This design comes from an exercise in tuning for small area on the open sky130 flow, not from production work. RTL that was checked went through simulation tests only; none was proved equivalent to the original. Not every run is shown, and edits may drop behaviour that the tests do not exercise. The RTL of runs 5 and 7 to 10 was laid out without a check of its function. Power is estimated from default activity; no workload was simulated.

==> run_1/met1.png <==
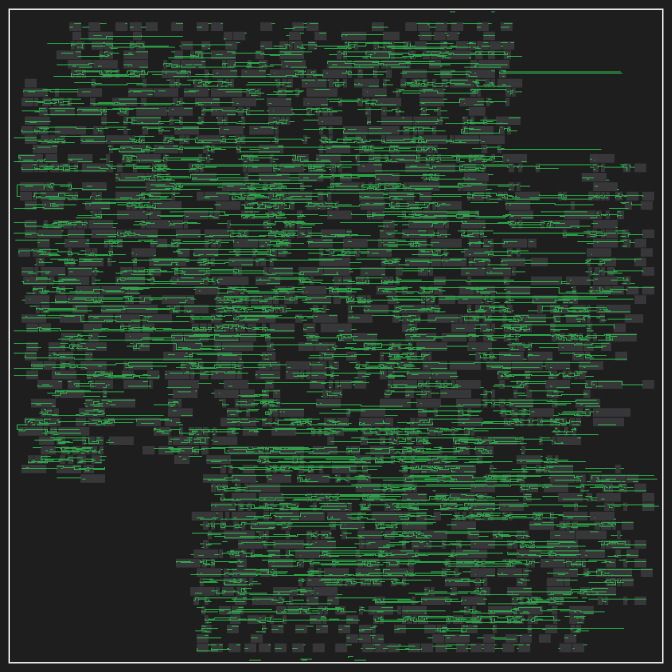
==> run_1/met2.png <==
Bar = 50 um.
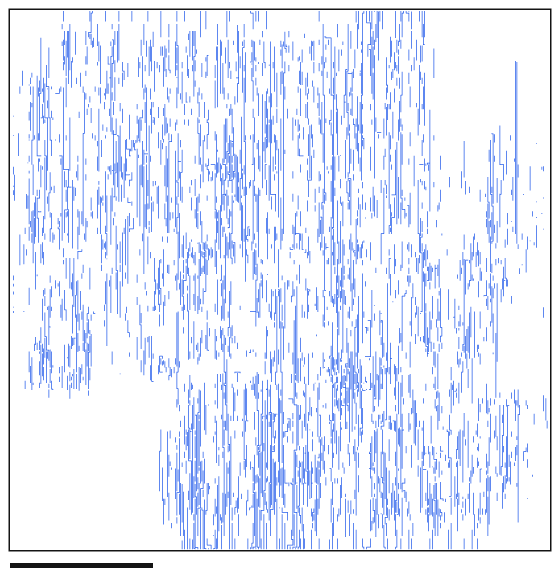
==> run_1/met3.png <==
Bar = 50 um.
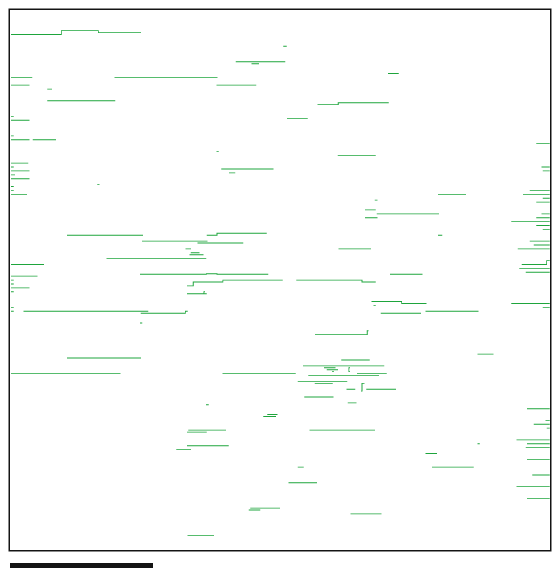
===== config.mk =====
export PLATFORM = sky130hd
export DESIGN_NAME = iobus
export DESIGN_NICKNAME = iobus
export VERILOG_FILES = /design/flow/design.v
export SDC_FILE = /design/flow/constraint.sdc
export NUM_CORES = 4
export LEC_CHECK = 0
export CAP_MARGIN = 20
export CORE_MARGIN = 2
export CORE_UTILIZATION = 40
export SLEW_MARGIN = 20

===== constraint.sdc =====
create_clock -name core_clock -period 10.0 [get_ports {clk_sys}]
set_input_delay 2.0000 -clock core_clock [delete_from_list [all_inputs] [get_ports {clk_sys}]]
set_output_delay 2.0000 -clock core_clock [all_outputs]
set_load 0.01 [all_outputs]

===== design.v =====
module iobus(
	input clk_sys,
	input rst,
	input rxd,
	output txd,
	output zg,
	input zw,
	input rcl,
	output dpa,
	input rs,
	input rf,
	input rok,
	input rpe,
	input rqb,
	input rpn,
	input [0:3] rnb,
	input [0:15] rad,
	input [0:15] rdt,
	output dw,
	output dr,
	output din,
	output dok,
	output den,
	output dpe,
	output dpn,
	output [0:3] dnb,
	output [0:15] dad,
	output [0:15] ddt,
	input [0:15] w,
	input [0:3] rotary_pos,
	input [0:9] indicators,
	output [0:3] rotary_out,
	output rotary_trig,
	output [0:15] keys,
	output keys_trig,
	output [0:3] fn,
	output fn_v,
	output fn_trig
);
	parameter CLK_UART_HZ = 50_000_000;
	parameter UART_BAUD = 1_000_000;
	wire uart_tx_ready;
	wire uart_rx_ready;
	wire uart_tx_send;
	wire [0:7] uart_rx_byte;
	wire [0:7] uart_tx_byte;
	uart #(
		.baud(UART_BAUD),
		.clk_speed(CLK_UART_HZ)
	) UART_IOB(
		.clk(clk_sys),
		.rst(rst),
		.rx_byte(uart_rx_byte),
		.rx_ready(uart_rx_ready),
		.rxd(rxd),
		.send(uart_tx_send),
		.tx_byte(uart_tx_byte),
		.tx_ready(uart_tx_ready),
		.txd(txd)
	);
	wire rx_ready;
	wire rx_r, rx_w, rx_in, rx_pa, rx_ok, rx_pe, rx_en;
	wire rx_cpd, rx_cpr, rx_cpf, rx_cps;
	wire [0:7] rx_a1;
	wire [0:15] rx_a2;
	wire [0:15] rx_a3;
	msg_rx MSG_RX(
		.clk_sys(clk_sys),
		.rst(rst),
		.data_in(uart_rx_byte),
		.data_in_ready(uart_rx_ready),
		.ready(rx_ready),
		.r(rx_r),
		.w(rx_w),
		.in(rx_in),
		.pa(rx_pa),
		.ok(rx_ok),
		.pe(rx_pe),
		.en(rx_en),
		.cpd(rx_cpd),
		.cpr(rx_cpr),
		.cpf(rx_cpf),
		.cps(rx_cps),
		.a1(rx_a1),
		.a2(rx_a2),
		.a3(rx_a3)
	);
	assign dpa = rx_ready & rx_pa;
	drv_cp_in DRV_CP_IN(
		.ready(rx_ready),
		.cpd(rx_cpd),
		.cpr(rx_cpr),
		.cpf(rx_cpf),
		.a1(rx_a1),
		.a3(rx_a3),
		.rotary_out(rotary_out),
		.rotary_trig(rotary_trig),
		.keys(keys),
		.keys_trig(keys_trig),
		.fn(fn),
		.fn_v(fn_v),
		.fn_trig(fn_trig)
	);
	wire send_cp = rx_ready & rx_cps;
	reg [0:4] timeout_cnt;
	always @ (posedge clk_sys) begin
		if (rst) begin
			timeout_cnt <= 5'd0;
		end else if (rok) begin
			timeout_cnt <= 5'd0;
		end else if (dw | dr | din) begin
			if (timeout_cnt != 5'b11111) begin
				timeout_cnt <= timeout_cnt + 1'd1;
			end
		end else begin
			timeout_cnt <= 5'd0;
		end
	end
	wire timeout = (timeout_cnt == 5'b11111);
	wire [0:15] ddt_req;
	drv_bus_req DRV_BUS_REQ(
		.clk_sys(clk_sys),
		.rst(rst),
		.ready(rx_ready),
		.r(rx_r),
		.w(rx_w),
		.in(rx_in),
		.a1(rx_a1),
		.a2(rx_a2),
		.a3(rx_a3),
		.zw(zw),
		.zg(zg),
		.ans_any(rok | timeout),
		.dw(dw),
		.dr(dr),
		.din(din),
		.dpn(dpn),
		.dnb(dnb),
		.dad(dad),
		.ddt(ddt_req)
	);
	wire io_req = (rs | rf) & ~rad[15];
	wire [0:15] ddt_resp;
	drv_bus_resp DRV_BUS_RESP(
		.clk_sys(clk_sys),
		.rst(rst),
		.ready(rx_ready),
		.ok(rx_ok),
		.en(rx_en),
		.pe(rx_pe),
		.a3(rx_a3),
		.req(io_req),
		.dok(dok),
		.den(den),
		.dpe(dpe),
		.ddt(ddt_resp)
	);
	wire [0:7] enc_cmd;
	msg_cmd_enc MSG_CMD_ENC(
		.cmd(enc_cmd),
		.f(rf),
		.s(rs),
		.r(dr),
		.w(dw),
		.in(din),
		.ok(rok),
		.timeout(timeout),
		.pe(rpe)
	);
	wire send_req = io_req;
	wire send_resp = (rok | timeout) & (dw | dr | din);
	wire tx_ena_bus;
	wire tx_trig_bus;
	wire [0:7] tx_bus_cmd;
	wire [0:7] tx_bus_a1;
	wire [0:15] tx_bus_a2;
	wire [0:15] tx_bus_a3;
	recv_bus RECV_BUS(
		.clk_sys(clk_sys),
		.rst(rst),
		.send_req(send_req),
		.send_resp(send_resp),
		.tx_ena_bus(tx_ena_bus),
		.tx_trig_bus(tx_trig_bus),
		.rqb(rqb),
		.rpn(rpn),
		.rnb(rnb),
		.rad(rad),
		.rdt(rdt),
		.enc_cmd(enc_cmd),
		.tx_bus_cmd(tx_bus_cmd),
		.tx_bus_a1(tx_bus_a1),
		.tx_bus_a2(tx_bus_a2),
		.tx_bus_a3(tx_bus_a3)
	);
	wire tx_ena_cp;
	wire tx_trig_cp;
	wire [0:7] tx_cp_cmd;
	wire [0:15] tx_cp_a2;
	wire [0:15] tx_cp_a3;
	recv_cp RECV_CP(
		.clk_sys(clk_sys),
		.rst(rst),
		.send_cp(send_cp),
		.tx_ena_cp(tx_ena_cp),
		.w(w),
		.indicators(indicators),
		.rotary_pos(rotary_pos),
		.tx_trig_cp(tx_trig_cp),
		.tx_cp_cmd(tx_cp_cmd),
		.tx_cp_a2(tx_cp_a2),
		.tx_cp_a3(tx_cp_a3)
	);
	wire tx_ena_cl;
	wire tx_trig_cl;
	wire [0:7] tx_reset_cmd;
	recv_cl RECV_CL(
		.clk_sys(clk_sys),
		.rst(rst),
		.rcl(rcl),
		.tx_ena_cl(tx_ena_cl),
		.tx_trig_cl(tx_trig_cl),
		.tx_reset_cmd(tx_reset_cmd)
	);
	wire [0:7] tx_cmd = tx_bus_cmd | tx_cp_cmd | tx_reset_cmd;
	wire [0:7]  tx_a1 = tx_bus_a1;
	wire [0:15] tx_a2 = tx_bus_a2 | tx_cp_a2;
	wire [0:15] tx_a3 = tx_bus_a3 | tx_cp_a3;
	msg_tx MSG_TX(
		.clk_sys(clk_sys),
		.rst(rst),
		.uart_data(uart_tx_byte),
		.uart_send(uart_tx_send),
		.uart_ready(uart_tx_ready),
		.trig({tx_trig_cl, tx_trig_cp, tx_trig_bus}),
		.ena({tx_ena_cl, tx_ena_cp, tx_ena_bus}),
		.cmd(tx_cmd),
		.a1(tx_a1),
		.a2(tx_a2),
		.a3(tx_a3)
	);
	assign ddt = ddt_req | ddt_resp;
endmodule
module uart(
	input clk,
	input rst,
	input send,
	input [7:0] tx_byte,
	output [7:0] rx_byte,
	output tx_ready,
	output rx_ready,
	output txd,
	input rxd
);
	parameter baud = 1_000_000;
	parameter clk_speed = 50_000_000;
	localparam prescale = clk_speed/baud;
	localparam width = $clog2(prescale+1);
	localparam [width-1:0] period = prescale[width-1:0] - 1'b1;
	uart_tx #(
		.width(width),
		.period(period)
	) tx(
		.clk(clk),
		.rst(rst),
		.d(tx_byte),
		.txd(txd),
		.send(send),
		.ready(tx_ready)
	);
	uart_rx #(
		.width(width),
		.period(period)
	) rx(
		.clk(clk),
		.rst(rst),
		.d(rx_byte),
		.rxd(rxd),
		.ready(rx_ready)
	);
endmodule
module uart_tx(
	input clk,
	input rst,
	input [7:0] d,
	input send,
	output reg ready,
	output txd
);
	parameter width = 6;
	parameter period = 49;
	localparam TX_IDLE	= 2'd0;
	localparam TX_SEND	= 2'd1;
	localparam TX_WAIT	= 2'd2;
	reg [1:0] txstate;
	reg [width-1:0] divcnt;
	reg [3:0] bitcnt;
	reg [0:10] txbuf;
	always @ (posedge clk) begin
		if (rst) begin
			txstate <= TX_IDLE;
			divcnt <= 0;
			bitcnt <= 4'd0;
			txbuf <= 11'b11111111111;
			ready <= 0;
		end else begin
			ready <= 0;
			case (txstate)
				TX_IDLE:
					if (send) begin
						bitcnt <= 4'd10;
						txbuf <= {1'b1, 1'b1, d, 1'b0};
						divcnt <= period;
						txstate <= TX_WAIT;
					end
				TX_SEND: begin
					txbuf <= {1'b1, txbuf[0:9]};
					divcnt <= period;
					txstate <= TX_WAIT;
				end
				TX_WAIT:
					if (divcnt != 0) begin
						divcnt <= divcnt - 1'd1;
					end else begin
						if (bitcnt == 1) begin
							ready <= 1;
							txstate <= TX_IDLE;
						end else begin
							bitcnt <= bitcnt - 1'd1;
							txstate <= TX_SEND;
						end
					end
			endcase
		end
	end
	assign txd = txbuf[10];
endmodule
module uart_rx(
	input clk,
	input rst,
	output reg [7:0] d,
	output reg ready,
	input rxd
);
	parameter width = 6;
	parameter period = 49;
	localparam halfperiod = period / 2;
	localparam RX_IDLE	= 2'd0;
	localparam RX_START	= 2'd1;
	localparam RX_DATA	= 2'd3;
	reg [1:0] rxstate;
	reg [width-1:0] divcnt;
	reg [3:0] bitcnt;
	reg [8:0] rxbuf;
	always @ (posedge clk) begin
		if (rst) begin
			rxstate <= RX_IDLE;
			divcnt <= 0;
			bitcnt <= 4'd0;
			rxbuf <= 9'd0;
			d <= 8'd0;
			ready <= 0;
		end else begin
			ready <= 0;
			case (rxstate)
				RX_IDLE:
					if (!rxd) begin
						divcnt <= period;
						rxstate <= RX_START;
					end
				RX_START:
					if (rxd) begin  
						rxstate <= RX_IDLE;
					end else if (divcnt > halfperiod) begin
						divcnt <= divcnt - 1'd1;
					end else begin
						divcnt <= period;
						bitcnt <= 4'd9;
						rxstate <= RX_DATA;
					end
				RX_DATA:
					if (bitcnt == 0) begin
						rxstate <= RX_IDLE;
						if (rxd) begin  
							d <= rxbuf[7:0];
							ready <= 1;
						end
					end else if (divcnt != 0) begin
						divcnt <= divcnt - 1'd1;
					end else begin
						divcnt <= period;
						bitcnt <= bitcnt - 1'd1;
						rxbuf <= {rxd, rxbuf[8:1]};
					end
			endcase
		end
	end
endmodule
module msg_cmd_dec(
	input [0:7] cmd,
	output r, w, in, pa, ok, pe, en,
	output cpd, cpr, cpf, cps
);
	reg [0:10] bus;
	always @ (*) begin
		case (cmd)
			{ 1'b1,  4'b0011,   3'b110 } : bus = 11'b10000000000;
			{ 1'b1,  4'b0010,   3'b111 } : bus = 11'b01000000000;
			{ 1'b1,  4'b0110,  3'b101 } : bus = 11'b00100000000;
			{ 1'b1,  4'b0000,  3'b000 } : bus = 11'b00010000000;
			{ 1'b0, 4'b0010,  3'b000 } : bus = 11'b00001000000;
			{ 1'b0, 4'b0010,  3'b001 } : bus = 11'b00001000000;
			{ 1'b0, 4'b0011,  3'b000 } : bus = 11'b00001100000;
			{ 1'b0, 4'b0011,  3'b001 } : bus = 11'b00001100000;
			{ 1'b0, 4'b0001,  3'b000 } : bus = 11'b00000010000;
			{ 1'b1,  4'b1000, 3'b001 } : bus = 11'b00000001000;
			{ 1'b1,  4'b1001, 3'b100 } : bus = 11'b00000000100;
			{ 1'b1,  4'b1010, 3'b100 } : bus = 11'b00000000010;
			{ 1'b1,  4'b1011, 3'b000 } : bus = 11'b00000000001;
			default: bus = 11'd0;
		endcase
	end
	assign { r, w, in, pa, ok, pe, en, cpd, cpr, cpf, cps } = bus;
endmodule
module msg_rx(
	input clk_sys,
	input rst,
	input [0:7] data_in,
	input data_in_ready,
	output reg ready,
	output reg r,
	output reg w,
	output reg in,
	output reg pa,
	output reg ok,
	output reg pe,
	output reg en,
	output reg cpd,
	output reg cpr,
	output reg cpf,
	output reg cps,
	output reg [0:7] a1,
	output reg [0:15] a2,
	output reg [0:15] a3
);
	reg [0:7] tcmd;
	reg [0:7] ta1;
	reg [0:15] ta2;
	reg [0:15] ta3;
	wire [1:3] arg = tcmd[5:7];
	wire xr, xw, xin, xpa, xok, xpe, xen, xcpd, xcpr, xcpf, xcps;
	msg_cmd_dec MSG_CMD_DEC(
		.cmd(tcmd),
		.r(xr),
		.w(xw),
		.in(xin),
		.pa(xpa),
		.ok(xok),
		.pe(xpe),
		.en(xen),
		.cpd(xcpd),
		.cpr(xcpr),
		.cpf(xcpf),
		.cps(xcps)
	);
	localparam IDLE = 4'd0;
	localparam ARG  = 4'd1;
	localparam A1   = 4'd2;
	localparam A2H  = 4'd3;
	localparam A2L  = 4'd4;
	localparam A3H  = 4'd5;
	localparam A3L  = 4'd6;
	localparam DONE	= 4'd7;
	reg [0:2] state;
	always @ (posedge clk_sys) begin
		if (rst) begin
			state <= IDLE;
			ready <= 0;
			{ r, w, in, pa, ok, pe, en } <= 7'd0;
			{ cpd, cpr, cpf, cps } <= 4'd0;
			a1 <= 8'd0;
			a2 <= 16'd0;
			a3 <= 16'd0;
			tcmd <= 8'd0;
			ta1 <= 8'd0;
			ta2 <= 16'd0;
			ta3 <= 16'd0;
		end else begin
			ready <= 0;
			case (state)
				IDLE: begin
					if (data_in_ready) begin
						tcmd <= data_in;
						state <= ARG;
					end
				end
				ARG: begin
					if (arg[1]) state <= A1;
					else if (arg[2]) state <= A2H;
					else if (arg[3]) state <= A3H;
					else state <= DONE;
				end
				A1: begin
					if (data_in_ready) begin
						ta1 <= data_in;
						if (arg[2]) state <= A2H;
						else if (arg[3]) state <= A3H;
						else state <= DONE;
					end
				end
				A2H: begin
					if (data_in_ready) begin
						ta2[0:7] <= data_in;
						state <= A2L;
					end
				end
				A2L: begin
					if (data_in_ready) begin
						ta2[8:15] <= data_in;
						if (arg[3]) state <= A3H;
						else state <= DONE;
					end
				end
				A3H: begin
					if (data_in_ready) begin
						ta3[0:7] <= data_in;
						state <= A3L;
					end
				end
				A3L: begin
					if (data_in_ready) begin
						ta3[8:15] <= data_in;
						state <= DONE;
					end
				end
				DONE: begin
					{ r, w, in, pa, ok, pe, en } <= { xr, xw, xin, xpa, xok, xpe, xen };
					{ cpd, cpr, cpf, cps } <= { xcpd, xcpr, xcpf, xcps };
					a1 <= ta1;
					a2 <= ta2;
					a3 <= ta3;
					ready <= 1;
					state <= IDLE;
				end
			endcase
		end
	end
endmodule
module msg_tx(
	input clk_sys,
	input rst,
	output reg [0:7] uart_data,
	output reg uart_send,
	input uart_ready,
	input [0:2] trig,
	output reg [0:2] ena,
	input [0:7] cmd,
	input [0:7] a1,
	input [0:15] a2,
	input [0:15] a3
);
	localparam IDLE	= 3'd0;
	localparam LOAD	= 3'd1;
	localparam A1	  = 3'd2;
	localparam A2H	= 3'd3;
	localparam A2L	= 3'd4;
	localparam A3H	= 3'd5;
	localparam A3L	= 3'd6;
	localparam WAIT	= 3'd7;
	reg [0:2] state;
	reg [1:3] a;
	reg [0:7] ia1;
	reg [0:15] ia2;
	reg [0:15] ia3;
	always @ (posedge clk_sys) begin
		if (rst) begin
			state <= IDLE;
			a <= 3'd0;
			ia1 <= 8'd0;
			ia2 <= 16'd0;
			ia3 <= 16'd0;
			uart_data <= 8'd0;
			uart_send <= 0;
			ena <= 3'd0;
		end else begin
			uart_send <= 0;
			case (state)
				IDLE: begin
					if (trig != 3'b0) begin
						ena[0] <= trig[0];
						ena[1] <= trig[1] & ~trig[0];
						ena[2] <= trig[2] & ~trig[1] & ~trig[0];
						state <= LOAD;
					end
				end
				LOAD: begin
					a <= cmd[5:7];
					ia1 <= a1;
					ia2 <= a2;
					ia3 <= a3;
					uart_data <= cmd;
					uart_send <= 1;
					if (cmd[5]) state <= A1;
					else if (cmd[6]) state <= A2H;
					else if (cmd[7]) state <= A3H;
					else state <= WAIT;
				end
				A1: begin
					if (uart_ready) begin
						uart_data <= ia1;
						uart_send <= 1;
						if (a[2]) state <= A2H;
						else if (a[3]) state <= A3H;
						else state <= WAIT;
					end
				end
				A2H: begin
					if (uart_ready) begin
						uart_data <= ia2[0:7];
						uart_send <= 1;
						state <= A2L;
					end
				end
				A2L: begin
					if (uart_ready) begin
						uart_data <= ia2[8:15];
						uart_send <= 1;
						if (a[3]) state <= A3H;
						else state <= WAIT;
					end
				end
				A3H: begin
					if (uart_ready) begin
						uart_data <= ia3[0:7];
						uart_send <= 1;
						state <= A3L;
					end
				end
				A3L: begin
					if (uart_ready) begin
						uart_data <= ia3[8:15];
						uart_send <= 1;
						state <= WAIT;
					end
				end
				WAIT: begin
					if (uart_ready) begin
						ena <= 3'd0;
						state <= IDLE;
					end
				end
			endcase
		end
	end
endmodule
module msg_cmd_enc(
	input f, s, r, w, in, ok, timeout, pe,
	output reg [0:7] cmd
);
	always @ (*) begin
		case ({f, s, r, w, in, ok, timeout, pe})
			8'b10000000 : cmd = { 1'b1,  4'b0101,  3'b110 };  
			8'b01000000 : cmd = { 1'b1,  4'b0100,  3'b111 };  
			8'b00100100 : cmd = { 1'b0, 4'b0010, 3'b001 };  
			8'b00100101 : cmd = { 1'b0, 4'b0011, 3'b000 };  
			8'b00010100 : cmd = { 1'b0, 4'b0010, 3'b000 };  
			8'b00001100 : cmd = { 1'b0, 4'b0010, 3'b000 };  
			8'b00100010 : cmd = { 1'b0, 4'b0100, 3'b000 };  
			8'b00010010 : cmd = { 1'b0, 4'b0100, 3'b000 };  
			8'b00001010 : cmd = { 1'b0, 4'b0100, 3'b000 };  
			default     : cmd = 8'd0;
		endcase
	end
endmodule
module drv_cp_in(
	input ready,
	input cpd,
	input cpr,
	input cpf,
	input [0:7] a1,
	input [0:15] a3,
	output [0:3] rotary_out,
	output rotary_trig,
	output [0:15] keys,
	output keys_trig,
	output [0:3] fn,
	output fn_v,
	output fn_trig
);
	assign keys = a3;
	assign rotary_out = a1[4:7];
	assign fn = a1[4:7];
	assign fn_v = a1[3];
	assign fn_trig = ready & cpf;
	assign rotary_trig = ready & cpr;
	assign keys_trig = ready & cpd;
endmodule
module drv_bus_req(
	input clk_sys,
	input rst,
	input ready,
	input r,
	input w,
	input in,
	input [0:7] a1,
	input [0:15] a2,
	input [0:15] a3,
	input zw,
	output reg zg,
	input ans_any,
	output dw,
	output dr,
	output din,
	output dpn,
	output [0:3] dnb,
	output [0:15] dad,
	output [0:15] ddt
);
	reg ir, iw, iin;
	reg [0:7] ia1;
	reg [0:15] ia2;
	reg [0:15] ia3;
	wire req = ready & (r | w | in);
	localparam IDLE = 4'd0;
	localparam REQ  = 4'd1;
	reg [0:0] state;
	always @ (posedge clk_sys) begin
		if (rst) begin
			state <= IDLE;
			{ir, iw, iin} <= 3'd0;
			ia1 <= 8'd0;
			ia2 <= 16'd0;
			ia3 <= 16'd0;
			zg <= 0;
		end else begin
			case (state)
				IDLE: begin
					if (req) begin
						ir <= r;
						iw <= w;
						iin <= in;
						ia1 <= a1;
						ia2 <= a2;
						ia3 <= a3;
						zg <= 1;
						state <= REQ;
					end
				end
				REQ: begin
					if (zw & ans_any) begin
						zg <= 0;
						state <= IDLE;
					end
				end
			endcase
		end
	end
	wire zwzg = zw & zg;
	assign dw  = zwzg ? iw       :  1'd0;
	assign dr  = zwzg ? ir       :  1'd0;
	assign din = zwzg ? iin      :  1'd0;
	assign dpn = zwzg ? ia1[3]   :  1'd0;
	assign dnb = zwzg ? ia1[4:7] :  4'd0;
	assign dad = zwzg ? ia2      : 16'd0;
	assign ddt = zwzg ? ia3      : 16'd0;
endmodule
module drv_bus_resp(
	input clk_sys,
	input rst,
	input ready,
	input ok,
	input en,
	input pe,
	input [0:15] a3,
	input req,
	output reg dok,
	output reg den,
	output reg dpe,
	output reg [0:15] ddt
);
	wire resp = req & ready & (ok | en);
	localparam IDLE = 4'd0;
	localparam RESP = 4'd1;
	reg [0:0] state;
	always @ (posedge clk_sys) begin
		if (rst) begin
			state <= IDLE;
			dok <= 0;
			den <= 0;
			dpe <= 0;
			ddt <= 16'd0;
		end else begin
			case (state)
				IDLE: begin
					if (resp) begin
						dok <= ok;
						den <= en;
						dpe <= pe;
						ddt <= a3;
						state <= RESP;
					end
				end
				RESP: begin
					if (!req) begin
						dok <= 0;
						den <= 0;
						dpe <= 0;
						ddt <= 16'd0;
						state <= IDLE;
					end
				end
			endcase
		end
	end
endmodule
module recv_bus(
	input clk_sys,
	input rst,
	input send_req,
	input send_resp,
	input tx_ena_bus,
	output reg tx_trig_bus,
	input rqb,
	input rpn,
	input [0:3] rnb,
	input [0:15] rad,
	input [0:15] rdt,
	input [0:7] enc_cmd,
	output [0:7] tx_bus_cmd,
	output [0:7] tx_bus_a1,
	output [0:15] tx_bus_a2,
	output [0:15] tx_bus_a3
);
	reg [0:7] reg_cmd;
	reg [0:7] reg_a1;
	reg [0:15] reg_a2;
	reg [0:15] reg_a3;
	localparam IDLE = 2'd0;
	localparam ACCESS = 2'd1;
	localparam WAIT = 2'd2;
	reg [0:1] bus_state;
	reg is_req;
	always @ (posedge clk_sys) begin
		if (rst) begin
			bus_state <= IDLE;
			is_req <= 0;
			reg_cmd <= 8'd0;
			reg_a1 <= 8'd0;
			reg_a2 <= 16'd0;
			reg_a3 <= 16'd0;
			tx_trig_bus <= 0;
		end else begin
			case (bus_state)
				IDLE: begin
					if (send_req | send_resp) begin
						is_req <= send_req;
						reg_cmd <= enc_cmd;
						reg_a1 <= {2'd0, rqb, rpn, rnb};
						reg_a2 <= rad;
						reg_a3 <= rdt;
						tx_trig_bus <= 1;
						bus_state <= ACCESS;
					end
				end
				ACCESS: begin
					if (tx_ena_bus) begin
						tx_trig_bus <= 0;
						bus_state <= WAIT;
					end
				end
				WAIT: begin
					if (!tx_ena_bus && ((!send_req && is_req) || (!send_resp && !is_req))) begin
						bus_state <= IDLE;
					end
				end
			endcase
		end
	end
	assign tx_bus_cmd= tx_ena_bus ? reg_cmd : 8'd0;
	assign tx_bus_a1 = tx_ena_bus ? reg_a1  : 8'd0;
	assign tx_bus_a2 = tx_ena_bus ? reg_a2  : 16'd0;
	assign tx_bus_a3 = tx_ena_bus ? reg_a3  : 16'd0;
endmodule
module recv_cp(
	input clk_sys,
	input rst,
	input send_cp,
	input tx_ena_cp,
	input [0:15] w,
	input [0:9] indicators,
	input [0:3] rotary_pos,
	output reg tx_trig_cp,
	output [0:7] tx_cp_cmd,
	output [0:15] tx_cp_a2,
	output [0:15] tx_cp_a3
);
	localparam IDLE = 2'd0;
	localparam ACCESS = 2'd1;
	localparam WAIT = 2'd2;
	reg [0:1] cp_state;
	always @ (posedge clk_sys) begin
		if (rst) begin
			cp_state <= IDLE;
			tx_trig_cp <= 0;
		end else begin
			case (cp_state)
				IDLE: begin
					if (send_cp) begin
						tx_trig_cp <= 1;
						cp_state <= ACCESS;
					end
				end
				ACCESS: begin
					if (tx_ena_cp) begin
						tx_trig_cp <= 0;
						cp_state <= WAIT;
					end
				end
				WAIT: begin
					if (!tx_ena_cp & !send_cp) begin
						cp_state <= IDLE;
					end
				end
			endcase
		end
	end
	assign tx_cp_cmd = tx_ena_cp ? { 1'b0, 4'b0010, 3'b011 } : 8'd0;
	assign tx_cp_a2  = tx_ena_cp ? w : 16'd0;
	assign tx_cp_a3  = tx_ena_cp ? { indicators, 2'b00, rotary_pos } : 16'd0;
endmodule
module recv_cl(
	input clk_sys,
	input rst,
	input rcl,
	input tx_ena_cl,
	output reg tx_trig_cl,
	output [0:7] tx_reset_cmd
);
	localparam IDLE = 2'd0;
	localparam ACCESS = 2'd1;
	localparam WAIT = 2'd2;
	reg [0:1] rstate;
	always @ (posedge clk_sys) begin
		if (rst) begin
			rstate <= IDLE;
			tx_trig_cl <= 0;
		end else begin
			case (rstate)
				IDLE: begin
					if (rcl) begin
						tx_trig_cl <= 1;
						rstate <= ACCESS;
					end
				end
				ACCESS: begin
					if (tx_ena_cl) begin
						tx_trig_cl <= 0;
						rstate <= WAIT;
					end
				end
				WAIT: begin
					if (!tx_ena_cl & !rcl) begin
						rstate <= IDLE;
					end
				end
			endcase
		end
	end
	assign tx_reset_cmd = tx_ena_cl ? { 1'b1, 4'b0001, 3'b000 } : 8'd0;
endmodule

===== run.sh =====
#!/bin/bash
# synth_recipe.tcl (not shown) runs the flow's synth.tcl, then flattens the netlist and writes it again
# the make line also repeats each setting of config.mk as NAME=value (left out here)
make -C /OpenROAD-flow-scripts/flow DESIGN_CONFIG=/design/flow/config.mk WORK_HOME=/design/flow/orfs CLKGATE_MAP_FILE= SYNTH_SCRIPT=/design/flow/synth_recipe.tcl finish

==> impl_metrics.json, run 1 <==
{
  "portBuffers": 150,
  "vias_per_cell": 5.22,
  "crit_slowest_cell": "clkdlybuf4s50_1",
  "row_count": 67,
  "period_needed_ps": 6640,
  "p_leak_nw": 5.84,
  "cts_buffer_depth": 3,
  "drcViolationCount": 0,
  "relSlewSlack_pct": 30.9,
  "synthFlopType": "dfxtp_1",
  "tightest_slew_ps": 1040,
  "stdcell_count": 2212,
  "ys_seq_area_share_pct": 47.7,
  "initial_core_util_pct": 40.6,
  "antenna_found_initial": 0,
  "hold_viol": 0,
  "clock.fmax_mhz": 151,
  "synth-seq-cells": 324,
  "cp_max_fo": 28,
  "avgSynthCellArea_um2": 8.17,
  "clock-sinks": 324,
  "overflow": 0,
  "tns_ps": 0,
  "async_reset_ff_share_pct": 0,
  "outcome": "complete, no violations",
  "gp_congestion": 0.798,
  "finalClockSkew_ps": 21.8,
  "dr.first_iter.drc_count": 742,
  "wl_per_cell_um": 15.3,
  "drv_slew": 0,
  "area_growth_pct": 20.4,
  "dpl.cell_count": 2151,
  "ant_nets": 0,
  "track_usage_pct": 18.8,
  "max-cap-violations": 0,
  "dr.pass1.iters": 4,
  "p_per_area_nw_per_um2": 220,
  "startpoint_type": "primary input",
  "path_clk_slew_ps": 60,
  "grt_setup_unrepaired": "false",
  "fp.dieArea_um2": 35500,
  "nNetsFinal": 1844,
  "yosys_warnings": 12,
  "hold_slack_ps": 446,
  "grt_first_pass_wirelength_um": 55800,
  "synth_edf_count": 0,
  "clk_latency_ps": 510,
  "post_cts_resized": 0,
  "hp-class": "reg2reg",
  "crit_type": "in2out",
  "ios": 151,
  "critPathMostFrequentCell": "clkdlybuf4s50_1",
  "die_x_um": 188,
  "die_h_um": 188,
  "cts_buffers": 36,
  "crit_path_end_kind": "output port",
  "grt_max_degree": 125,
  "cts-root-buf": "clkbuf_16",
  "cts_max_level": 2,
  "postSynthCellCount": 1666
}
Back to the opening pictures, met1.png:
wire length on this layer: 16800 um
nets with wire on the layer: 1719
longest straight run: 83.7 um
met1 Use GR: 26.8%
drt total wl: 33700 um

Back to the opening pictures, met2.png:
share of all routed wire: 45%
longest straight run: 63.2 um
wire length on this layer: 15200 um
main direction: vertical
nets with wire on the layer: 1442
routing usage on met2: 30.1%
via count: 11600

Back to the opening pictures, met3.png:
main direction: horizontal
longest straight run: 43.2 um
nets with wire on the layer: 97
met3 Use GR: 2.87%

[run 1: cell families after synthesis]
family | Yosys count | synth area share [%]
simple gates | 702 | 22.6
compound gates | 399 | 18.2
flops | 324 | 47.7
buf+inv | 158 | 4.95
mux | 47 | 3.50
fa+ha+maj | 26 | 2.39
xor+xnor | 10 | 0.644
[run 1: registers in the layout (all words and copies together) (netlist names), 9 cells and up]
name / count
MSG_RX.ta3: 16
DRV_BUS_REQ.ia3: 16
DRV_BUS_REQ.ia2: 16
MSG_TX.ia3: 16
RECV_BUS.reg_a2: 16
RECV_BUS.reg_a3: 16
UART_IOB.tx.txbuf: 9
DRV_BUS_RESP.ddt: 16
MSG_RX.ta2: 16
MSG_RX.a2: 16
UART_IOB.rx.rxbuf: 9
MSG_RX.a3: 16
MSG_TX.ia2: 16
[run 1: worst paths after layout]
check	end	slack [ps]	start	cells after the start
setup / recovery	ddt[1]	3360	zw	4
setup reg to reg	RECV_BUS.reg_a2[13]	7260	DRV_BUS_REQ.zg	6
hold / removal	MSG_RX.cpr	450	MSG_RX.cpr	2
hold reg to reg	MSG_RX.cpr	450	MSG_RX.cpr	2
[run 1: metrics by stage]
stage / power [mW] / area [um^2] / worst slack (ps) / util (%)
2_1_floorplan: 2.17 / 13600 / 5100 / -
3_3_place_gp: 2.34 / 15200 / 3480 / 45.5
3_5_place_dp: 2.36 / 15200 / 3420 / 45.5
4_1_cts: 3.65 / 16400 / 3410 / 48.8
5_1_grt: 3.83 / 16400 / 3220 / 48.8
6_report: 3.61 / 16400 / 3360 / 48.8
[run 1: worst max-delay path: cells and delay by family]
family | cells | cell delay [ps]
AOI/OAI and AO/OA | 1 | 220
and+or+nand+nor | 1 | 760
buffers and inverters | 2 | 1640
[run 1: metal layers]
layer / share of wire, % / wire (um) / global-route usage [%] / up-vias
met3: 3.8 / 1300 / 2.87 / 36
li1: - / - / - / 5858
met5: 0 / 0 / 0 / -
met1: 50 / 16800 / 26.8 / 5461
met4: 1.3 / 440 / 3.91 / 0
met2: 45 / 15200 / 30.1 / 197
[run 1: placed cells by master (no fill, tap or decap), drive strengths merged, types with 4 or more instances in the layout]
master and n:
a211oi 13, nor3b 5, or2 6, nand2 360, clkbuf 54, clkdlybuf4s50 149, a21o 18, buf 16
clkinv 5, a311oi 4, o22ai 5, a21oi 215, nor2b 14, xnor2 4, a221oi 35, nand2b 14
mux2 5, o21ai 38, xor2 6, and2 9, a211o 5, nand3 25, a2bb2oi 4, nor2 161
mux2i 42, a22oi 33, dfxtp 324, ha 26, and3 28, inv 31, nor3 53, or3 5
nand4 5
[run 1: where the power goes]
part / leakage (nW) / internal, mW / total (mW) / switching (mW)
combinational: 2.65 / 0.311 / 0.760 / 0.449
clock: 0.563 / 0.763 / 1.27 / 0.509
sequential: 2.63 / 1.44 / 1.58 / 0.138
total: 5.84 / 2.52 / 3.61 / 1.10
[run 1: area by class of cell]
| type | instances | area, um^2 |
|---|---|---|
| Timing Repair Buffer | 165 | 1620 |
| Multi-Input combinational cell | 1184 | 6460 |
| Clock inverter | 7 | 67.6 |
| Clock buffer | 54 | 1070 |
| Sequential cell | 324 | 6490 |
| Tap cell | 448 | 561 |
| Inverter | 30 | 113 |
| Fill cell | 3305 | 17200 |
[run 1: synthesized netlist by cell type (28+ instances only)]
cell type  count  area [um^2]
inv_1         28          105
a21oi_1      213         1070
clkbuf_1      81          304
nor3_1        51          255
mux2i_1       42          420
a221oi_1      35          307
buf_2         31          155
dfxtp_1      324         6490
nor2_1       160          601
o21ai_0       37          185
a22oi_1       33          248
nand2_1      360         1350
and3_1        28          175
==> run 2: a larger rewrite; changed files in full <==
==> design.v <==
module iobus(
	input clk_sys,
	input rst,
	input rxd,
	output txd,
	output zg,
	input zw,
	input rcl,
	output dpa,
	input rs,
	input rf,
	input rok,
	input rpe,
	input rqb,
	input rpn,
	input [0:3] rnb,
	input [0:15] rad,
	input [0:15] rdt,
	output dw,
	output dr,
	output din,
	output dok,
	output den,
	output dpe,
	output dpn,
	output [0:3] dnb,
	output [0:15] dad,
	output [0:15] ddt,
	input [0:15] w,
	input [0:3] rotary_pos,
	input [0:9] indicators,
	output [0:3] rotary_out,
	output rotary_trig,
	output [0:15] keys,
	output keys_trig,
	output [0:3] fn,
	output fn_v,
	output fn_trig
);
	reg [1:0] rxs;
	reg [5:0] rdiv;
	reg [8:0] rsr;		 
	reg rx_rdy;
	always @ (posedge clk_sys) begin
		if (rst) begin
			rxs <= 2'd0;
			rx_rdy <= 1'b0;
		end else begin
			rx_rdy <= 1'b0;
			case (rxs)
				2'd0: begin
					rsr <= 9'h100;
					if (!rxd) begin
						rdiv <= 6'd49;
						rxs <= 2'd1;
					end
				end
				2'd1: begin
					if (rxd) rxs <= 2'd0;
					else if (rdiv != 6'd24) rdiv <= rdiv - 1'b1;
					else begin
						rdiv <= 6'd49;
						rxs <= 2'd2;
					end
				end
				2'd2: begin
					if (rdiv != 6'd0) rdiv <= rdiv - 1'b1;
					else begin
						rdiv <= 6'd49;
						if (rsr[0]) rxs <= 2'd3;
						else rsr <= {rxd, rsr[8:1]};
					end
				end
				2'd3: begin
					rxs <= 2'd0;
					rx_rdy <= rxd;
				end
			endcase
		end
	end
	wire [7:0] rbyte = rsr[8:1];
	localparam M_IDLE = 3'd0;
	localparam M_ARG  = 3'd1;
	localparam M_A1   = 3'd2;
	localparam M_A2H  = 3'd3;
	localparam M_A2L  = 3'd4;
	localparam M_A3H  = 3'd5;
	localparam M_A3L  = 3'd6;
	localparam M_DONE = 3'd7;
	reg [2:0] ms;
	reg m_rdy;
	reg [7:0] tcmd;
	reg [4:0] ta1;
	reg [15:0] ta2;
	reg [15:0] ta3;
	always @ (posedge clk_sys) begin
		if (rst) begin
			ms <= M_IDLE;
			m_rdy <= 1'b0;
			ta2 <= 16'd0;
			ta3 <= 16'd0;
		end else begin
			m_rdy <= (ms == M_DONE);
			case (ms)
				M_IDLE: if (rx_rdy) begin
					tcmd <= rbyte;
					ms <= M_ARG;
				end
				M_ARG: ms <= tcmd[2] ? M_A1 : tcmd[1] ? M_A2H : tcmd[0] ? M_A3H : M_DONE;
				M_A1: if (rx_rdy) begin
					ta1 <= rbyte[4:0];
					ms <= tcmd[1] ? M_A2H : tcmd[0] ? M_A3H : M_DONE;
				end
				M_A2H: if (rx_rdy) begin
					ta2[15:8] <= rbyte;
					ms <= M_A2L;
				end
				M_A2L: if (rx_rdy) begin
					ta2[7:0] <= rbyte;
					ms <= tcmd[0] ? M_A3H : M_DONE;
				end
				M_A3H: if (rx_rdy) begin
					ta3[15:8] <= rbyte;
					ms <= M_A3L;
				end
				M_A3L: if (rx_rdy) begin
					ta3[7:0] <= rbyte;
					ms <= M_DONE;
				end
				M_DONE: ms <= M_IDLE;
			endcase
		end
	end
	wire c_r   = (tcmd == 8'h9e);
	wire c_w   = (tcmd == 8'h97);
	wire c_in  = (tcmd == 8'hb5);
	wire c_pa  = (tcmd == 8'h80);
	wire c_pe  = (tcmd[7:1] == 7'b0001100);
	wire c_ok  = (tcmd[7:1] == 7'b0001000) | c_pe;
	wire c_en  = (tcmd == 8'h08);
	wire c_cpd = (tcmd == 8'hc1);
	wire c_cpr = (tcmd == 8'hcc);
	wire c_cpf = (tcmd == 8'hd4);
	wire c_cps = (tcmd == 8'hd8);
	assign dpa = m_rdy & c_pa;
	assign keys = ta3;
	assign rotary_out = ta1[3:0];
	assign fn = ta1[3:0];
	assign fn_v = ta1[4];
	assign keys_trig = m_rdy & c_cpd;
	assign rotary_trig = m_rdy & c_cpr;
	assign fn_trig = m_rdy & c_cpf;
	reg zg_r;
	reg ir, iw;
	reg [4:0] ia1;
	reg [15:0] ia2;
	reg [15:0] ia3;
	reg [4:0] tcnt5;
	wire timeout = &tcnt5;
	wire zwzg = zw & zg_r;
	always @ (posedge clk_sys) begin
		if (rst) begin
			zg_r <= 1'b0;
		end else if (!zg_r) begin
			if (m_rdy & (c_r | c_w | c_in)) begin
				zg_r <= 1'b1;
				ir <= c_r;
				iw <= c_w;
				ia1 <= ta1;
				ia2 <= ta2;
				ia3 <= ta3;
			end
		end else if (zw & (rok | timeout)) begin
			zg_r <= 1'b0;
		end
	end
	always @ (posedge clk_sys) begin
		if (rst | rok | !zwzg) tcnt5 <= 5'd0;
		else if (!timeout) tcnt5 <= tcnt5 + 1'b1;
	end
	assign zg = zg_r;
	assign dr = zwzg & ir;
	assign dw = zwzg & iw;
	assign din = zwzg & ~ir & ~iw;
	assign dpn = zwzg & ia1[4];
	assign dnb = zwzg ? ia1[3:0] : 4'd0;
	assign dad = zwzg ? ia2 : 16'd0;
	wire io_req = (rs | rf) & ~rad[15];
	reg dok_r, den_r, dpe_r;
	reg [15:0] rddt;
	wire resp_act = dok_r | den_r;
	always @ (posedge clk_sys) begin
		if (rst) begin
			dok_r <= 1'b0;
			den_r <= 1'b0;
			dpe_r <= 1'b0;
		end else if (!resp_act) begin
			if (io_req & m_rdy & (c_ok | c_en)) begin
				dok_r <= c_ok;
				den_r <= c_en;
				dpe_r <= c_pe;
				rddt <= ta3;
			end
		end else if (!io_req) begin
			dok_r <= 1'b0;
			den_r <= 1'b0;
			dpe_r <= 1'b0;
		end
	end
	assign dok = dok_r;
	assign den = den_r;
	assign dpe = dpe_r;
	assign ddt = (zwzg ? ia3 : 16'd0) | (resp_act ? rddt : 16'd0);
	reg ena_cl, ena_cp, ena_bus;
	reg [7:0] enc_cmd;
	always @ (*) begin
		case ({rf, rs, dr, dw, din, rok, timeout, rpe})
			8'b10000000 : enc_cmd = { 1'b1,  4'b0101,  3'b110 };
			8'b01000000 : enc_cmd = { 1'b1,  4'b0100,  3'b111 };
			8'b00100100 : enc_cmd = { 1'b0, 4'b0010, 3'b001 };
			8'b00100101 : enc_cmd = { 1'b0, 4'b0011, 3'b000 };
			8'b00010100 : enc_cmd = { 1'b0, 4'b0010, 3'b000 };
			8'b00001100 : enc_cmd = { 1'b0, 4'b0010, 3'b000 };
			8'b00100010 : enc_cmd = { 1'b0, 4'b0100, 3'b000 };
			8'b00010010 : enc_cmd = { 1'b0, 4'b0100, 3'b000 };
			8'b00001010 : enc_cmd = { 1'b0, 4'b0100, 3'b000 };
			default     : enc_cmd = 8'd0;
		endcase
	end
	wire send_req = io_req;
	wire send_resp = (rok | timeout) & zwzg;
	reg [1:0] bst;		 
	reg is_req;
	reg [4:0] bc;		 
	reg [5:0] ba1;
	reg [15:0] ba2;
	reg [15:0] ba3;
	always @ (posedge clk_sys) begin
		if (rst) begin
			bst <= 2'd0;
		end else begin
			case (bst)
				2'd0: if (send_req | send_resp) begin
					is_req <= send_req;
					bc <= {enc_cmd[7], enc_cmd[5], enc_cmd[4], enc_cmd[3], enc_cmd[0]};
					ba1 <= {rqb, rpn, rnb};
					ba2 <= rad;
					ba3 <= rdt;
					bst <= 2'd1;
				end
				2'd1: if (ena_bus) bst <= 2'd2;
				default: if (!ena_bus && (is_req ? !send_req : !send_resp)) bst <= 2'd0;
			endcase
		end
	end
	wire [7:0] bcmd = {bc[4], 1'b0, bc[3], bc[2], bc[1], bc[4], bc[4], bc[0]};
	wire trig_bus = (bst == 2'd1);
	wire send_cp = m_rdy & c_cps;
	reg [1:0] cst;
	always @ (posedge clk_sys) begin
		if (rst) begin
			cst <= 2'd0;
		end else begin
			case (cst)
				2'd0: if (send_cp) cst <= 2'd1;
				2'd1: if (ena_cp) cst <= 2'd2;
				default: if (!ena_cp & !send_cp) cst <= 2'd0;
			endcase
		end
	end
	wire trig_cp = (cst == 2'd1);
	reg [1:0] lst;
	always @ (posedge clk_sys) begin
		if (rst) begin
			lst <= 2'd0;
		end else begin
			case (lst)
				2'd0: if (rcl) lst <= 2'd1;
				2'd1: if (ena_cl) lst <= 2'd2;
				default: if (!ena_cl & !rcl) lst <= 2'd0;
			endcase
		end
	end
	wire trig_cl = (lst == 2'd1);
	localparam T_STOP = 4'd0;
	localparam T_RDY  = 4'd1;
	localparam T_IDLE = 4'd4;
	localparam T_LOAD = 4'd5;
	localparam T_SEND = 4'd6;
	localparam T_START = 4'd7;
	reg [3:0] tp;
	reg [5:0] tdiv;
	reg [2:0] idx;
	reg [15:0] sw;
	reg [9:0] sind;
	reg [3:0] srot;
	wire [2:0] targ = ena_bus ? {bc[4], bc[4], bc[0]} : {1'b0, ena_cp, ena_cp};
	reg [2:0] nidx;
	reg nlast;
	always @ (*) begin
		nidx = 3'd0;
		nlast = 1'b0;
		case (idx)
			3'd0: if (targ[2]) nidx = 3'd1; else if (targ[1]) nidx = 3'd2; else if (targ[0]) nidx = 3'd4; else nlast = 1'b1;
			3'd1: if (targ[1]) nidx = 3'd2; else if (targ[0]) nidx = 3'd4; else nlast = 1'b1;
			3'd2: nidx = 3'd3;
			3'd3: if (targ[0]) nidx = 3'd4; else nlast = 1'b1;
			3'd4: nidx = 3'd5;
			default: nlast = 1'b1;
		endcase
	end
	always @ (posedge clk_sys) begin
		if (rst) begin
			tp <= T_IDLE;
			ena_cl <= 1'b0;
			ena_cp <= 1'b0;
			ena_bus <= 1'b0;
		end else begin
			case (tp)
				T_IDLE: if (trig_cl | trig_cp | trig_bus) begin
					ena_cl <= trig_cl;
					ena_cp <= trig_cp & ~trig_cl;
					ena_bus <= trig_bus & ~trig_cp & ~trig_cl;
					tp <= T_LOAD;
				end
				T_LOAD: begin
					sw <= w;
					sind <= indicators;
					srot <= rotary_pos;
					idx <= 3'd0;
					tp <= T_SEND;
				end
				T_SEND: begin
					tdiv <= 6'd0;
					tp <= T_START;
				end
				T_STOP: begin
					if (tdiv == 6'd49) tp <= T_RDY;
					else tdiv <= tdiv + 1'b1;
				end
				T_RDY: begin
					if (nlast) begin
						ena_cl <= 1'b0;
						ena_cp <= 1'b0;
						ena_bus <= 1'b0;
						tp <= T_IDLE;
					end else begin
						idx <= nidx;
						tp <= T_SEND;
					end
				end
				default: begin		 
					if (tdiv == 6'd50) begin
						tdiv <= 6'd0;
						tp <= tp + 1'b1;
					end else tdiv <= tdiv + 1'b1;
				end
			endcase
		end
	end
	wire [15:0] a2 = ena_bus ? ba2 : sw;
	wire [15:0] a3 = ena_bus ? ba3 : {sind, 2'b00, srot};
	wire [7:0] cmdb = ena_bus ? bcmd : ena_cp ? 8'h13 : 8'h88;
	reg [7:0] tbyte;
	always @ (*) begin
		case (idx)
			3'd0: tbyte = cmdb;
			3'd1: tbyte = {2'b00, ba1};
			3'd2: tbyte = a2[15:8];
			3'd3: tbyte = a2[7:0];
			3'd4: tbyte = a3[15:8];
			default: tbyte = a3[7:0];
		endcase
	end
	assign txd = tp[3] ? tbyte[tp[2:0]] : (tp != T_START);
endmodule
==> config.mk <==
export PLATFORM = sky130hd
export DESIGN_NAME = iobus
export DESIGN_NICKNAME = iobus
export VERILOG_FILES = /design/flow/design.v
export SDC_FILE = /design/flow/constraint.sdc
export NUM_CORES = 4
export LEC_CHECK = 0
export CAP_MARGIN = 20
export CORE_MARGIN = 2
export CORE_UTILIZATION = 40
export CTS_BUF_LIST = sky130_fd_sc_hd__clkbuf_16
export CTS_CLUSTER_DIAMETER = 80
export CTS_CLUSTER_SIZE = 30
export SLEW_MARGIN = 20
==> run 2 against run 1 <==
Net effect:
- sequential power decreased by 29%
- hold slack got worse by 3.5 ps
- clock power decreased by 53%
==> impl_metrics.json, run 2 <==
{
  "startpoint_type": "primary input",
  "setup_ws_ps": 3450,
  "grt_max_degree": 62,
  "path_clk_slew_ps": 110,
  "synth.most_common_cell": "edfxtp_1",
  "p_leak_nw": 3.99,
  "row_count": 56,
  "p_sw_share_pct": 26.2,
  "pwr-share-clk_pct": 30.0,
  "tns_ps": 0,
  "p_switching_uw": 523,
  "clk_latency_ps": 480,
  "relSlewSlack_pct": 44.1,
  "ys_top_cells_by_count": "edfxtp_1 (166), nand2_1 (98), a21oi_1 (70)",
  "mostFrequentLayoutCell": "edfxtp_1",
  "post_cts_resized": 0,
  "pwr-share-seq_pct": 56.0,
  "crit_path_end_kind": "output port",
  "die_h_um": 159,
  "dr.first_iter.drc_count": 427,
  "overflow": 0,
  "drcViolationCount": 0,
  "async_reset_ff_share_pct": 0,
  "hold_slack_ps": 442,
  "final_cell_mix": "edfxtp_1 (166), clkdlybuf4s50_1 (149), nand2_1 (98), a21oi_1 (70)",
  "period_needed_ps": 6550,
  "ant_nets": 0,
  "synth_edf_count": 166,
  "clock.fmax_mhz": 153,
  "area_growth_pct": 23.0,
  "vias_per_cell": 5.24,
  "tightest_slew_ps": 836,
  "crit_type": "in2out",
  "outcome": "complete, no violations",
  "synth_top_cell_area_share_pct": 51.6,
  "initial_core_util_pct": 40.9,
  "pre_cts_ws_ps": 3380,
  "hp-class": "reg2reg",
  "antenna_found_initial": 0,
  "yosys.area.top_type": "edfxtp_1",
  "grt_setup_unrepaired": "false",
  "dr.pass1.iters": 4,
  "cp_max_fo": 26,
  "fillers": 2167,
  "synthFlopType": "edfxtp_1",
  "synth.area.top_cells": "edfxtp_1 (52%), dfxtp_1 (13%), nand2_1 (3.8%)",
  "cts_buffer_depth": 3,
  "ys_seq_area_share_pct": 64.2,
  "nNetsFinal": 1042,
  "die_x_um": 159,
  "reg2reg_slack_ps": 7150,
  "hold_viol": 0,
  "synth-seq-cells": 227,
  "max-cap-violations": 0,
  "p_comb_share_pct": 14.0
}
run 2: final cells by class:
cell class | count | area, um^2 | area share [%]
clock buffer | 13 | 325 | 2.74
clock inverter | 8 | 116 | 0.978
inverter | 22 | 82.6 | 0.694
multi-input combinational | 528 | 3210 | 27.0
sequential | 227 | 6210 | 52.2
tap | 319 | 399 | 3.36
timing repair buffer | 158 | 1560 | 13.1
run 2: logic make-up after synthesis:
group	synth area share, %
AOI/OAI and AO/OA	11.3
xor gates and xnor gates	1.18
adders and majority gates	1.94
buffers and inverters	2.87
DFF	64.2
muxes	3.75
and+or+nand+nor	14.8
run 2: power by group through the flow:
stage / Sequential [mW] / Combinational [mW] / Clock (mW)
floorplan: 1.12 / 0.207 / 0
global placement: 1.14 / 0.280 / 0
detailed placement: 1.14 / 0.281 / 0
CTS: 1.12 / 0.282 / 0.622
global route: 1.13 / 0.315 / 0.651
finish: 1.12 / 0.280 / 0.599
run 2: metal layers:
metal  share of wire, %  GRT usage, %
met5                  0             0
met4                2.0          4.67
met2                 51          32.3
met1                 44          22.7
met3                3.4          2.08
run 2: worst max-delay path, stage by stage:
cell,delay (ps)
clkdlybuf4s50_1,1020
and2_1,730
a22o_1,260
clkdlybuf4s50_1,540
run 2: final timing paths:
| kind | endpoint | depth (start not counted) | startpoint |
|---|---|---|---|
| hold / removal | ia2[7] | 0 | ta2[7] |
| hold reg to reg | ia2[7] | 0 | ta2[7] |
| setup / recovery | ddt[11] | 4 | zw |
| setup reg to reg | ba2[9] | 6 | tcnt5[0] |
run 2: per-stage QoR:
stage	utilization (%)	total power, mW	cell area [um^2]	cells
finish	50.4	2.00	11900	1275
global placement	48.5	1.42	11500	1254
CTS	50.4	2.02	11900	1275
floorplan	-	1.32	9670	819
detailed placement	48.5	1.42	11500	1254
global route	50.4	2.09	11900	1275
==> run_2/met4.png <==
Bar = 50 um.
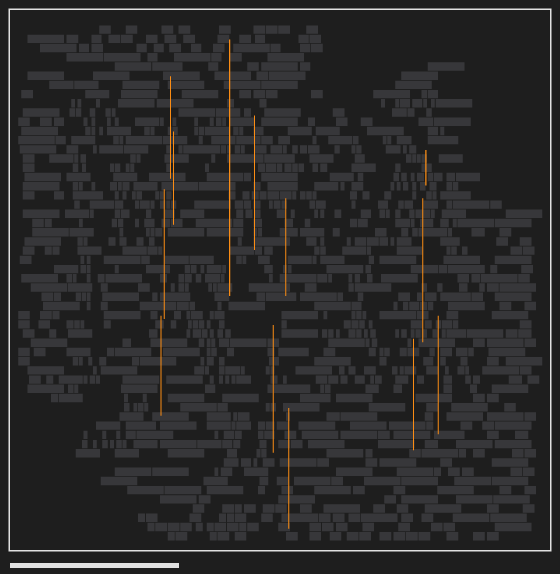
nets with wire on the layer: 11
longest straight run: 75.5 um
wire length on this layer: 460 um
main direction: vertical
share of all routed wire: 2.0%
via count: 6687
drt total wl: 23000 um

==> run_2/cts_layout.png <==
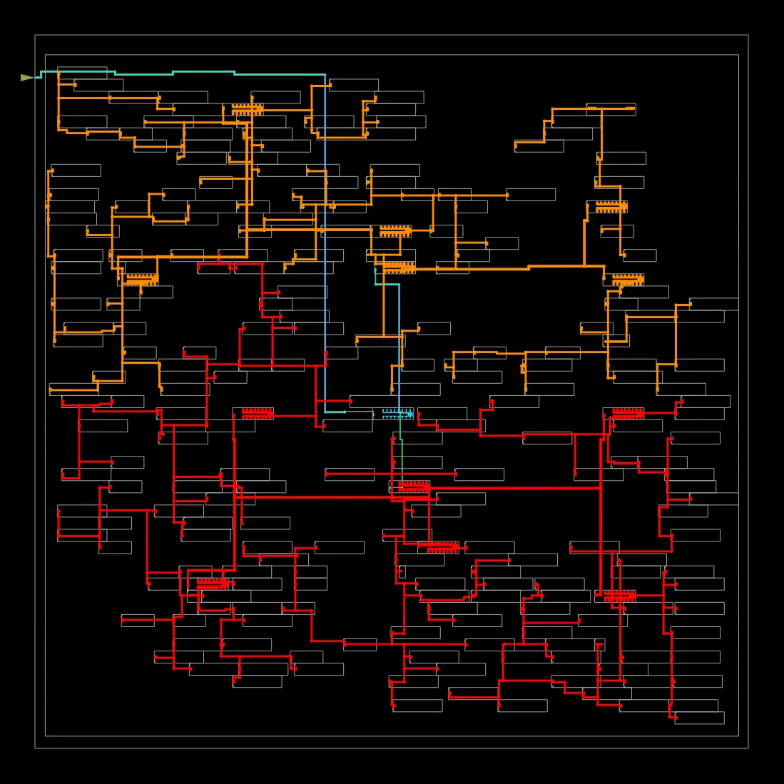
total CTS buffers: 13
clk sinks: 227
H-tree lvl count: 1
FFs & Latches: 227
Clk Tree Root Cell: clkbuf_16

==> run_2/met3.png <==
Bar = 50 um.
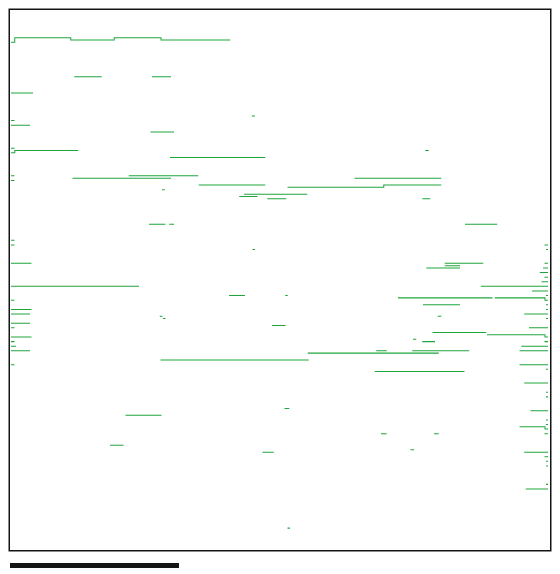

--- run 3 (diff from run 2) ---
--- a/config.mk
+++ b/config.mk
@@ -10,5 +10,2 @@
 export CORE_UTILIZATION = 40
-export CTS_BUF_LIST = sky130_fd_sc_hd__clkbuf_16
-export CTS_CLUSTER_DIAMETER = 80
-export CTS_CLUSTER_SIZE = 30
 export SLEW_MARGIN = 20
==> run_3/met3.png <==
Bar = 50 um.
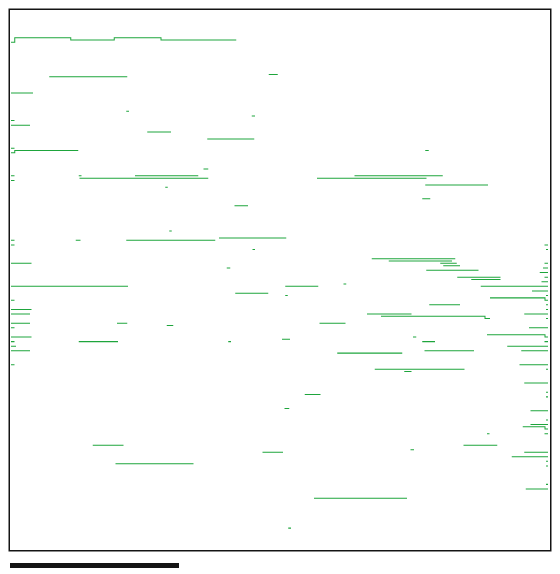
longest straight run: 37.7 um
share of all routed wire: 3.9%
drt total wl: 23200 um
via count: 6745
met3 Use GR: 2.71%

==> run_3/met1.png <==
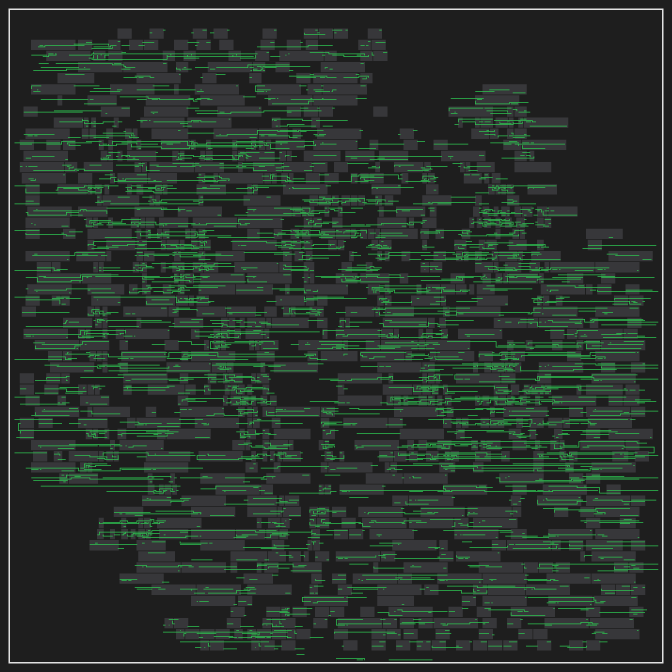
main direction: horizontal
nets with wire on the layer: 997
met1 Use GR: 22.6%

==> run 3 against run 2 <==
Net effect:
- routed wire length grew 0.71%
- power is 16% higher
- maximum frequency is essentially flat
- design area is 3.2% higher
- via count up 0.87%
- sequential power is essentially flat
- first-iteration DRC count shrank 15%
- utilization up 1.6 points
==> impl_metrics.json, run 3 <==
{
  "outcome": "complete, no violations",
  "cts-root-buf": "clkbuf_16",
  "area_growth_pct": 26.9,
  "period_needed_ps": 6550,
  "setup-violations-final": 0,
  "wl_per_cell_um": 17.8,
  "crit_chain": "clkdlybuf4s50_1, and2_1, a22o_1, clkdlybuf4s50_1",
  "yosys_warnings": 1,
  "synth_cell_type_count": 64,
  "p_leak_nw": 4.18,
  "max_stage_delay_ps": 1020,
  "ys_top_cells_by_count": "edfxtp_1 (166), nand2_1 (98), a21oi_1 (70)",
  "pre_cts_ws_ps": 3380,
  "vias_per_cell": 5.19,
  "path_clk_slew_ps": 60,
  "busiest_layer": "met2",
  "row_count": 56,
  "track_usage_pct": 18.0,
  "crit_slowest_cell": "clkdlybuf4s50_1",
  "critPathArrivalTime_ps": 4550,
  "ios": 151,
  "cp_max_fo": 26,
  "cts_tree": "done",
  "dr.pass1.iters": 4,
  "period_share_pct": 65.5,
  "drv_slew": 0,
  "cts_buffer_depth": 3,
  "dr.first_iter.drc_count": 365,
  "portBuffers": 150,
  "crit_type": "in2out",
  "reg2reg_slack_ps": 7180,
  "hp-class": "reg2reg",
  "cts_setup_buffers": 0,
  "synth.area.top_cells": "edfxtp_1 (52%), dfxtp_1 (13%), nand2_1 (3.8%)",
  "avgSynthCellArea_um2": 11.8,
  "dpl-instance-area_um2": 11500,
  "grt_setup_unrepaired": "false",
  "cts_buffers": 25,
  "clk_latency_ps": 530,
  "cp.required_ps": 8000,
  "post_cts_resized": 0,
  "peakVddDrop_mv": 0.154,
  "tightest_slew_ps": 845,
  "async_reset_ff_share_pct": 0,
  "synthFlopType": "edfxtp_1",
  "synth_edf_count": 166,
  "relSlewSlack_pct": 43.5,
  "postSynthCellCount": 819,
  "yosys.area.top_type": "edfxtp_1",
  "antenna_found_initial": 0,
  "finalInstanceArea_um2": 12300,
  "final_cell_mix": "edfxtp_1 (166), clkdlybuf4s50_1 (149), nand2_1 (98), a21oi_1 (70)",
  "critPathMostFrequentCell": "clkdlybuf4s50_1",
  "overflow": 0,
  "use_met2_pct": 32.2,
  "cts_max_level": 1,
  "die_h_um": 159,
  "finalClockSkew_ps": 15.8,
  "max-cap-violations": 0,
  "clock.fmax_mhz": 153,
  "ant_nets": 0,
  "layout-drive-gt1-share_pct": 6.93,
  "clock-sinks": 227,
  "insertedDiodeCount": 0,
  "synth_top_cell_area_share_pct": 51.6,
  "synth.most_common_cell": "edfxtp_1",
  "grt_first_pass_wirelength_um": 36800,
  "ys_seq_area_share_pct": 64.2,
  "p_per_area_nw_per_um2": 189,
  "dp_hpwl_um": 15900,
  "nNetsFinal": 1054,
  "fp.dieArea_um2": 25400,
  "initial_core_util_pct": 40.9,
  "tns_ps": 0,
  "die_x_um": 159,
  "mostFrequentLayoutCell": "edfxtp_1",
  "fp.coreArea_um2": 23600,
  "cts_hold_buf": 0,
  "gp_congestion": 0.840,
  "grt_max_degree": 62,
  "drcViolationCount": 0,
  "crit_path_end_kind": "output port",
  "setup_ws_ps": 3450,
  "hold_viol": 0,
  "startpoint_type": "primary input",
  "synth-seq-cells": 227
}
==> run 3: report_power, final <==
group          internal (mW)  total [mW]  switching (mW)
combinational          0.125       0.280           0.156
clock                  0.543       0.917           0.373
sequential              1.07        1.12          0.0480
==> run 3: critical path: cells and delay by family <==
kind            cells  cell delay (ps)
buf+inv             2             1560
simple gates        1              720
compound gates      1              250
==> run 3: metrics by stage <==
step           instances  hold slack [ps]  utilization (%)  power, mW
2_1_floorplan        819              408                -       1.32
3_3_place_gp        1254              416             48.5       1.42
3_5_place_dp        1254              419             48.5       1.42
4_1_cts             1300              435             52.0       2.34
5_1_grt             1300              448             52.0       2.42
6_report            1300              435             52.0       2.32
==> run 3: cell families (layout without fill, tap and decap cells) <==
family | Yosys count | after routing | synth area share [%]
multiplexers | 34 | 34 | 3.75
buffers and inverters | 64 | 226 | 2.87
XOR/XNOR | 13 | 13 | 1.18
AO/OA/AOI/OAI | 174 | 174 | 11.3
adder cells (fa/ha/maj) | 15 | 15 | 1.94
AND/OR/NAND/NOR | 292 | 292 | 14.8
flip-flops | 227 | 227 | 64.2
==> run 3: path summary, 6_finish.rpt <==
path	start	end	cells after the start
setup / recovery	zw	ddt[11]	4
hold / removal	ta2[9]	ia2[9]	0
setup reg to reg	tcnt5[0]	ba1[3]	6
hold reg to reg	ta2[9]	ia2[9]	0
==> run 3: routing by layer <==
layer / part of all wire, % / routed length [um]
met3: 3.9 / 900
met4: 2.7 / 631
met1: 43 / 9950
met5: 0 / 0
met2: 50 / 11700
==> run 3: area by class of cell <==
type / count / area (um^2)
fillers: 2140 / 11300
flip-flops and latches: 227 / 6210
multi-input cells: 528 / 3210
repair buffers: 158 / 1560
clock buffers: 31 / 648
well taps: 319 / 399
clock inverters: 15 / 174
inverters: 22 / 82.6
--- run 4 (diff from run 3) ---
--- a/config.mk
+++ b/config.mk
@@ -10,2 +10,5 @@
 export CORE_UTILIZATION = 40
+export CTS_BUF_LIST = sky130_fd_sc_hd__clkbuf_8
+export CTS_CLUSTER_DIAMETER = 60
+export CTS_CLUSTER_SIZE = 16
 export SLEW_MARGIN = 20
==> run_4/met4.png <==
Bar = 50 um.
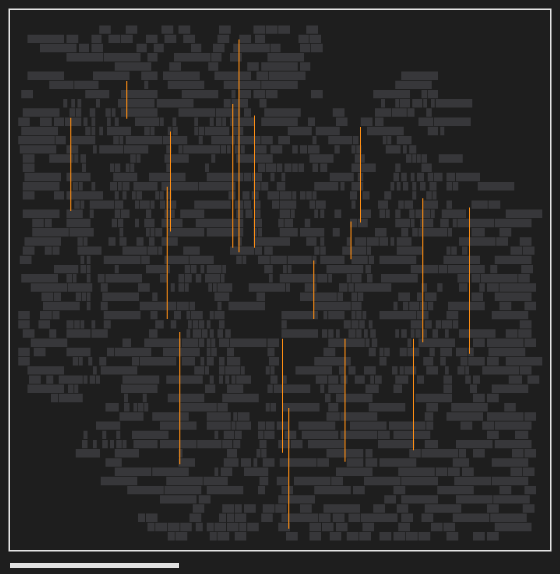
nets with wire on the layer: 11
share of all routed wire: 2.5%
wire length on this layer: 566 um
via count: 6699
drt total wl: 23100 um

==> run 4 against run 3 <==
Net effect:
- still clean on timing, DRC and antenna
- non-clock buffer count did not move
- maximum frequency barely moved
- count of clock-buffer cells in the layout fell by 10
- synthesized area did not move
- flip-flop and latch count did not move
- clock power fell by 35%
- utilization fell by 1.6 points
- combinational power barely moved
==> impl_metrics.json, run 4 <==
{
  "outcome": "complete, no violations",
  "stdcell_count": 1290,
  "min_to": "ia2[9]",
  "crit_chain": "clkdlybuf4s50_1, and2_1, a22o_1, clkdlybuf4s50_1",
  "synth_top_cell_area_share_pct": 51.6,
  "area_growth_pct": 23.0,
  "synthFlopType": "edfxtp_1",
  "mostFrequentLayoutCell": "edfxtp_1",
  "clk_latency_ps": 540,
  "ys_top_cells_by_count": "edfxtp_1 (166), nand2_1 (98), a21oi_1 (70)",
  "cts_buffers": 21,
  "ios": 151,
  "synthMuxAreaShare_pct": 3.75,
  "grt_max_degree": 62,
  "ant_nets": 0,
  "antenna_found_initial": 0,
  "cp_max_fo": 26,
  "final_cell_mix": "edfxtp_1 (166), clkdlybuf4s50_1 (149), nand2_1 (98), a21oi_1 (70)",
  "vias_per_cell": 5.19,
  "p_leak_nw": 4.01,
  "dpl.cell_count": 1254,
  "seq_area_um2": 6210,
  "fp.dieArea_um2": 25400,
  "postSynthCellCount": 819,
  "fin_util_pct": 50.4,
  "setup-violations-final": 0,
  "synth-xor-area-share_pct": 1.18,
  "synth.most_common_cell": "edfxtp_1",
  "tightest_slew_ps": 847,
  "synth.area.top_cells": "edfxtp_1 (52%), dfxtp_1 (13%), nand2_1 (3.8%)",
  "yosys_warnings": 1,
  "dp_hpwl_um": 15900,
  "critPathTopFamily": "buffers and inverters",
  "worstHoldStart": "ta2[9]",
  "cts_setup_buffers": 0,
  "max-cap-violations": 0,
  "fp.coreArea_um2": 23600,
  "die_x_um": 159,
  "finalClockSkew_ps": 21.9,
  "synth_cell_type_count": 64,
  "holdPathStages": 0,
  "dr.first_iter.drc_count": 374,
  "critPathArrivalTime_ps": 4550,
  "synth_top_family_by_area": "simple AND/OR/NAND/NOR gates",
  "pre_cts_ws_ps": 3380,
  "synth_edf_count": 166,
  "die_h_um": 159,
  "hp-class": "reg2reg",
  "hold_viol": 0,
  "clock-sinks": 227,
  "max_stage_delay_ps": 1020,
  "row_count": 56,
  "initial_core_util_pct": 40.9,
  "r2r_end": "ba1[3]",
  "peakVddDrop_mv": 0.0925,
  "avgSynthCellArea_um2": 11.8,
  "async_reset_ff_share_pct": 0,
  "clock.fmax_mhz": 153,
  "cts_hold_buf": 0,
  "cts_tree": "done",
  "cts_max_level": 1,
  "insertedDiodeCount": 0,
  "synth_fa_ha_area_share_pct": 1.94,
  "multi_input_area_um2": 3210,
  "synth-seq-cells": 227,
  "drv_slew": 0,
  "yosys.area.top_type": "edfxtp_1",
  "fillers": 2174,
  "layout-drive-gt1-share_pct": 6.28,
  "cts_buffer_depth": 3,
  "period_needed_ps": 6550,
  "period_share_pct": 65.5,
  "dr.pass1.iters": 4,
  "synth-compound-area-share_pct": 11.3,
  "path_clk_slew_ps": 100,
  "track_usage_pct": 18.0,
  "grt_setup_unrepaired": "false",
  "cts-root-buf": "clkbuf_8",
  "synth-simple-area-share_pct": 14.8,
  "cp.required_ps": 8000,
  "crit_path_end_kind": "output port",
  "reg2reg_slack_ps": 7160,
  "portBuffers": 150,
  "path_buf_inv": 2,
  "relSlewSlack_pct": 43.4,
  "startpoint_type": "primary input",
  "post_cts_resized": 0,
  "r2r_cells": 6,
  "power_mw": 2.00,
  "drcViolationCount": 0,
  "setup_ws_ps": 3450,
  "wl_per_cell_um": 17.9,
  "gp_congestion": 0.840,
  "r2r-start": "tcnt5[0]",
  "ys_seq_area_share_pct": 64.2,
  "tns_ps": 0,
  "grt_first_pass_wirelength_um": 36700,
  "overflow": 0,
  "crit_type": "in2out",
  "critPathMostFrequentCell": "clkdlybuf4s50_1"
}
==> run_4/met2.png <==
Bar = 50 um.
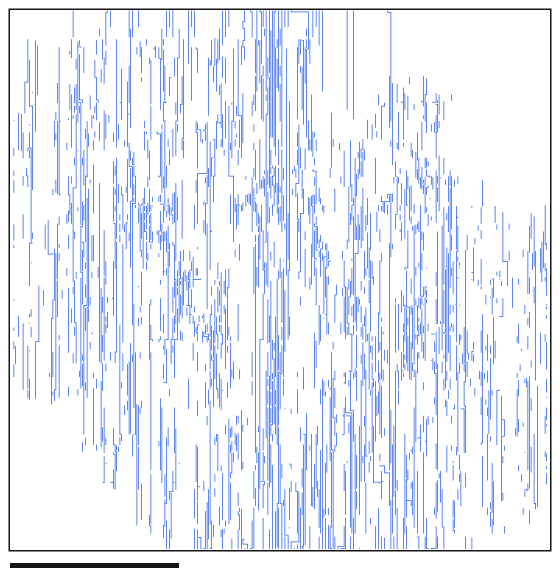
main direction: vertical
share of all routed wire: 50%
routing usage on met2: 32.2%

-- run 4: cell counts after synthesis --
No cell type changed its count.
-- run 4: how the worst max path moves through the flow --
stage | from | end | slack, ps | cells after the start
4_1_cts | zw | ddt[12] | 3370 | 4
3_3_place_gp | zw | ddt[10] | 3430 | 4
3_5_place_dp | zw | ddt[15] | 3380 | 4
5_1_grt | zw | ddt[7] | 3270 | 4
6_report | zw | ddt[12] | 3450 | 4
2_1_floorplan | rf | ba1[0] | 2170 | 4
-- run 4: kinds of logic (layout without fill, tap and decap cells) --
family / after synthesis / count (layout)
adders and majority gates: 15 / 15
buffers and inverters: 64 / 216
and+or+nand+nor: 292 / 292
xor gates and xnor gates: 13 / 13
muxes: 34 / 34
AOI/OAI and AO/OA: 174 / 174
DFF: 227 / 227
-- run 4: cell type report --
type / instances / area share, %
well taps: 319 / 3.36
inverters: 22 / 0.694
flip-flops and latches: 227 / 52.2
clock buffers: 21 / 2.43
multi-input cells: 528 / 27.0
clock inverters: 15 / 1.29
repair buffers: 158 / 13.1
-- run 4: power by group --
| part | internal, mW | leakage, nW | total, mW | switching [mW] |
|---|---|---|---|---|
| logic | 0.125 | 1.75 | 0.280 | 0.156 |
| clock network | 0.262 | 0.238 | 0.599 | 0.337 |
| registers | 1.07 | 2.03 | 1.12 | 0.0481 |
| total | 1.46 | 4.01 | 2.00 | 0.540 |
-- run 4: through the flow --
step,instance area [um^2],hold WS [ps]
2_1_floorplan,9670,408
3_3_place_gp,11500,416
3_5_place_dp,11500,419
4_1_cts,11900,420
5_1_grt,11900,441
6_report,11900,420
-- run 4: layer usage --
layer,GRT usage (%),vias up,share of wire (%)
met5,0,-,0
met4,4.92,0,2.4
met3,2.60,37,3.6
met2,32.2,133,50
met1,22.6,3237,44
li1,-,3292,-
--- run 5 (diff from run 4) ---
--- a/design.v
+++ b/design.v
@@ -39,4 +39,8 @@
 );
+	localparam [5:0] L25 = 6'b100001;
+	localparam [5:0] L49 = 6'b001001;
+	localparam [5:0] L50 = 6'b010011;
 	reg [1:0] rxs;
 	reg [5:0] rdiv;
+	wire [5:0] rdiv_nx = {rdiv[4:0], ~(rdiv[5] ^ rdiv[4])};
 	reg [8:0] rsr;		 
@@ -53,3 +57,3 @@
 					if (!rxd) begin
-						rdiv <= 6'd49;
+						rdiv <= 6'd0;
 						rxs <= 2'd1;
@@ -59,5 +63,5 @@
 					if (rxd) rxs <= 2'd0;
-					else if (rdiv != 6'd24) rdiv <= rdiv - 1'b1;
+					else if (rdiv != L25) rdiv <= rdiv_nx;
 					else begin
-						rdiv <= 6'd49;
+						rdiv <= 6'd0;
 						rxs <= 2'd2;
@@ -66,5 +70,5 @@
 				2'd2: begin
-					if (rdiv != 6'd0) rdiv <= rdiv - 1'b1;
+					if (rdiv != L49) rdiv <= rdiv_nx;
 					else begin
-						rdiv <= 6'd49;
+						rdiv <= 6'd0;
 						if (rsr[0]) rxs <= 2'd3;
@@ -80,3 +84,3 @@
 	end
-	wire [7:0] rbyte = rsr[8:1];
+	wire [7:0] rbyte = rsr[8:1] & {8{~rst}};
 	localparam M_IDLE = 3'd0;
@@ -99,4 +103,2 @@
 			m_rdy <= 1'b0;
-			ta2 <= 16'd0;
-			ta3 <= 16'd0;
 		end else begin
@@ -114,3 +116,2 @@
 				M_A2H: if (rx_rdy) begin
-					ta2[15:8] <= rbyte;
 					ms <= M_A2L;
@@ -118,3 +119,2 @@
 				M_A2L: if (rx_rdy) begin
-					ta2[7:0] <= rbyte;
 					ms <= tcmd[0] ? M_A3H : M_DONE;
@@ -122,3 +122,2 @@
 				M_A3H: if (rx_rdy) begin
-					ta3[15:8] <= rbyte;
 					ms <= M_A3L;
@@ -126,3 +125,2 @@
 				M_A3L: if (rx_rdy) begin
-					ta3[7:0] <= rbyte;
 					ms <= M_DONE;
@@ -133,2 +131,12 @@
 	end
+	wire rx_a2h = rst | (rx_rdy & (ms == M_A2H));
+	wire rx_a2l = rst | (rx_rdy & (ms == M_A2L));
+	wire rx_a3h = rst | (rx_rdy & (ms == M_A3H));
+	wire rx_a3l = rst | (rx_rdy & (ms == M_A3L));
+	always @ (posedge clk_sys) begin
+		if (rx_a2h) ta2[15:8] <= rbyte;
+		if (rx_a2l) ta2[7:0] <= rbyte;
+		if (rx_a3h) ta3[15:8] <= rbyte;
+		if (rx_a3l) ta3[7:0] <= rbyte;
+	end
 	wire c_r   = (tcmd == 8'h9e);
@@ -292,2 +300,3 @@
 	reg [5:0] tdiv;
+	wire [5:0] tdiv_nx = {tdiv[4:0], ~(tdiv[5] ^ tdiv[4])};
 	reg [2:0] idx;
@@ -337,4 +346,4 @@
 				T_STOP: begin
-					if (tdiv == 6'd49) tp <= T_RDY;
-					else tdiv <= tdiv + 1'b1;
+					if (tdiv == L49) tp <= T_RDY;
+					else tdiv <= tdiv_nx;
 				end
@@ -352,6 +361,6 @@
 				default: begin		 
-					if (tdiv == 6'd50) begin
+					if (tdiv == L50) begin
 						tdiv <= 6'd0;
 						tp <= tp + 1'b1;
-					end else tdiv <= tdiv + 1'b1;
+					end else tdiv <= tdiv_nx;
 				end
==> flow/run.sh (new file) <==
#!/bin/bash
# The standard layout (standard.sh, standard synthesis unchanged), with two changes:
# - every input and output port still gets its own buffer, but a buf_1 instead of the
#   larger cell buffer_ports picks by default;
# - clock tree synthesis clusters the registers under clkbuf_16 buffers and adds no
#   dummy loads.
# make's full output goes to standard.log in this folder; ORFS keeps its per-step logs
# under orfs/logs.
set -euo pipefail
bash standard.sh \
  BUFFER_PORTS_ARGS="-buffer_cell sky130_fd_sc_hd__buf_1" \
  CTS_ARGS="-sink_clustering_enable -repair_clock_nets -dont_use_dummy_load -sink_clustering_size 30 -sink_clustering_max_diameter 80 -buf_list sky130_fd_sc_hd__clkbuf_16" \
  finish > standard.log 2>&1
==> standard.sh (new file) <==
#!/bin/bash
# synth_recipe.tcl (not shown) runs the flow's synth.tcl, then flattens the netlist and writes it again
# the make line also repeats each setting of config.mk as NAME=value (left out here)
make -C /OpenROAD-flow-scripts/flow DESIGN_CONFIG=/design/flow/config.mk WORK_HOME=/design/flow/orfs CLKGATE_MAP_FILE= SYNTH_SCRIPT=/design/flow/synth_recipe.tcl "${@:-finish}"
--- a/config.mk
+++ b/config.mk
@@ -10,5 +10,2 @@
 export CORE_UTILIZATION = 40
-export CTS_BUF_LIST = sky130_fd_sc_hd__clkbuf_8
-export CTS_CLUSTER_DIAMETER = 60
-export CTS_CLUSTER_SIZE = 16
 export SLEW_MARGIN = 20
removed: run.sh
==> run 5 against run 4 <==
Net effect:
- critical path depth unchanged
- setup slack better by 970 ps
- die area shrank 0.29%
- hold slack worse by 27 ps
- sequential share of layout area is 8.1 points higher
- flip-flop and latch count stayed put
- clock power shrank 12%
- via count down 11%
- power grew 0.41%
- largest cell class unchanged
- synthesized area is 0.30% lower
==> impl_metrics.json, run 5 <==
{
  "nNetsFinal": 931,
  "grt_first_pass_wirelength_um": 31300,
  "crit_type": "in2out",
  "pwr-share-seq_pct": 58.2,
  "synth_cell_type_count": 79,
  "netlist_area_um2": 9640,
  "crit_path_end_kind": "output port",
  "post_cts_resized": 0,
  "cts_tree": "done",
  "tightest_slew_ps": 833,
  "setup-violations-final": 0,
  "dpl-instance-area_um2": 10500,
  "grt_setup_unrepaired": "false",
  "wl_per_cell_um": 17.6,
  "yosys_warnings": 1,
  "hp-class": "reg2reg",
  "synth_top_cell_area_share_pct": 61.7,
  "internal_power_mw": 1.49,
  "startpoint_type": "primary input",
  "fp.dieArea_um2": 25400,
  "track_usage_pct": 15.5,
  "cts_hold_buf": 0,
  "max-cap-violations": 0,
  "clock.fmax_mhz": 179,
  "ys_seq_area_share_pct": 67.7,
  "synth-seq-cells": 227,
  "drcViolationCount": 0,
  "p_switching_uw": 514,
  "cts_buffers": 14,
  "dr.pass1.iters": 6,
  "crit_end": "ddt[7]",
  "p_per_area_nw_per_um2": 185,
  "synthFlopType": "edfxtp_1",
  "avgSynthCellArea_um2": 13.7,
  "portBuffers": 150,
  "yosys.area.top_type": "edfxtp_1",
  "ant_nets": 0,
  "clk_latency_ps": 480,
  "overflow": 0,
  "dp_hpwl_um": 14400,
  "r2r_cells": 4,
  "crit_slowest_cell": "and2_1",
  "dr.first_iter.drc_count": 404,
  "cts_buffer_depth": 3,
  "pre_cts_ws_ps": 4370,
  "stdcell_count": 1158,
  "p_sw_share_pct": 25.6,
  "p_leak_nw": 3.60,
  "vias_per_cell": 5.15,
  "p_comb_share_pct": 15.3,
  "layout-drive-gt1-share_pct": 5.73,
  "clock-sinks": 227,
  "ys_top_cells_by_count": "edfxtp_1 (198), nor2_1 (46), a21oi_1 (31)",
  "gp_congestion": 0.809,
  "pwr-share-clk_pct": 26.4,
  "cts-root-buf": "clkbuf_16",
  "hold_viol": 0,
  "period_needed_ps": 5580,
  "finalInstanceArea_um2": 10800,
  "r2r-start": "zg_r",
  "synth.most_common_cell": "edfxtp_1",
  "crit_path_start": "zw",
  "synth.area.top_cells": "edfxtp_1 (62%), dfxtp_1 (6.0%), mux2i_1 (2.9%)",
  "mostFrequentLayoutCell": "edfxtp_1",
  "period_share_pct": 55.8,
  "cp_max_fo": 25,
  "async_reset_ff_share_pct": 0,
  "final_cell_mix": "edfxtp_1 (198), buf_1 (149), nor2_1 (46), a21oi_1 (31), nand2_1 (29)",
  "peakVddDrop_mv": 0.0977,
  "row_count": 56,
  "crit_chain": "buf_1, and2_1, a22o_1, buf_1",
  "outcome": "complete, no violations",
  "cts_setup_buffers": 0,
  "synth_edf_count": 198,
  "critPathMostFrequentCell": "buf_1",
  "drv_slew": 0,
  "antenna_found_initial": 1,
  "finalClockSkew_ps": 51.5,
  "postSynthCellCount": 703,
  "setup_ws_ps": 4420,
  "area_growth_pct": 12.3,
  "r2r_end": "ba3[14]",
  "max_stage_delay_ps": 690,
  "grt_pass1_vias": 5587,
  "grt_max_degree": 46,
  "dpl.cell_count": 1143,
  "relSlewSlack_pct": 44.5,
  "reg2reg_slack_ps": 6850,
  "die_h_um": 159,
  "critPathArrivalTime_ps": 3580,
  "ios": 151,
  "cts_max_level": 1,
  "path_clk_slew_ps": 100,
  "fp.coreArea_um2": 23500,
  "die_x_um": 159,
  "initial_core_util_pct": 40.9,
  "tns_ps": 0,
  "cp.required_ps": 8000
}
## run 5: cell types whose count changed after synthesis, sizes merged, moves of 6 or more
cell | before | now
a211oi | 4 | 12
a21oi | 70 | 32
clkbuf | 26 | 17
dfxtp | 61 | 29
edfxtp | 166 | 198
nand2 | 98 | 29
nand2b | 14 | 7
nor2 | 60 | 46
nor2b | 13 | 23
o21ai | 34 | 26
xnor2 | 7 | 1
## run 5: power groups by stage
stage          logic, mW  registers, mW  clock network, mW
2_1_floorplan      0.239           1.17                  0
3_3_place_gp       0.305           1.19                  0
3_5_place_dp       0.308           1.19                  0
4_1_cts            0.310           1.17              0.552
5_1_grt            0.347           1.18              0.581
6_report           0.308           1.17              0.530
## run 5: cells by family (layout without fill, tap and decap cells)
group | after synthesis | in the layout | synth area share, %
xor+xnor | 3 | 3 | 0.273
mux | 40 | 40 | 4.57
compound gates | 140 | 140 | 10.2
simple gates | 215 | 215 | 12.1
fa+ha+maj | 14 | 14 | 1.82
other cells | 0 | 1 | 0
flops | 227 | 227 | 67.7
buf+inv | 64 | 199 | 3.28
## run 5: layout make-up
class                      count  area (um^2)
fill                        2228        12700
sequential                   227         6530
multi-input combinational    412         2820
timing repair buffer         159          632
tap                          319          399
clock buffer                  14          350
inverter                      26         97.6
antenna                        1         2.50
## run 5: worst min-delay path by stage
stage	endpoint	slack, ps	start	cells past startpoint
finish	ia2[6]	390	ta2[6]	0
CTS	ia2[4]	400	ta2[4]	0
floorplan	ia2[0]	400	ta2[0]	0
global placement	ia2[4]	400	ta2[4]	0
detailed placement	ia2[13]	400	ta2[13]	0
global route	ia2[6]	400	ta2[6]	0
## run 5: metal layers
metal | wire [um] | vias up | global-route usage (%)
met5 | 0 | - | 0
met4 | 267 | 0 | 3.55
met3 | 954 | 21 | 3.15
met2 | 9670 | 109 | 24.5
met1 | 9450 | 2905 | 22.3
li1 | - | 2928 | -
## run 5: through the flow
stage               power (mW)  hold slack (ps)  util, %
floorplan                 1.41              400        -
global route              2.10              402     46.0
CTS                       2.03              397     46.0
finish                    2.01              393     46.0
global placement          1.49              401     44.5
detailed placement        1.50              405     44.5
## run 5: worst max-delay path, delay by kind of cell
family / cells / cell delay (ps)
compound gates: 1 / 260
simple gates: 1 / 690
buf+inv: 2 / 610
==> run_5/met1.png <==
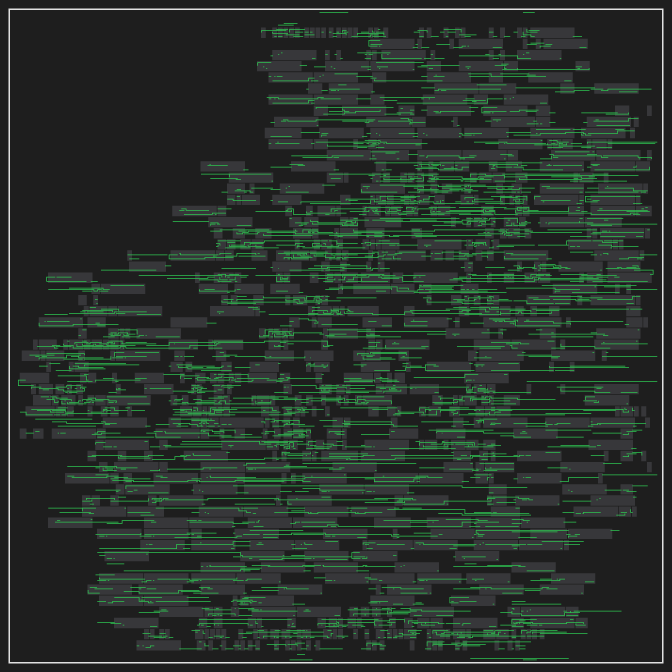
wire length on this layer: 9450 um
main direction: horizontal
nets with wire on the layer: 869
longest straight run: 55.9 um
share of all routed wire: 46%
met1 Use GR: 22.3%
via count: 5963
drt total wl: 20300 um

==> run_5/met3.png <==
Bar = 50 um.
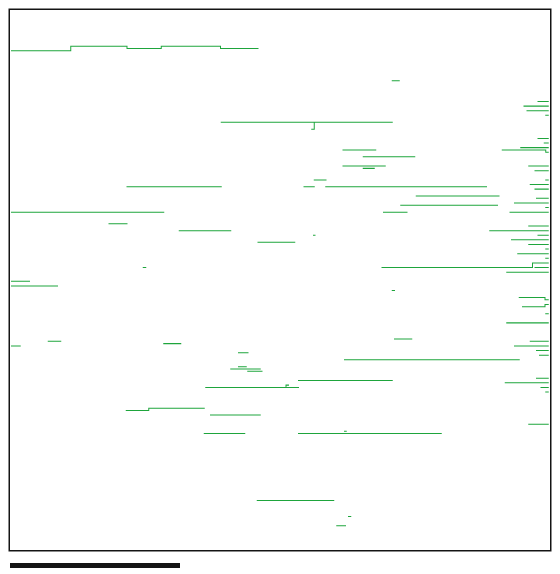
wire length on this layer: 954 um
share of all routed wire: 4.7%
met3 Use GR: 3.15%

==> run_5/met4.png <==
Bar = 50 um.
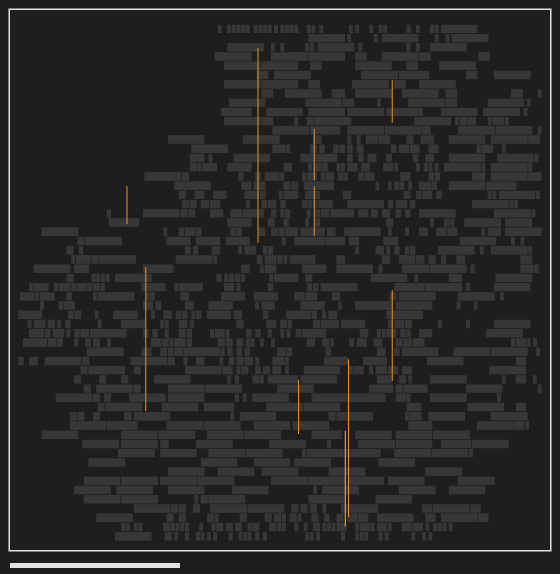

--- run 6 (diff from run 5) ---
--- a/design.v
+++ b/design.v
@@ -196,15 +196,13 @@
 	wire io_req = (rs | rf) & ~rad[15];
-	reg dok_r, den_r, dpe_r;
+	reg rsa, rsb;
 	reg [15:0] rddt;
-	wire resp_act = dok_r | den_r;
+	wire resp_act = rsa | rsb;
 	always @ (posedge clk_sys) begin
 		if (rst) begin
-			dok_r <= 1'b0;
-			den_r <= 1'b0;
-			dpe_r <= 1'b0;
+			rsa <= 1'b0;
+			rsb <= 1'b0;
 		end else if (!resp_act) begin
 			if (io_req & m_rdy & (c_ok | c_en)) begin
-				dok_r <= c_ok;
-				den_r <= c_en;
-				dpe_r <= c_pe;
+				rsa <= c_ok;
+				rsb <= c_en | c_pe;
 				rddt <= ta3;
@@ -212,10 +210,9 @@
 		end else if (!io_req) begin
-			dok_r <= 1'b0;
-			den_r <= 1'b0;
-			dpe_r <= 1'b0;
+			rsa <= 1'b0;
+			rsb <= 1'b0;
 		end
 	end
-	assign dok = dok_r;
-	assign den = den_r;
-	assign dpe = dpe_r;
+	assign dok = rsa;
+	assign den = ~rsa & rsb;
+	assign dpe = rsa & rsb;
 	assign ddt = (zwzg ? ia3 : 16'd0) | (resp_act ? rddt : 16'd0);
@@ -240,4 +237,3 @@
 	reg [1:0] bst;		 
-	reg is_req;
-	reg [4:0] bc;		 
+	reg [2:0] bk;
 	reg [5:0] ba1;
@@ -245,2 +241,15 @@
 	reg [15:0] ba3;
+	reg [2:0] bk_nx;
+	always @ (*) begin
+		case (enc_cmd)
+			8'h10: bk_nx = 3'd1;
+			8'h11: bk_nx = 3'd2;
+			8'h18: bk_nx = 3'd3;
+			8'h20: bk_nx = 3'd4;
+			8'hae: bk_nx = 3'd6;
+			8'ha7: bk_nx = 3'd7;
+			default: bk_nx = send_req ? 3'd5 : 3'd0;
+		endcase
+	end
+	wire is_req = bk[2] & (bk[1] | bk[0]);
 	always @ (posedge clk_sys) begin
@@ -251,4 +260,3 @@
 				2'd0: if (send_req | send_resp) begin
-					is_req <= send_req;
-					bc <= {enc_cmd[7], enc_cmd[5], enc_cmd[4], enc_cmd[3], enc_cmd[0]};
+					bk <= bk_nx;
 					ba1 <= {rqb, rpn, rnb};
@@ -263,3 +271,14 @@
 	end
-	wire [7:0] bcmd = {bc[4], 1'b0, bc[3], bc[2], bc[1], bc[4], bc[4], bc[0]};
+	reg [7:0] bcmd;
+	always @ (*) begin
+		case (bk)
+			3'd1: bcmd = 8'h10;
+			3'd2: bcmd = 8'h11;
+			3'd3: bcmd = 8'h18;
+			3'd4: bcmd = 8'h20;
+			3'd6: bcmd = 8'hae;
+			3'd7: bcmd = 8'ha7;
+			default: bcmd = 8'h00;
+		endcase
+	end
 	wire trig_bus = (bst == 2'd1);
@@ -305,3 +324,3 @@
 	reg [3:0] srot;
-	wire [2:0] targ = ena_bus ? {bc[4], bc[4], bc[0]} : {1'b0, ena_cp, ena_cp};
+	wire [2:0] targ = ena_bus ? bcmd[2:0] : {1'b0, ena_cp, ena_cp};
 	reg [2:0] nidx;
==> run_6/met4.png <==
Bar = 50 um.
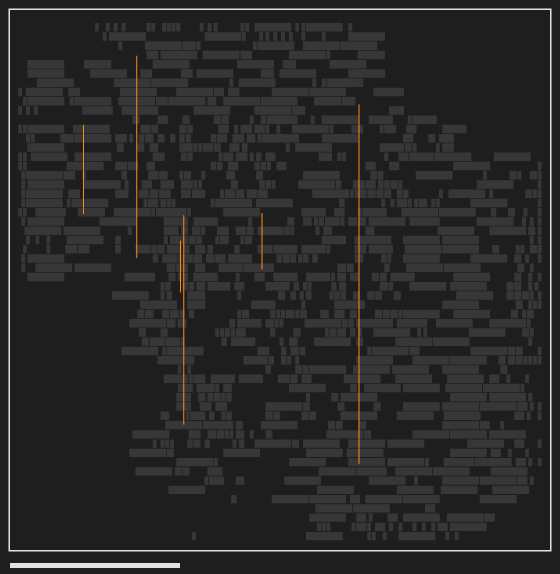
wire length on this layer: 283 um
share of all routed wire: 1.4%
via count: 6058
drt total wl: 19600 um

==> run 6 against run 5 <==
Net effect:
- utilization shrank 0.34 points
- via count grew 1.6%
- critical path depth is the same
- first-iteration DRC count grew 21%
- synthesized cell count shrank 0.43%
- highest routed layer unchanged
==> impl_metrics.json, run 6 <==
{
  "synth.area.top_cells": "edfxtp_1 (61%), dfxtp_1 (5.9%), and3_1 (1.9%)",
  "grt_first_pass_wirelength_um": 30900,
  "max-cap-violations": 0,
  "synth_edf_count": 195,
  "p_sw_share_pct": 26.1,
  "busiest_layer": "met2",
  "dp_hpwl_um": 13700,
  "cts_hold_buf": 0,
  "ios": 151,
  "crit_type": "in2out",
  "path_buf_inv": 2,
  "hold_viol": 0,
  "r2r_end": "ba3[8]",
  "ys_seq_area_share_pct": 67.0,
  "synth-seq-cells": 223,
  "cts_tree": "done",
  "min_to": "ia2[11]",
  "p_per_area_nw_per_um2": 185,
  "die_x_um": 159,
  "dr.first_iter.drc_count": 490,
  "p_leak_nw": 3.56,
  "peakVddDrop_mv": 0.132,
  "initial_core_util_pct": 40.8,
  "wl_per_cell_um": 17.0,
  "reg2reg_slack_ps": 7370,
  "r2r-start": "tcnt5[0]",
  "drcViolationCount": 0,
  "cts_buffers": 13,
  "synth_cell_type_count": 79,
  "crit_chain": "buf_1, and2_1, a22o_1, buf_1",
  "final_cell_mix": "edfxtp_1 (195), buf_1 (149), nor2_1 (44), inv_1 (31), and3_1 (29)",
  "tightest_slew_ps": 982,
  "crit_slowest_cell": "and2_1",
  "met1_usage_pct": 21.8,
  "overflow": 0,
  "outcome": "complete, no violations",
  "period_share_pct": 55.5,
  "pwr-share-clk_pct": 25.5,
  "nNetsFinal": 924,
  "use_met2_pct": 23.7,
  "area_growth_pct": 11.9,
  "post_cts_resized": 0,
  "portBuffers": 150,
  "path_clk_slew_ps": 90,
  "gp_congestion": 0.871,
  "cts-root-buf": "clkbuf_16",
  "dpl-instance-area_um2": 10400,
  "critPathMostFrequentCell": "buf_1",
  "stdcell_count": 1151,
  "netlist_area_um2": 9580,
  "drv_slew": 0,
  "tns_ps": 0,
  "period_needed_ps": 5550,
  "dpl.cell_count": 1137,
  "cts_max_level": 1,
  "pwr-share-seq_pct": 58.6,
  "ant_nets": 0,
  "layout-drive-gt1-share_pct": 5.42,
  "row_count": 56,
  "yosys.area.top_type": "edfxtp_1",
  "dr.pass1.iters": 4,
  "synthFlopType": "edfxtp_1",
  "ys_top_cells_by_count": "edfxtp_1 (195), nor2_1 (44), inv_1 (31)",
  "setup_ws_ps": 4450,
  "clock.fmax_mhz": 180,
  "pre_cts_ws_ps": 4410,
  "startpoint_type": "primary input",
  "clk_latency_ps": 500,
  "cp.required_ps": 8000,
  "postSynthCellCount": 700,
  "worstHoldStart": "ta2[11]",
  "grt_max_degree": 43,
  "fp.dieArea_um2": 25200,
  "crit_path_end_kind": "output port",
  "internal_power_mw": 1.47,
  "critPathTopFamily": "simple AND/OR/NAND/NOR gates",
  "holdPathStages": 0,
  "async_reset_ff_share_pct": 0,
  "finalClockSkew_ps": 91.6,
  "finalInstanceArea_um2": 10700,
  "die_h_um": 159,
  "antenna_found_initial": 1
}
==> run_6/met3.png <==
Bar = 50 um.
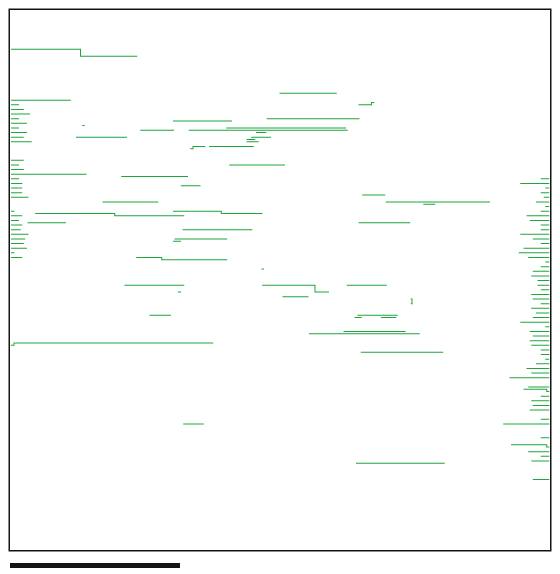
share of all routed wire: 5.8%
nets with wire on the layer: 123
wire length on this layer: 1140 um
longest straight run: 58.4 um
met3 Use GR: 3.03%

[run 6: power groups by stage]
stage,Combinational [mW],Sequential [mW],Clock [mW]
finish,0.315,1.16,0.507
floorplan,0.256,1.15,0
global placement,0.314,1.18,0
CTS,0.316,1.16,0.520
detailed placement,0.315,1.18,0
global route,0.351,1.17,0.552
[run 6: worst max-delay path by stage]
stage | startpoint | end | slack (ps) | cells past startpoint
after CTS | zw | ddt[2] | 4400 | 4
after floorplan | rf | ba1[0] | 3040 | 4
after global placement | zw | ddt[1] | 4560 | 4
final | zw | ddt[12] | 4450 | 4
after detailed placement | zw | ddt[1] | 4410 | 4
after global routing | zw | ddt[2] | 4240 | 4
[run 6: kinds of logic (layout without fill, tap and decap cells)]
group / Yosys count / in the layout / synth area share, %
compound gates: 143 / 143 / 11.0
fa+ha+maj: 15 / 15 / 1.93
buf+inv: 68 / 199 / 3.36
simple gates: 215 / 215 / 12.4
other cells: 0 / 1 / 0
mux: 31 / 31 / 3.92
xor+xnor: 5 / 5 / 0.457
flops: 223 / 223 / 67.0
[run 6: cell type report]
cell class                 count  area (um^2)
multi-input combinational    409         2850
tap                          319          399
sequential                   223         6420
fill                        2108        12800
clock buffer                  13          325
antenna                        1         2.50
timing repair buffer         155          602
inverter                      31          116
[run 6: metrics by stage]
stage	utilization, %	total power, mW
after floorplan	-	1.41
after global placement	44.3	1.50
after detailed placement	44.3	1.50
after CTS	45.6	2.00
after global routing	45.6	2.08
final	45.7	1.99
[run 6: per-layer routing]
metal,part of all wire (%),up-vias
li1,-,2933
met5,0,-
met4,1.4,0
met2,46,176
met1,47,2933
met3,5.8,16
--- run 7 (diff from run 6) ---
--- a/design.v
+++ b/design.v
@@ -45,4 +45,6 @@
 	wire [5:0] rdiv_nx = {rdiv[4:0], ~(rdiv[5] ^ rdiv[4])};
-	reg [8:0] rsr;		 
+	reg [3:0] rcnt;		 
 	reg rx_rdy;
+	wire rx_smp = (rxs == 2'd2) & (rdiv == L49);
+	wire rx_bit = rx_smp & ~rcnt[3];
 	always @ (posedge clk_sys) begin
@@ -55,3 +57,2 @@
 				2'd0: begin
-					rsr <= 9'h100;
 					if (!rxd) begin
@@ -66,2 +67,3 @@
 						rdiv <= 6'd0;
+						rcnt <= 4'd0;
 						rxs <= 2'd2;
@@ -73,4 +75,4 @@
 						rdiv <= 6'd0;
-						if (rsr[0]) rxs <= 2'd3;
-						else rsr <= {rxd, rsr[8:1]};
+						rcnt <= rcnt + 1'b1;
+						if (rcnt[3]) rxs <= 2'd3;
 					end
@@ -84,3 +86,2 @@
 	end
-	wire [7:0] rbyte = rsr[8:1] & {8{~rst}};
 	localparam M_IDLE = 3'd0;
@@ -106,11 +107,5 @@
 			case (ms)
-				M_IDLE: if (rx_rdy) begin
-					tcmd <= rbyte;
-					ms <= M_ARG;
-				end
+				M_IDLE: if (rx_rdy) ms <= M_ARG;
 				M_ARG: ms <= tcmd[2] ? M_A1 : tcmd[1] ? M_A2H : tcmd[0] ? M_A3H : M_DONE;
-				M_A1: if (rx_rdy) begin
-					ta1 <= rbyte[4:0];
-					ms <= tcmd[1] ? M_A2H : tcmd[0] ? M_A3H : M_DONE;
-				end
+				M_A1: if (rx_rdy) ms <= tcmd[1] ? M_A2H : tcmd[0] ? M_A3H : M_DONE;
 				M_A2H: if (rx_rdy) begin
@@ -131,11 +126,20 @@
 	end
-	wire rx_a2h = rst | (rx_rdy & (ms == M_A2H));
-	wire rx_a2l = rst | (rx_rdy & (ms == M_A2L));
-	wire rx_a3h = rst | (rx_rdy & (ms == M_A3H));
-	wire rx_a3l = rst | (rx_rdy & (ms == M_A3L));
+	wire sh_cmd = rx_bit & (ms == M_IDLE);
+	wire sh_a1  = rx_bit & (ms == M_A1) & (rcnt < 4'd5);
+	wire sh_a2h = rx_bit & (ms == M_A2H);
+	wire sh_a2l = rx_bit & (ms == M_A2L);
+	wire sh_a3h = rx_bit & (ms == M_A3H);
+	wire sh_a3l = rx_bit & (ms == M_A3L);
 	always @ (posedge clk_sys) begin
-		if (rx_a2h) ta2[15:8] <= rbyte;
-		if (rx_a2l) ta2[7:0] <= rbyte;
-		if (rx_a3h) ta3[15:8] <= rbyte;
-		if (rx_a3l) ta3[7:0] <= rbyte;
+		if (sh_cmd) tcmd <= {rxd, tcmd[7:1]};
+		if (sh_a1) ta1 <= {rxd, ta1[4:1]};
+		if (rst) begin
+			ta2 <= 16'd0;
+			ta3 <= 16'd0;
+		end else begin
+			if (sh_a2h) ta2[15:8] <= {rxd, ta2[15:9]};
+			if (sh_a2l) ta2[7:0] <= {rxd, ta2[7:1]};
+			if (sh_a3h) ta3[15:8] <= {rxd, ta3[15:9]};
+			if (sh_a3l) ta3[7:0] <= {rxd, ta3[7:1]};
+		end
 	end
==> run 7 against run 6 <==
Net effect:
- die area down 1.9%
- routed wire length up 4.9%
- combinational power down 9.8%
- hold slack better by 47 ps
- clock power up 4%
- count of clock-buffer cells in the layout up 1
- critical path type unchanged
- highest routed layer unchanged
==> impl_metrics.json, run 7 <==
{
  "crit_chain": "buf_1, and2_1, a22o_1, buf_1",
  "critPathTopFamily": "simple AND/OR/NAND/NOR gates",
  "cts-root-buf": "clkbuf_16",
  "row_count": 56,
  "cts_buffers": 14,
  "max_stage_delay_ps": 790,
  "mostFrequentLayoutCell": "edfxtp_1",
  "outcome": "complete, no violations",
  "dp_hpwl_um": 14000,
  "grt_setup_unrepaired": "false",
  "peakVddDrop_mv": 0.106,
  "seq_area_um2": 5950,
  "period_needed_ps": 5750,
  "setup-violations-final": 0,
  "synth.most_common_cell": "edfxtp_1",
  "min_to": "ia2[0]",
  "cts_max_level": 1,
  "tightest_slew_ps": 1060,
  "period_share_pct": 57.5,
  "clock.fmax_mhz": 174,
  "grt_pass1_vias": 5965,
  "vias_per_cell": 5.23,
  "overflow": 0,
  "tns_ps": 0,
  "netlist_area_um2": 9390,
  "synth_top_cell_area_share_pct": 50.5,
  "relSlewSlack_pct": 29.1,
  "critPathArrivalTime_ps": 3750,
  "grt_first_pass_wirelength_um": 31800,
  "holdPathStages": 0,
  "cp_max_fo": 25,
  "wl_per_cell_um": 17.1,
  "synth.area.top_cells": "edfxtp_1 (51%), dfxtp_1 (13%), mux2i_1 (5.2%)",
  "ys_top_cells_by_count": "edfxtp_1 (158), nor2_1 (71), dfxtp_1 (60)",
  "postSynthCellCount": 747,
  "yosys.area.top_type": "edfxtp_1",
  "cts_setup_buffers": 0,
  "finalClockSkew_ps": 36.9,
  "critPathMostFrequentCell": "buf_1",
  "multi_input_area_um2": 3190,
  "synth_edf_count": 158,
  "ant_nets": 0,
  "dr.pass1.iters": 5
}
run 7: area by class of cell:
| class | count | share of cell area, % |
|---|---|---|
| antenna | 2 | 0.0472 |
| sequential | 218 | 56.1 |
| clock buffer | 14 | 3.30 |
| inverter | 24 | 0.850 |
| timing repair buffer | 158 | 5.89 |
| multi-input combinational | 464 | 30.1 |
| tap | 319 | 3.76 |
run 7: through the flow:
step | cell area, um^2 | cells | worst slack (ps) | hold WS (ps) | utilization (%)
detailed placement | 10200 | 1183 | 4230 | 416 | 44.1
finish | 10600 | 1199 | 4250 | 441 | 45.6
CTS | 10600 | 1197 | 4230 | 439 | 45.6
global route | 10600 | 1198 | 3990 | 461 | 45.6
floorplan | 9390 | 747 | 298 | 408 | -
global placement | 10200 | 1183 | 4290 | 418 | 44.1
run 7: logic make-up after synthesis:
| group | Yosys count | synth area share, % |
|---|---|---|
| AOI/OAI and AO/OA | 149 | 11.4 |
| muxes | 57 | 6.42 |
| adders and majority gates | 16 | 2.13 |
| and+or+nand+nor | 235 | 13.2 |
| buffers and inverters | 65 | 2.96 |
| DFF | 218 | 63.3 |
| xor gates and xnor gates | 7 | 0.653 |
run 7: worst max path at each step:
stage	depth (start not counted)	start	to	slack, ps
4_1_cts	4	zw	ddt[7]	4230
3_3_place_gp	4	zw	ddt[9]	4290
6_report	4	zw	ddt[9]	4250
2_1_floorplan	4	zw	ba1[0]	300
3_5_place_dp	4	zw	ddt[7]	4230
5_1_grt	4	zw	ddt[9]	3990
run 7: worst reg2reg max path, delay by kind of cell (launching register included):
kind,cells,cell delay [ps]
flops,1,840
compound gates,2,830
simple gates,1,800
buf+inv,1,520
run 7: metal layers:
metal | global-route usage (%) | vias to the layer above | share of wire (%)
met4 | 5.11 | 0 | 3.1
met5 | 0 | - | 0
li1 | - | 3058 | -
met1 | 22.8 | 3029 | 46
met2 | 25.0 | 149 | 45
met3 | 3.58 | 31 | 5.5
run 7: where the power goes:
group          switching (mW)  total (mW)  internal [mW]
combinational           0.174       0.284          0.110
sequential             0.0378        1.07           1.03
clock                   0.274       0.525          0.250
==> run_7/final_worst_path.png <==
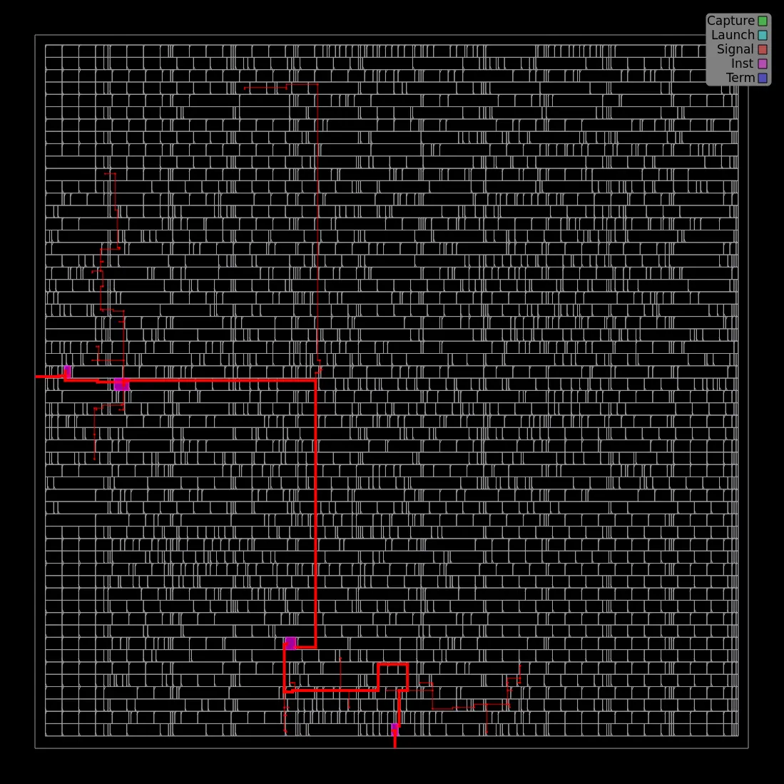
Post-Layout Cell Count: 1199
utilization after layout: 45.6%

==> run_7/met2.png <==
Bar = 50 um.
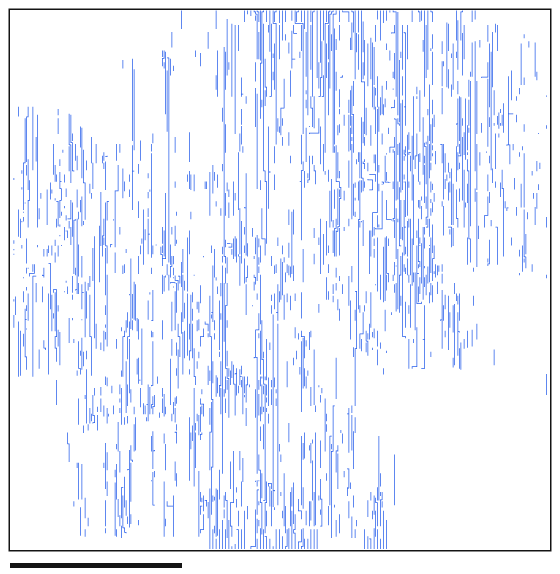
main direction: vertical
longest straight run: 60.9 um
routing usage on met2: 25.0%
via count: 6267
drt total wl: 20500 um

--- run 8 (diff from run 7) ---
==> flow/run.sh (replaced) <==
#!/bin/bash
# The standard layout (standard.sh, standard synthesis unchanged), with two changes:
# - every input and output port still gets its own buffer, but a buf_1 instead of the
#   larger cell buffer_ports picks by default;
# - clock tree synthesis adds no dummy loads and uses the clustering given below.
# make's full output goes to standard.log in this folder; ORFS keeps its per-step logs
# under orfs/logs.
set -euo pipefail
bash standard.sh \
  BUFFER_PORTS_ARGS="-buffer_cell sky130_fd_sc_hd__buf_1" \
  CTS_ARGS="-sink_clustering_enable -repair_clock_nets -dont_use_dummy_load -sink_clustering_size 18 -sink_clustering_max_diameter 60 -buf_list sky130_fd_sc_hd__clkbuf_8" \
   finish > standard.log 2>&1
==> run_8/met3.png <==
Bar = 50 um.
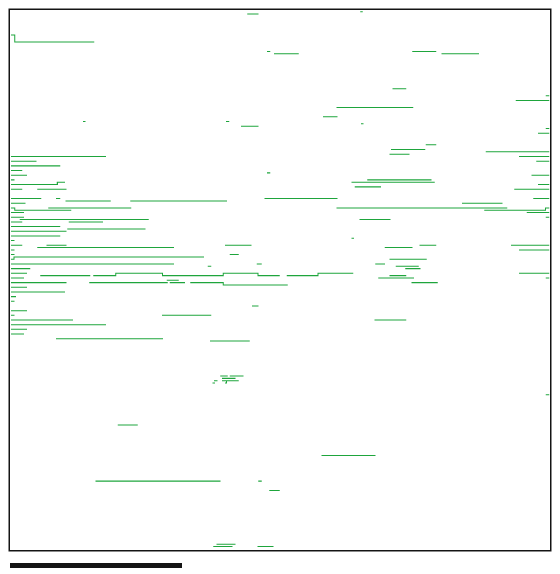
longest straight run: 55.2 um
main direction: horizontal
share of all routed wire: 6.4%
drt total wl: 20600 um
met3 Use GR: 3.94%
via count: 6292

==> run 8 against run 7 <==
Net effect:
- still clean
- clock power fell by 16%
- utilization shrank 0.38 points
- final cell count up 0.42%
- critical path depth did not move
- setup slack got worse by 14 ps
- maximum frequency shrank 0.25%
- non-clock buffer count did not move
- first-iteration DRC count rose by 37%
- power down 4.4%
- global-route usage is 0.18 points higher
- sequential power is essentially flat
- count of clock-buffer cells in the layout up 5
- critical path type unchanged
- critical endpoint is now ddt[7]
==> impl_metrics.json, run 8 <==
{
  "p_leak_nw": 3.60,
  "clk_latency_ps": 540,
  "hp-class": "reg2reg",
  "drv_slew": 0,
  "crit_type": "in2out",
  "cts_hold_buf": 0,
  "tns_ps": 0,
  "grt_first_pass_wirelength_um": 32100,
  "avgSynthCellArea_um2": 12.6,
  "cts_buffer_depth": 3,
  "grt_max_degree": 55,
  "seq_area_um2": 5950,
  "tightest_slew_ps": 1050,
  "startpoint_type": "primary input",
  "crit_path_end_kind": "output port",
  "dr.first_iter.drc_count": 480,
  "track_usage_pct": 16.4,
  "multi_input_area_um2": 3190,
  "row_count": 56,
  "netlist_area_um2": 9390,
  "synth_edf_count": 158,
  "synth_cell_type_count": 71,
  "synth-seq-cells": 218,
  "nNetsFinal": 978,
  "peakVddDrop_mv": 0.0999,
  "fp.coreArea_um2": 23300,
  "mostFrequentLayoutCell": "edfxtp_1",
  "cp.required_ps": 8000,
  "cts-root-buf": "clkbuf_8",
  "postSynthCellCount": 747,
  "setup_ws_ps": 4240,
  "fp.dieArea_um2": 24700,
  "ys_top_cells_by_count": "edfxtp_1 (158), nor2_1 (71), dfxtp_1 (60)",
  "portBuffers": 150,
  "ys_seq_area_share_pct": 63.3,
  "fin_util_pct": 45.2,
  "yosys_warnings": 1,
  "synth_top_cell_area_share_pct": 50.5,
  "die_h_um": 157,
  "grt_setup_unrepaired": "false",
  "period_needed_ps": 5760,
  "ios": 151,
  "dp_hpwl_um": 14000,
  "fillers": 2198,
  "synth.most_common_cell": "edfxtp_1",
  "clock-sinks": 218,
  "p_per_area_nw_per_um2": 171,
  "final_cell_mix": "edfxtp_1 (158), buf_1 (149), nor2_1 (71), dfxtp_1 (59), mux2i_1 (49)",
  "antenna_found_initial": 2,
  "drcViolationCount": 0,
  "die_x_um": 157,
  "cts_tree": "done",
  "critPathArrivalTime_ps": 3760,
  "outcome": "complete, no violations",
  "path_clk_slew_ps": 80,
  "cts_max_level": 1,
  "cp_max_fo": 25,
  "overflow": 0,
  "max-cap-violations": 0,
  "cts_buffers": 19,
  "yosys.area.top_type": "edfxtp_1",
  "period_share_pct": 57.6,
  "vias_per_cell": 5.23,
  "grt_pass1_vias": 6071,
  "wl_per_cell_um": 17.1,
  "layout-drive-gt1-share_pct": 6.12,
  "power_mw": 1.79,
  "gp_congestion": 0.798,
  "pre_cts_ws_ps": 4230,
  "cts_setup_buffers": 0,
  "setup-violations-final": 0,
  "area_growth_pct": 11.9,
  "clock.fmax_mhz": 174,
  "stdcell_count": 1204,
  "initial_core_util_pct": 40.4,
  "finalClockSkew_ps": 51.7,
  "synthFlopType": "edfxtp_1",
  "relSlewSlack_pct": 29.4,
  "async_reset_ff_share_pct": 0,
  "dr.pass1.iters": 5,
  "dpl.cell_count": 1183,
  "synth.area.top_cells": "edfxtp_1 (51%), dfxtp_1 (13%), mux2i_1 (5.2%)",
  "post_cts_resized": 0,
  "ant_nets": 0,
  "hold_viol": 0
}
==> run_8/met1.png <==
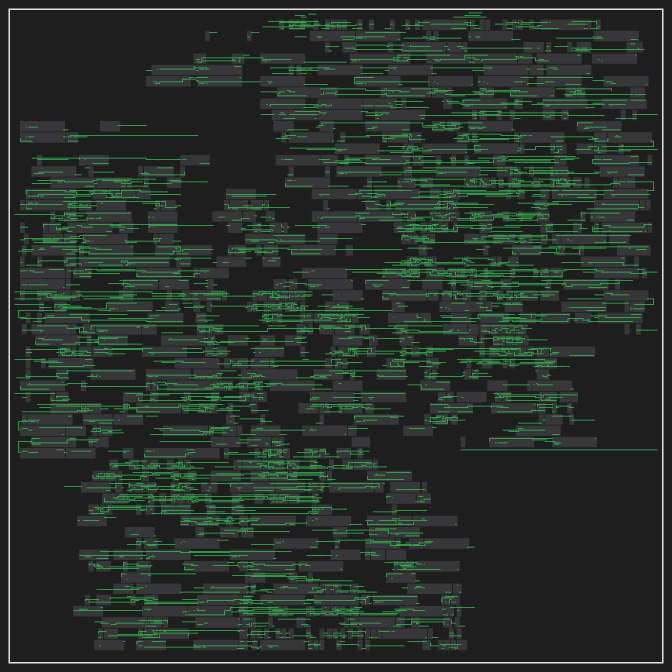
wire length on this layer: 9390 um
nets with wire on the layer: 897
met1 Use GR: 22.8%

==> run 8: cell counts after synthesis <==
Identical to the previous run, type by type.
==> run 8: critical path, stage by stage <==
cell and delay [ps]:
buf_1 520, and2_1 800, a22o_1 270, buf_1 160
==> run 8: kinds of logic after synthesis <==
family | share of synthesized area, %
XOR/XNOR | 0.653
adder cells (fa/ha/maj) | 2.13
buffers and inverters | 2.96
multiplexers | 6.42
AND/OR/NAND/NOR | 13.2
AO/OA/AOI/OAI | 11.4
flip-flops | 63.3
==> run 8: per-layer routing <==
layer  track usage, %  up-vias  routed length [um]
li1                 -     3061                   -
met1             22.8     3010                9390
met2             25.2      183                9300
met3             3.94       38                1310
met4             5.45        0                 638
met5                0        -                   0
==> run 8: per-stage QoR <==
| stage | area [um^2] | hold WS, ps |
|---|---|---|
| after global placement | 10200 | 418 |
| after CTS | 10500 | 439 |
| after detailed placement | 10200 | 416 |
| after global routing | 10500 | 461 |
| final | 10500 | 439 |
| after floorplan | 9390 | 408 |
==> run 8: cell type report <==
cell class | count | share of cell area (%)
antenna | 2 | 0.0476
clock buffer | 19 | 2.49
tap | 319 | 3.80
timing repair buffer | 158 | 5.94
multi-input combinational | 464 | 30.3
inverter | 24 | 0.857
sequential | 218 | 56.6
==> run 8: worst paths after layout <==
check	cells after the start	slack [ps]	start	to
hold reg to reg	0	440	ta2[0]	ia2[0]
setup reg to reg	4	6590	zg_r	ba3[0]
setup / recovery	4	4240	zw	ddt[7]
hold / removal	0	440	ta2[0]	ia2[0]
==> run 8: where the power goes <==
| part | switching (mW) | internal [mW] | leakage, nW | total (mW) |
|---|---|---|---|---|
| Sequential | 0.0378 | 1.03 | 1.94 | 1.07 |
| Combinational | 0.174 | 0.110 | 1.52 | 0.284 |
| Clock | 0.272 | 0.171 | 0.137 | 0.443 |
--- run 9 (diff from run 8) ---
--- a/flow/run.sh
+++ b/flow/run.sh
@@ -10,3 +10,3 @@
   BUFFER_PORTS_ARGS="-buffer_cell sky130_fd_sc_hd__buf_1" \
-  CTS_ARGS="-sink_clustering_enable -repair_clock_nets -dont_use_dummy_load -sink_clustering_size 18 -sink_clustering_max_diameter 60 -buf_list sky130_fd_sc_hd__clkbuf_8" \
+  CTS_ARGS="-sink_clustering_enable -repair_clock_nets -dont_use_dummy_load -sink_clustering_size 10 -sink_clustering_max_diameter 50 -buf_list sky130_fd_sc_hd__clkbuf_4" \
    finish > standard.log 2>&1
==> run 9 against run 8 <==
Net effect:
- still clean
- clock skew is 26 ps higher
- synthesized cell count stayed put
- utilization is 0.21 points lower
- combinational power hardly changed
- flip-flop and latch count stayed put
- routed wire length is 0.76% higher
- first-iteration DRC count is 14% lower
- non-clock buffer count stayed put
- global-route usage is 0.11 points higher
- largest cell class unchanged
- largest power group unchanged
==> impl_metrics.json, run 9 <==
{
  "p_leak_nw": 3.59,
  "post_cts_resized": 0,
  "cts-root-buf": "clkbuf_4",
  "p_per_area_nw_per_um2": 167,
  "cts_setup_buffers": 0,
  "track_usage_pct": 16.5,
  "grt_max_degree": 55,
  "synth_cell_type_count": 71,
  "cp.required_ps": 8000,
  "ys_seq_area_share_pct": 63.3,
  "hold_viol": 0,
  "relSlewSlack_pct": 31.0,
  "synth-seq-cells": 218,
  "cts_hold_buf": 0,
  "period_share_pct": 57.4,
  "fp.dieArea_um2": 24700,
  "dr.first_iter.drc_count": 414,
  "dr.pass1.iters": 5,
  "area_growth_pct": 11.4,
  "r2r_cells": 4,
  "critPathArrivalTime_ps": 3740,
  "vias_per_cell": 5.22,
  "dp_hpwl_um": 14000,
  "grt_first_pass_wirelength_um": 32400,
  "max-cap-violations": 0,
  "cts_buffer_depth": 3,
  "portBuffers": 150,
  "avgSynthCellArea_um2": 12.6,
  "die_x_um": 157,
  "startpoint_type": "primary input",
  "fp.coreArea_um2": 23300,
  "cts_buffers": 28,
  "async_reset_ff_share_pct": 0,
  "tns_ps": 0,
  "wl_per_cell_um": 17.1,
  "layout-drive-gt1-share_pct": 7.06,
  "clock-sinks": 218,
  "holdPathStages": 0,
  "row_count": 56,
  "overflow": 0,
  "cp_max_fo": 25,
  "yosys_warnings": 1,
  "clock.fmax_mhz": 174,
  "final_cell_mix": "edfxtp_1 (158), buf_1 (149), nor2_1 (71), dfxtp_1 (59), mux2i_1 (49)",
  "grt_pass1_vias": 6118,
  "grt_setup_unrepaired": "false",
  "postSynthCellCount": 747,
  "period_needed_ps": 5740,
  "drcViolationCount": 0,
  "cts_tree": "done",
  "synth.most_common_cell": "edfxtp_1",
  "yosys.area.top_type": "edfxtp_1",
  "synth.area.top_cells": "edfxtp_1 (51%), dfxtp_1 (13%), mux2i_1 (5.2%)",
  "die_h_um": 157,
  "hp-class": "reg2reg",
  "antenna_found_initial": 3,
  "setup-violations-final": 0,
  "fillers": 2215,
  "cts_max_level": 1,
  "synthFlopType": "edfxtp_1",
  "netlist_area_um2": 9390,
  "ios": 151,
  "peakVddDrop_mv": 0.0921,
  "gp_congestion": 0.798,
  "outcome": "complete, no violations",
  "crit_path_end_kind": "output port",
  "synth_edf_count": 158,
  "crit_type": "in2out",
  "mostFrequentLayoutCell": "edfxtp_1",
  "setup_ws_ps": 4260,
  "clk_latency_ps": 700,
  "tightest_slew_ps": 1030,
  "nNetsFinal": 987,
  "drv_slew": 0,
  "path_clk_slew_ps": 100,
  "synth_top_cell_area_share_pct": 50.5,
  "ant_nets": 0,
  "ys_top_cells_by_count": "edfxtp_1 (158), nor2_1 (71), dfxtp_1 (60)",
  "initial_core_util_pct": 40.4,
  "finalClockSkew_ps": 78.2
}
## run 9: critical path, stage by stage
cell	delay (ps)
buf_1	510
and2_1	790
a22o_1	280
buf_1	150
## run 9: kinds of logic after synthesis
| kind of cell | after synthesis | synth area share (%) |
|---|---|---|
| flip-flops | 218 | 63.3 |
| adder cells (fa/ha/maj) | 16 | 2.13 |
| AND/OR/NAND/NOR | 235 | 13.2 |
| buffers and inverters | 65 | 2.96 |
| AO/OA/AOI/OAI | 149 | 11.4 |
| XOR/XNOR | 7 | 0.653 |
| multiplexers | 57 | 6.42 |
## run 9: final timing paths
path / from / end / slack [ps]
setup / recovery: zw / ddt[5] / 4260
hold / removal: ta2[0] / ia2[0] / 410
setup reg to reg: zg_r / ba2[13] / 6580
hold reg to reg: ta2[0] / ia2[0] / 410
## run 9: metrics by stage
step / power (mW) / std cells / utilization (%) / instance area, um^2 / hold WS [ps]
after CTS: 1.78 / 1211 / 45.0 / 10500 / 417
after global placement: 1.37 / 1183 / 44.1 / 10200 / 418
after global routing: 1.85 / 1213 / 45.0 / 10500 / 443
final: 1.75 / 1214 / 45.0 / 10500 / 411
after detailed placement: 1.37 / 1183 / 44.1 / 10200 / 416
after floorplan: 1.29 / 747 / - / 9390 / 408
## run 9: report_power, final
group | total, mW | switching (mW) | internal [mW]
Clock | 0.402 | 0.274 | 0.128
Sequential | 1.07 | 0.0377 | 1.03
Combinational | 0.284 | 0.174 | 0.110
Total | 1.75 | 0.486 | 1.27
## run 9: routing by layer
layer	track usage (%)	share of wire [%]	up-vias
met2	25.6	45	176
met3	3.88	6.0	48
met5	0	0	-
li1	-	-	3093
met1	22.8	46	3017
met4	5.76	3.4	0
## run 9: cell type report
class                      instances  area [um^2]  area share, %
clock buffer                      28          210           2.01
multi-input combinational        464         3190           30.5
timing repair buffer             158          624           5.97
inverter                          24         90.1          0.861
sequential                       218         5950           56.8
antenna                            3         7.51         0.0717
tap                              319          399           3.81
==> run_9/met2.png <==
Bar = 50 um.
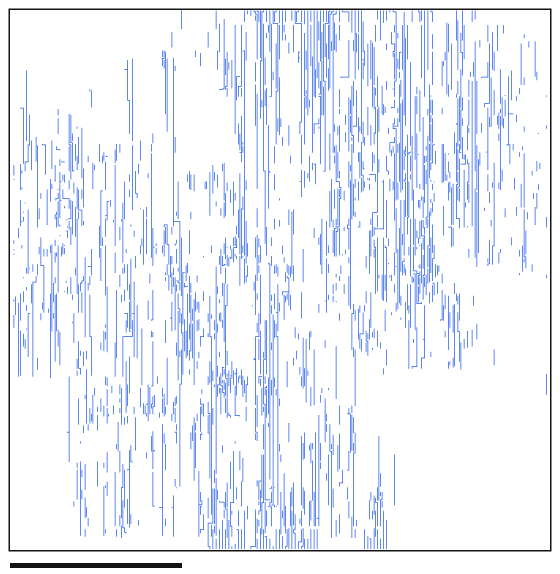
wire length on this layer: 9370 um
share of all routed wire: 45%
main direction: vertical
longest straight run: 62.7 um
nets with wire on the layer: 820
routing usage on met2: 25.6%
via count: 6334
drt total wl: 20800 um

==> run_9/met4.png <==
Bar = 50 um.
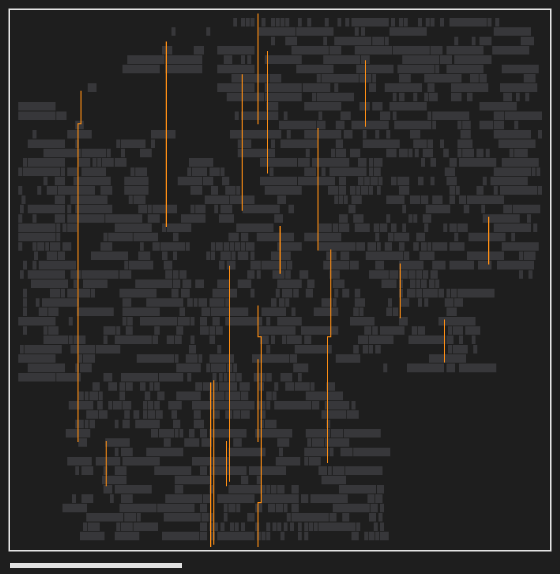
wire length on this layer: 715 um
nets with wire on the layer: 10
longest straight run: 92.5 um
main direction: vertical
share of all routed wire: 3.4%

--- run 10 (diff from run 9) ---
--- a/design.v
+++ b/design.v
@@ -368,6 +368,2 @@
 				end
-				T_STOP: begin
-					if (tdiv == L49) tp <= T_RDY;
-					else tdiv <= tdiv_nx;
-				end
 				T_RDY: begin
@@ -385,3 +381,3 @@
 					if (tdiv == L50) begin
-						tdiv <= 6'd0;
+						tdiv <= {5'd0, tp == 4'd15};
 						tp <= tp + 1'b1;
@@ -392,17 +388,40 @@
 	end
-	wire [15:0] a2 = ena_bus ? ba2 : sw;
-	wire [15:0] a3 = ena_bus ? ba3 : {sind, 2'b00, srot};
+	wire [3:0] wsel = {~idx[0], tp[2:0]};
+	wire [15:0] s3 = {sind, 2'b00, srot};
+	wire b2, b3, c2, c3;
+	tx_sel16 SEL_B2(.d(ba2), .s(wsel), .y(b2));
+	tx_sel16 SEL_B3(.d(ba3), .s(wsel), .y(b3));
+	tx_sel16 SEL_C2(.d(sw), .s(wsel), .y(c2));
+	tx_sel16 SEL_C3(.d(s3), .s(wsel), .y(c3));
 	wire [7:0] cmdb = ena_bus ? bcmd : ena_cp ? 8'h13 : 8'h88;
-	reg [7:0] tbyte;
-	always @ (*) begin
-		case (idx)
-			3'd0: tbyte = cmdb;
-			3'd1: tbyte = {2'b00, ba1};
-			3'd2: tbyte = a2[15:8];
-			3'd3: tbyte = a2[7:0];
-			3'd4: tbyte = a3[15:8];
-			default: tbyte = a3[7:0];
-		endcase
-	end
-	assign txd = tp[3] ? tbyte[tp[2:0]] : (tp != T_START);
+	wire [7:0] a1b = {2'b00, ba1};
+	wire k0, k1, ka0, wsel23;
+	tx_mux4 SEL_K0(.d(cmdb[3:0]), .s(tp[1:0]), .y(k0));
+	tx_mux4 SEL_K1(.d(cmdb[7:4]), .s(tp[1:0]), .y(k1));
+	tx_mux4 SEL_A0(.d(a1b[3:0]), .s(tp[1:0]), .y(ka0));
+	wire ka1 = ~tp[1] & (tp[0] ? a1b[5] : a1b[4]);
+	wire w01 = idx[0] ? (tp[2] ? ka1 : ka0) : (tp[2] ? k1 : k0);
+	wire tbit;
+	tx_mux4 SEL_W(.d({b3, c3, b2, c2} ), .s({idx[2], ena_bus}), .y(wsel23));
+	assign tbit = (idx[2] | idx[1]) ? wsel23 : w01;
+	assign txd = tp[3] ? tbit : (tp != T_START);
+endmodule
+module tx_mux4(
+	input [3:0] d,
+	input [1:0] s,
+	output y
+);
+	assign y = d[s];
+endmodule
+module tx_sel16(
+	input [15:0] d,
+	input [3:0] s,
+	output y
+);
+	wire [3:0] m;
+	tx_mux4 M0(.d(d[3:0]), .s(s[1:0]), .y(m[0]));
+	tx_mux4 M1(.d(d[7:4]), .s(s[1:0]), .y(m[1]));
+	tx_mux4 M2(.d(d[11:8]), .s(s[1:0]), .y(m[2]));
+	tx_mux4 M3(.d(d[15:12]), .s(s[1:0]), .y(m[3]));
+	tx_mux4 M4(.d(m), .s(s[3:2]), .y(y));
 endmodule
--- a/flow/run.sh
+++ b/flow/run.sh
@@ -10,3 +10,3 @@
   BUFFER_PORTS_ARGS="-buffer_cell sky130_fd_sc_hd__buf_1" \
-  CTS_ARGS="-sink_clustering_enable -repair_clock_nets -dont_use_dummy_load -sink_clustering_size 10 -sink_clustering_max_diameter 50 -buf_list sky130_fd_sc_hd__clkbuf_4" \
+  CTS_ARGS="-sink_clustering_enable -repair_clock_nets -dont_use_dummy_load -sink_clustering_size 18 -sink_clustering_max_diameter 60 -buf_list sky130_fd_sc_hd__clkbuf_8" \
    finish > standard.log 2>&1
--- a/config.mk
+++ b/config.mk
@@ -11 +11,2 @@
 export SLEW_MARGIN = 20
+export SYNTH_HIERARCHICAL = 1
==> run_10/met3.png <==
Bar = 50 um.
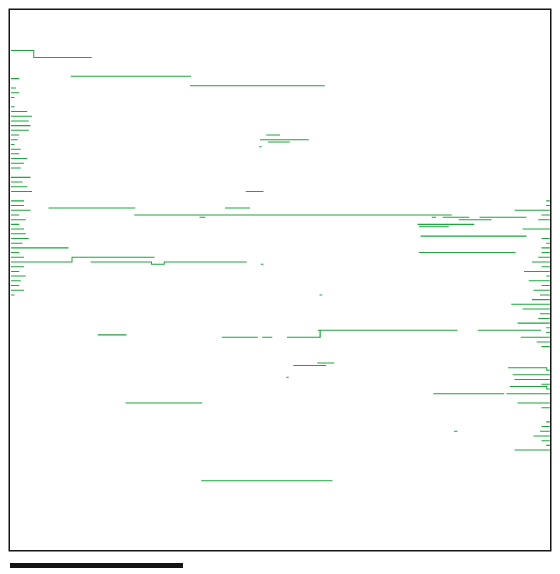
longest straight run: 91.5 um
nets with wire on the layer: 109
wire length on this layer: 991 um
main direction: horizontal
drt total wl: 17200 um
met3 Use GR: 2.67%

==> run_10/met2.png <==
Bar = 50 um.
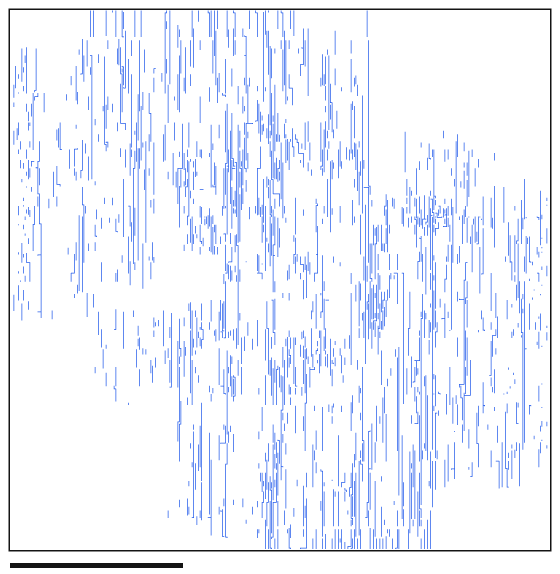
main direction: vertical
longest straight run: 67.1 um
share of all routed wire: 44%
nets with wire on the layer: 750
via count: 5801
routing usage on met2: 20.7%

==> run 10 against run 9 <==
Net effect:
- via count is 8.4% lower
- sequential share of layout area is 0.20 points higher
- maximum frequency is 2.3% higher
- routed wire length is 17% lower
- final cell count is 7.6% lower
- flip-flop and latch count stayed put
==> impl_metrics.json, run 10 <==
{
  "cts-root-buf": "clkbuf_8",
  "setup-violations-final": 0,
  "cp.required_ps": 8000,
  "avgSynthCellArea_um2": 13.5,
  "fp.coreArea_um2": 22700,
  "outcome": "complete, no violations",
  "startpoint_type": "primary input",
  "antenna_found_initial": 0,
  "synth_top_cell_area_share_pct": 51.2,
  "p_per_area_nw_per_um2": 176,
  "dp_hpwl_um": 11900,
  "cts_max_level": 1,
  "wl_per_cell_um": 15.4,
  "hp-class": "reg2reg",
  "synth-seq-cells": 218,
  "cts_tree": "done",
  "mostFrequentLayoutCell": "edfxtp_1",
  "portBuffers": 150,
  "clock.fmax_mhz": 178,
  "yosys.area.top_type": "edfxtp_1",
  "post_cts_resized": 0,
  "layout-drive-gt1-share_pct": 8.36,
  "yosys_warnings": 7,
  "peakVddDrop_mv": 0.113,
  "vias_per_cell": 5.17,
  "ys_top_cells_by_count": "edfxtp_1 (158), nor2_1 (71), dfxtp_1 (60)",
  "cts_setup_buffers": 0,
  "period_needed_ps": 5610,
  "crit_path_end_kind": "output port",
  "clk_latency_ps": 520,
  "grt_setup_unrepaired": "false",
  "dpl-instance-area_um2": 10200,
  "cp_max_fo": 24,
  "tns_ps": 0,
  "synthFlopType": "edfxtp_1",
  "cts_hold_buf": 0,
  "drv_slew": 0,
  "synth.most_common_cell": "edfxtp_1",
  "grt_first_pass_wirelength_um": 27300,
  "grt_max_degree": 58,
  "synth_edf_count": 158,
  "cts_buffer_depth": 3,
  "row_count": 55,
  "netlist_area_um2": 9260,
  "synth.area.top_cells": "edfxtp_1 (51%), dfxtp_1 (13%), mux4_2 (6.1%)",
  "relSlewSlack_pct": 49.6,
  "insertedDiodeCount": 0,
  "grt_pass1_vias": 5328,
  "pre_cts_ws_ps": 4390,
  "synth_cell_type_count": 55,
  "area_growth_pct": 12.6,
  "final_cell_mix": "edfxtp_1 (158), buf_1 (149), nor2_1 (71), dfxtp_1 (60), mux2i_1 (40)",
  "gp_congestion": 0.791,
  "crit_type": "in2out",
  "path_clk_slew_ps": 100,
  "setup_ws_ps": 4390,
  "async_reset_ff_share_pct": 0,
  "clock-sinks": 218,
  "dr.pass1.iters": 5,
  "finalInstanceArea_um2": 10400,
  "critPathArrivalTime_ps": 3610,
  "initial_core_util_pct": 40.8,
  "fp.dieArea_um2": 24400,
  "dr.first_iter.drc_count": 343,
  "hold_viol": 0,
  "overflow": 0,
  "max-cap-violations": 0,
  "postSynthCellCount": 688,
  "finalClockSkew_ps": 58.7,
  "die_x_um": 156,
  "period_share_pct": 56.1,
  "nNetsFinal": 931,
  "drcViolationCount": 0,
  "ant_nets": 0,
  "track_usage_pct": 13.8
}
## run 10: cell count changes after synthesis, moves of 5 or more
cell	before	now
a31oi_1	6	1
mux2i_1	49	40
mux4_2	2	25
nand2_1	37	31
nand2b_1	7	12
nor2b_1	20	10
o21ai_0	25	18
## run 10: layer usage
layer  global-route usage [%]  part of all wire [%]  vias up
li1                         -                     -     2864
met1                     20.8                    49     2768
met2                     20.7                    44      154
met3                     2.67                   5.7       15
met4                     3.01                   1.2        0
met5                        0                     0        -
## run 10: cells by family (layout without fill, tap and decap cells)
kind of cell,Yosys count,count (layout),synth area share (%)
AND/OR/NAND/NOR,227,227,13.0
flip-flops,218,218,64.2
XOR/XNOR,9,9,0.851
other,1,3,0.0405
buffers and inverters,57,204,2.53
multiplexers,65,65,10.4
AO/OA/AOI/OAI,96,96,6.93
adder cells (fa/ha/maj),15,15,2.03
## run 10: worst paths after layout
| path | depth (start not counted) | slack (ps) | endpoint | from |
|---|---|---|---|---|
| max reg2reg | 7 | 7260 | ena_cl | tp[0] |
| min | 0 | 400 | ia2[12] | ta2[12] |
| max | 4 | 4390 | ddt[1] | zw |
| min reg2reg | 0 | 400 | ia2[12] | ta2[12] |
## run 10: layout make-up
class,instances,area (um^2)
Timing Repair Buffer,161,647
Multi-Input combinational cell,415,3130
Fill cell,2094,12300
Clock buffer,19,262
Tap cell,285,357
Sequential cell,218,5950
Inverter,24,90.1
## run 10: report_power, final
part           switching, mW  internal (mW)  total, mW
clock                  0.267          0.171      0.438
combinational          0.171          0.159      0.330
sequential            0.0359           1.03       1.07
total                  0.474           1.36       1.83
## run 10: through the flow
step | hold slack [ps] | std cells
6_report | 403 | 1122
5_1_grt | 420 | 1122
4_1_cts | 405 | 1122
3_5_place_dp | 417 | 1103
3_3_place_gp | 419 | 1103
2_1_floorplan | 408 | 690
## run 10: worst max-delay path, cell delays in order
cell	delay, ps
buf_1	530
and2_1	670
a22o_1	250
buf_1	150
## run 10: per-module statistics from Yosys (local to each module, per instance), a selection
module | cells inside | area [um^2]
iobus | 664 | 8720
tx_mux4 | 1 | 22.5

re-timing with driven ports:
No port has a modelled driver above. Below, the same layouts with a new extraction and two added sets of constraints. Step 1 sets driving cells, clkbuf_16 on the clock port and buf_2 on the other inputs (assumed; they add their load-dependent delay and slew). Step 2 times the ports against the registers' clock, not the clock port: input delays grow and output delays shrink by t, the midpoint of the rising clock arrivals with the driver on. Slacks: ideal / step 1 / step 2; pairs: ideal / step 1.
run | shift t [ns] | setup slack, ns | cell pins on the clock port's net
run 1 | 0.556 | 3.362 / 3.337 / 3.337 | 1
run 2 | 0.516 | 3.449 / 3.420 / 3.420 | 1
run 3 | 0.570 | 3.454 / 3.425 / 3.425 | 1
run 4 | 0.575 | 3.453 / 3.421 / 3.421 | 1
run 5 | 0.506 | 4.420 / 4.396 / 4.396 | 1
run 6 | 0.495 | 4.446 / 4.422 / 4.422 | 1
run 7 | 0.512 | 4.254 / 4.230 / 4.230 | 1
run 8 | 0.552 | 4.239 / 4.215 / 4.215 | 1
run 9 | 0.675 | 4.259 / 4.235 / 4.235 | 1
run 10 | 0.535 | 4.386 / 4.363 / 4.363 | 1
After both steps setup and hold are still met in every run listed. For run 4, which loses most, drivers alone change the setup slack by -0.032 ns; drivers and shift together by -0.032 ns.
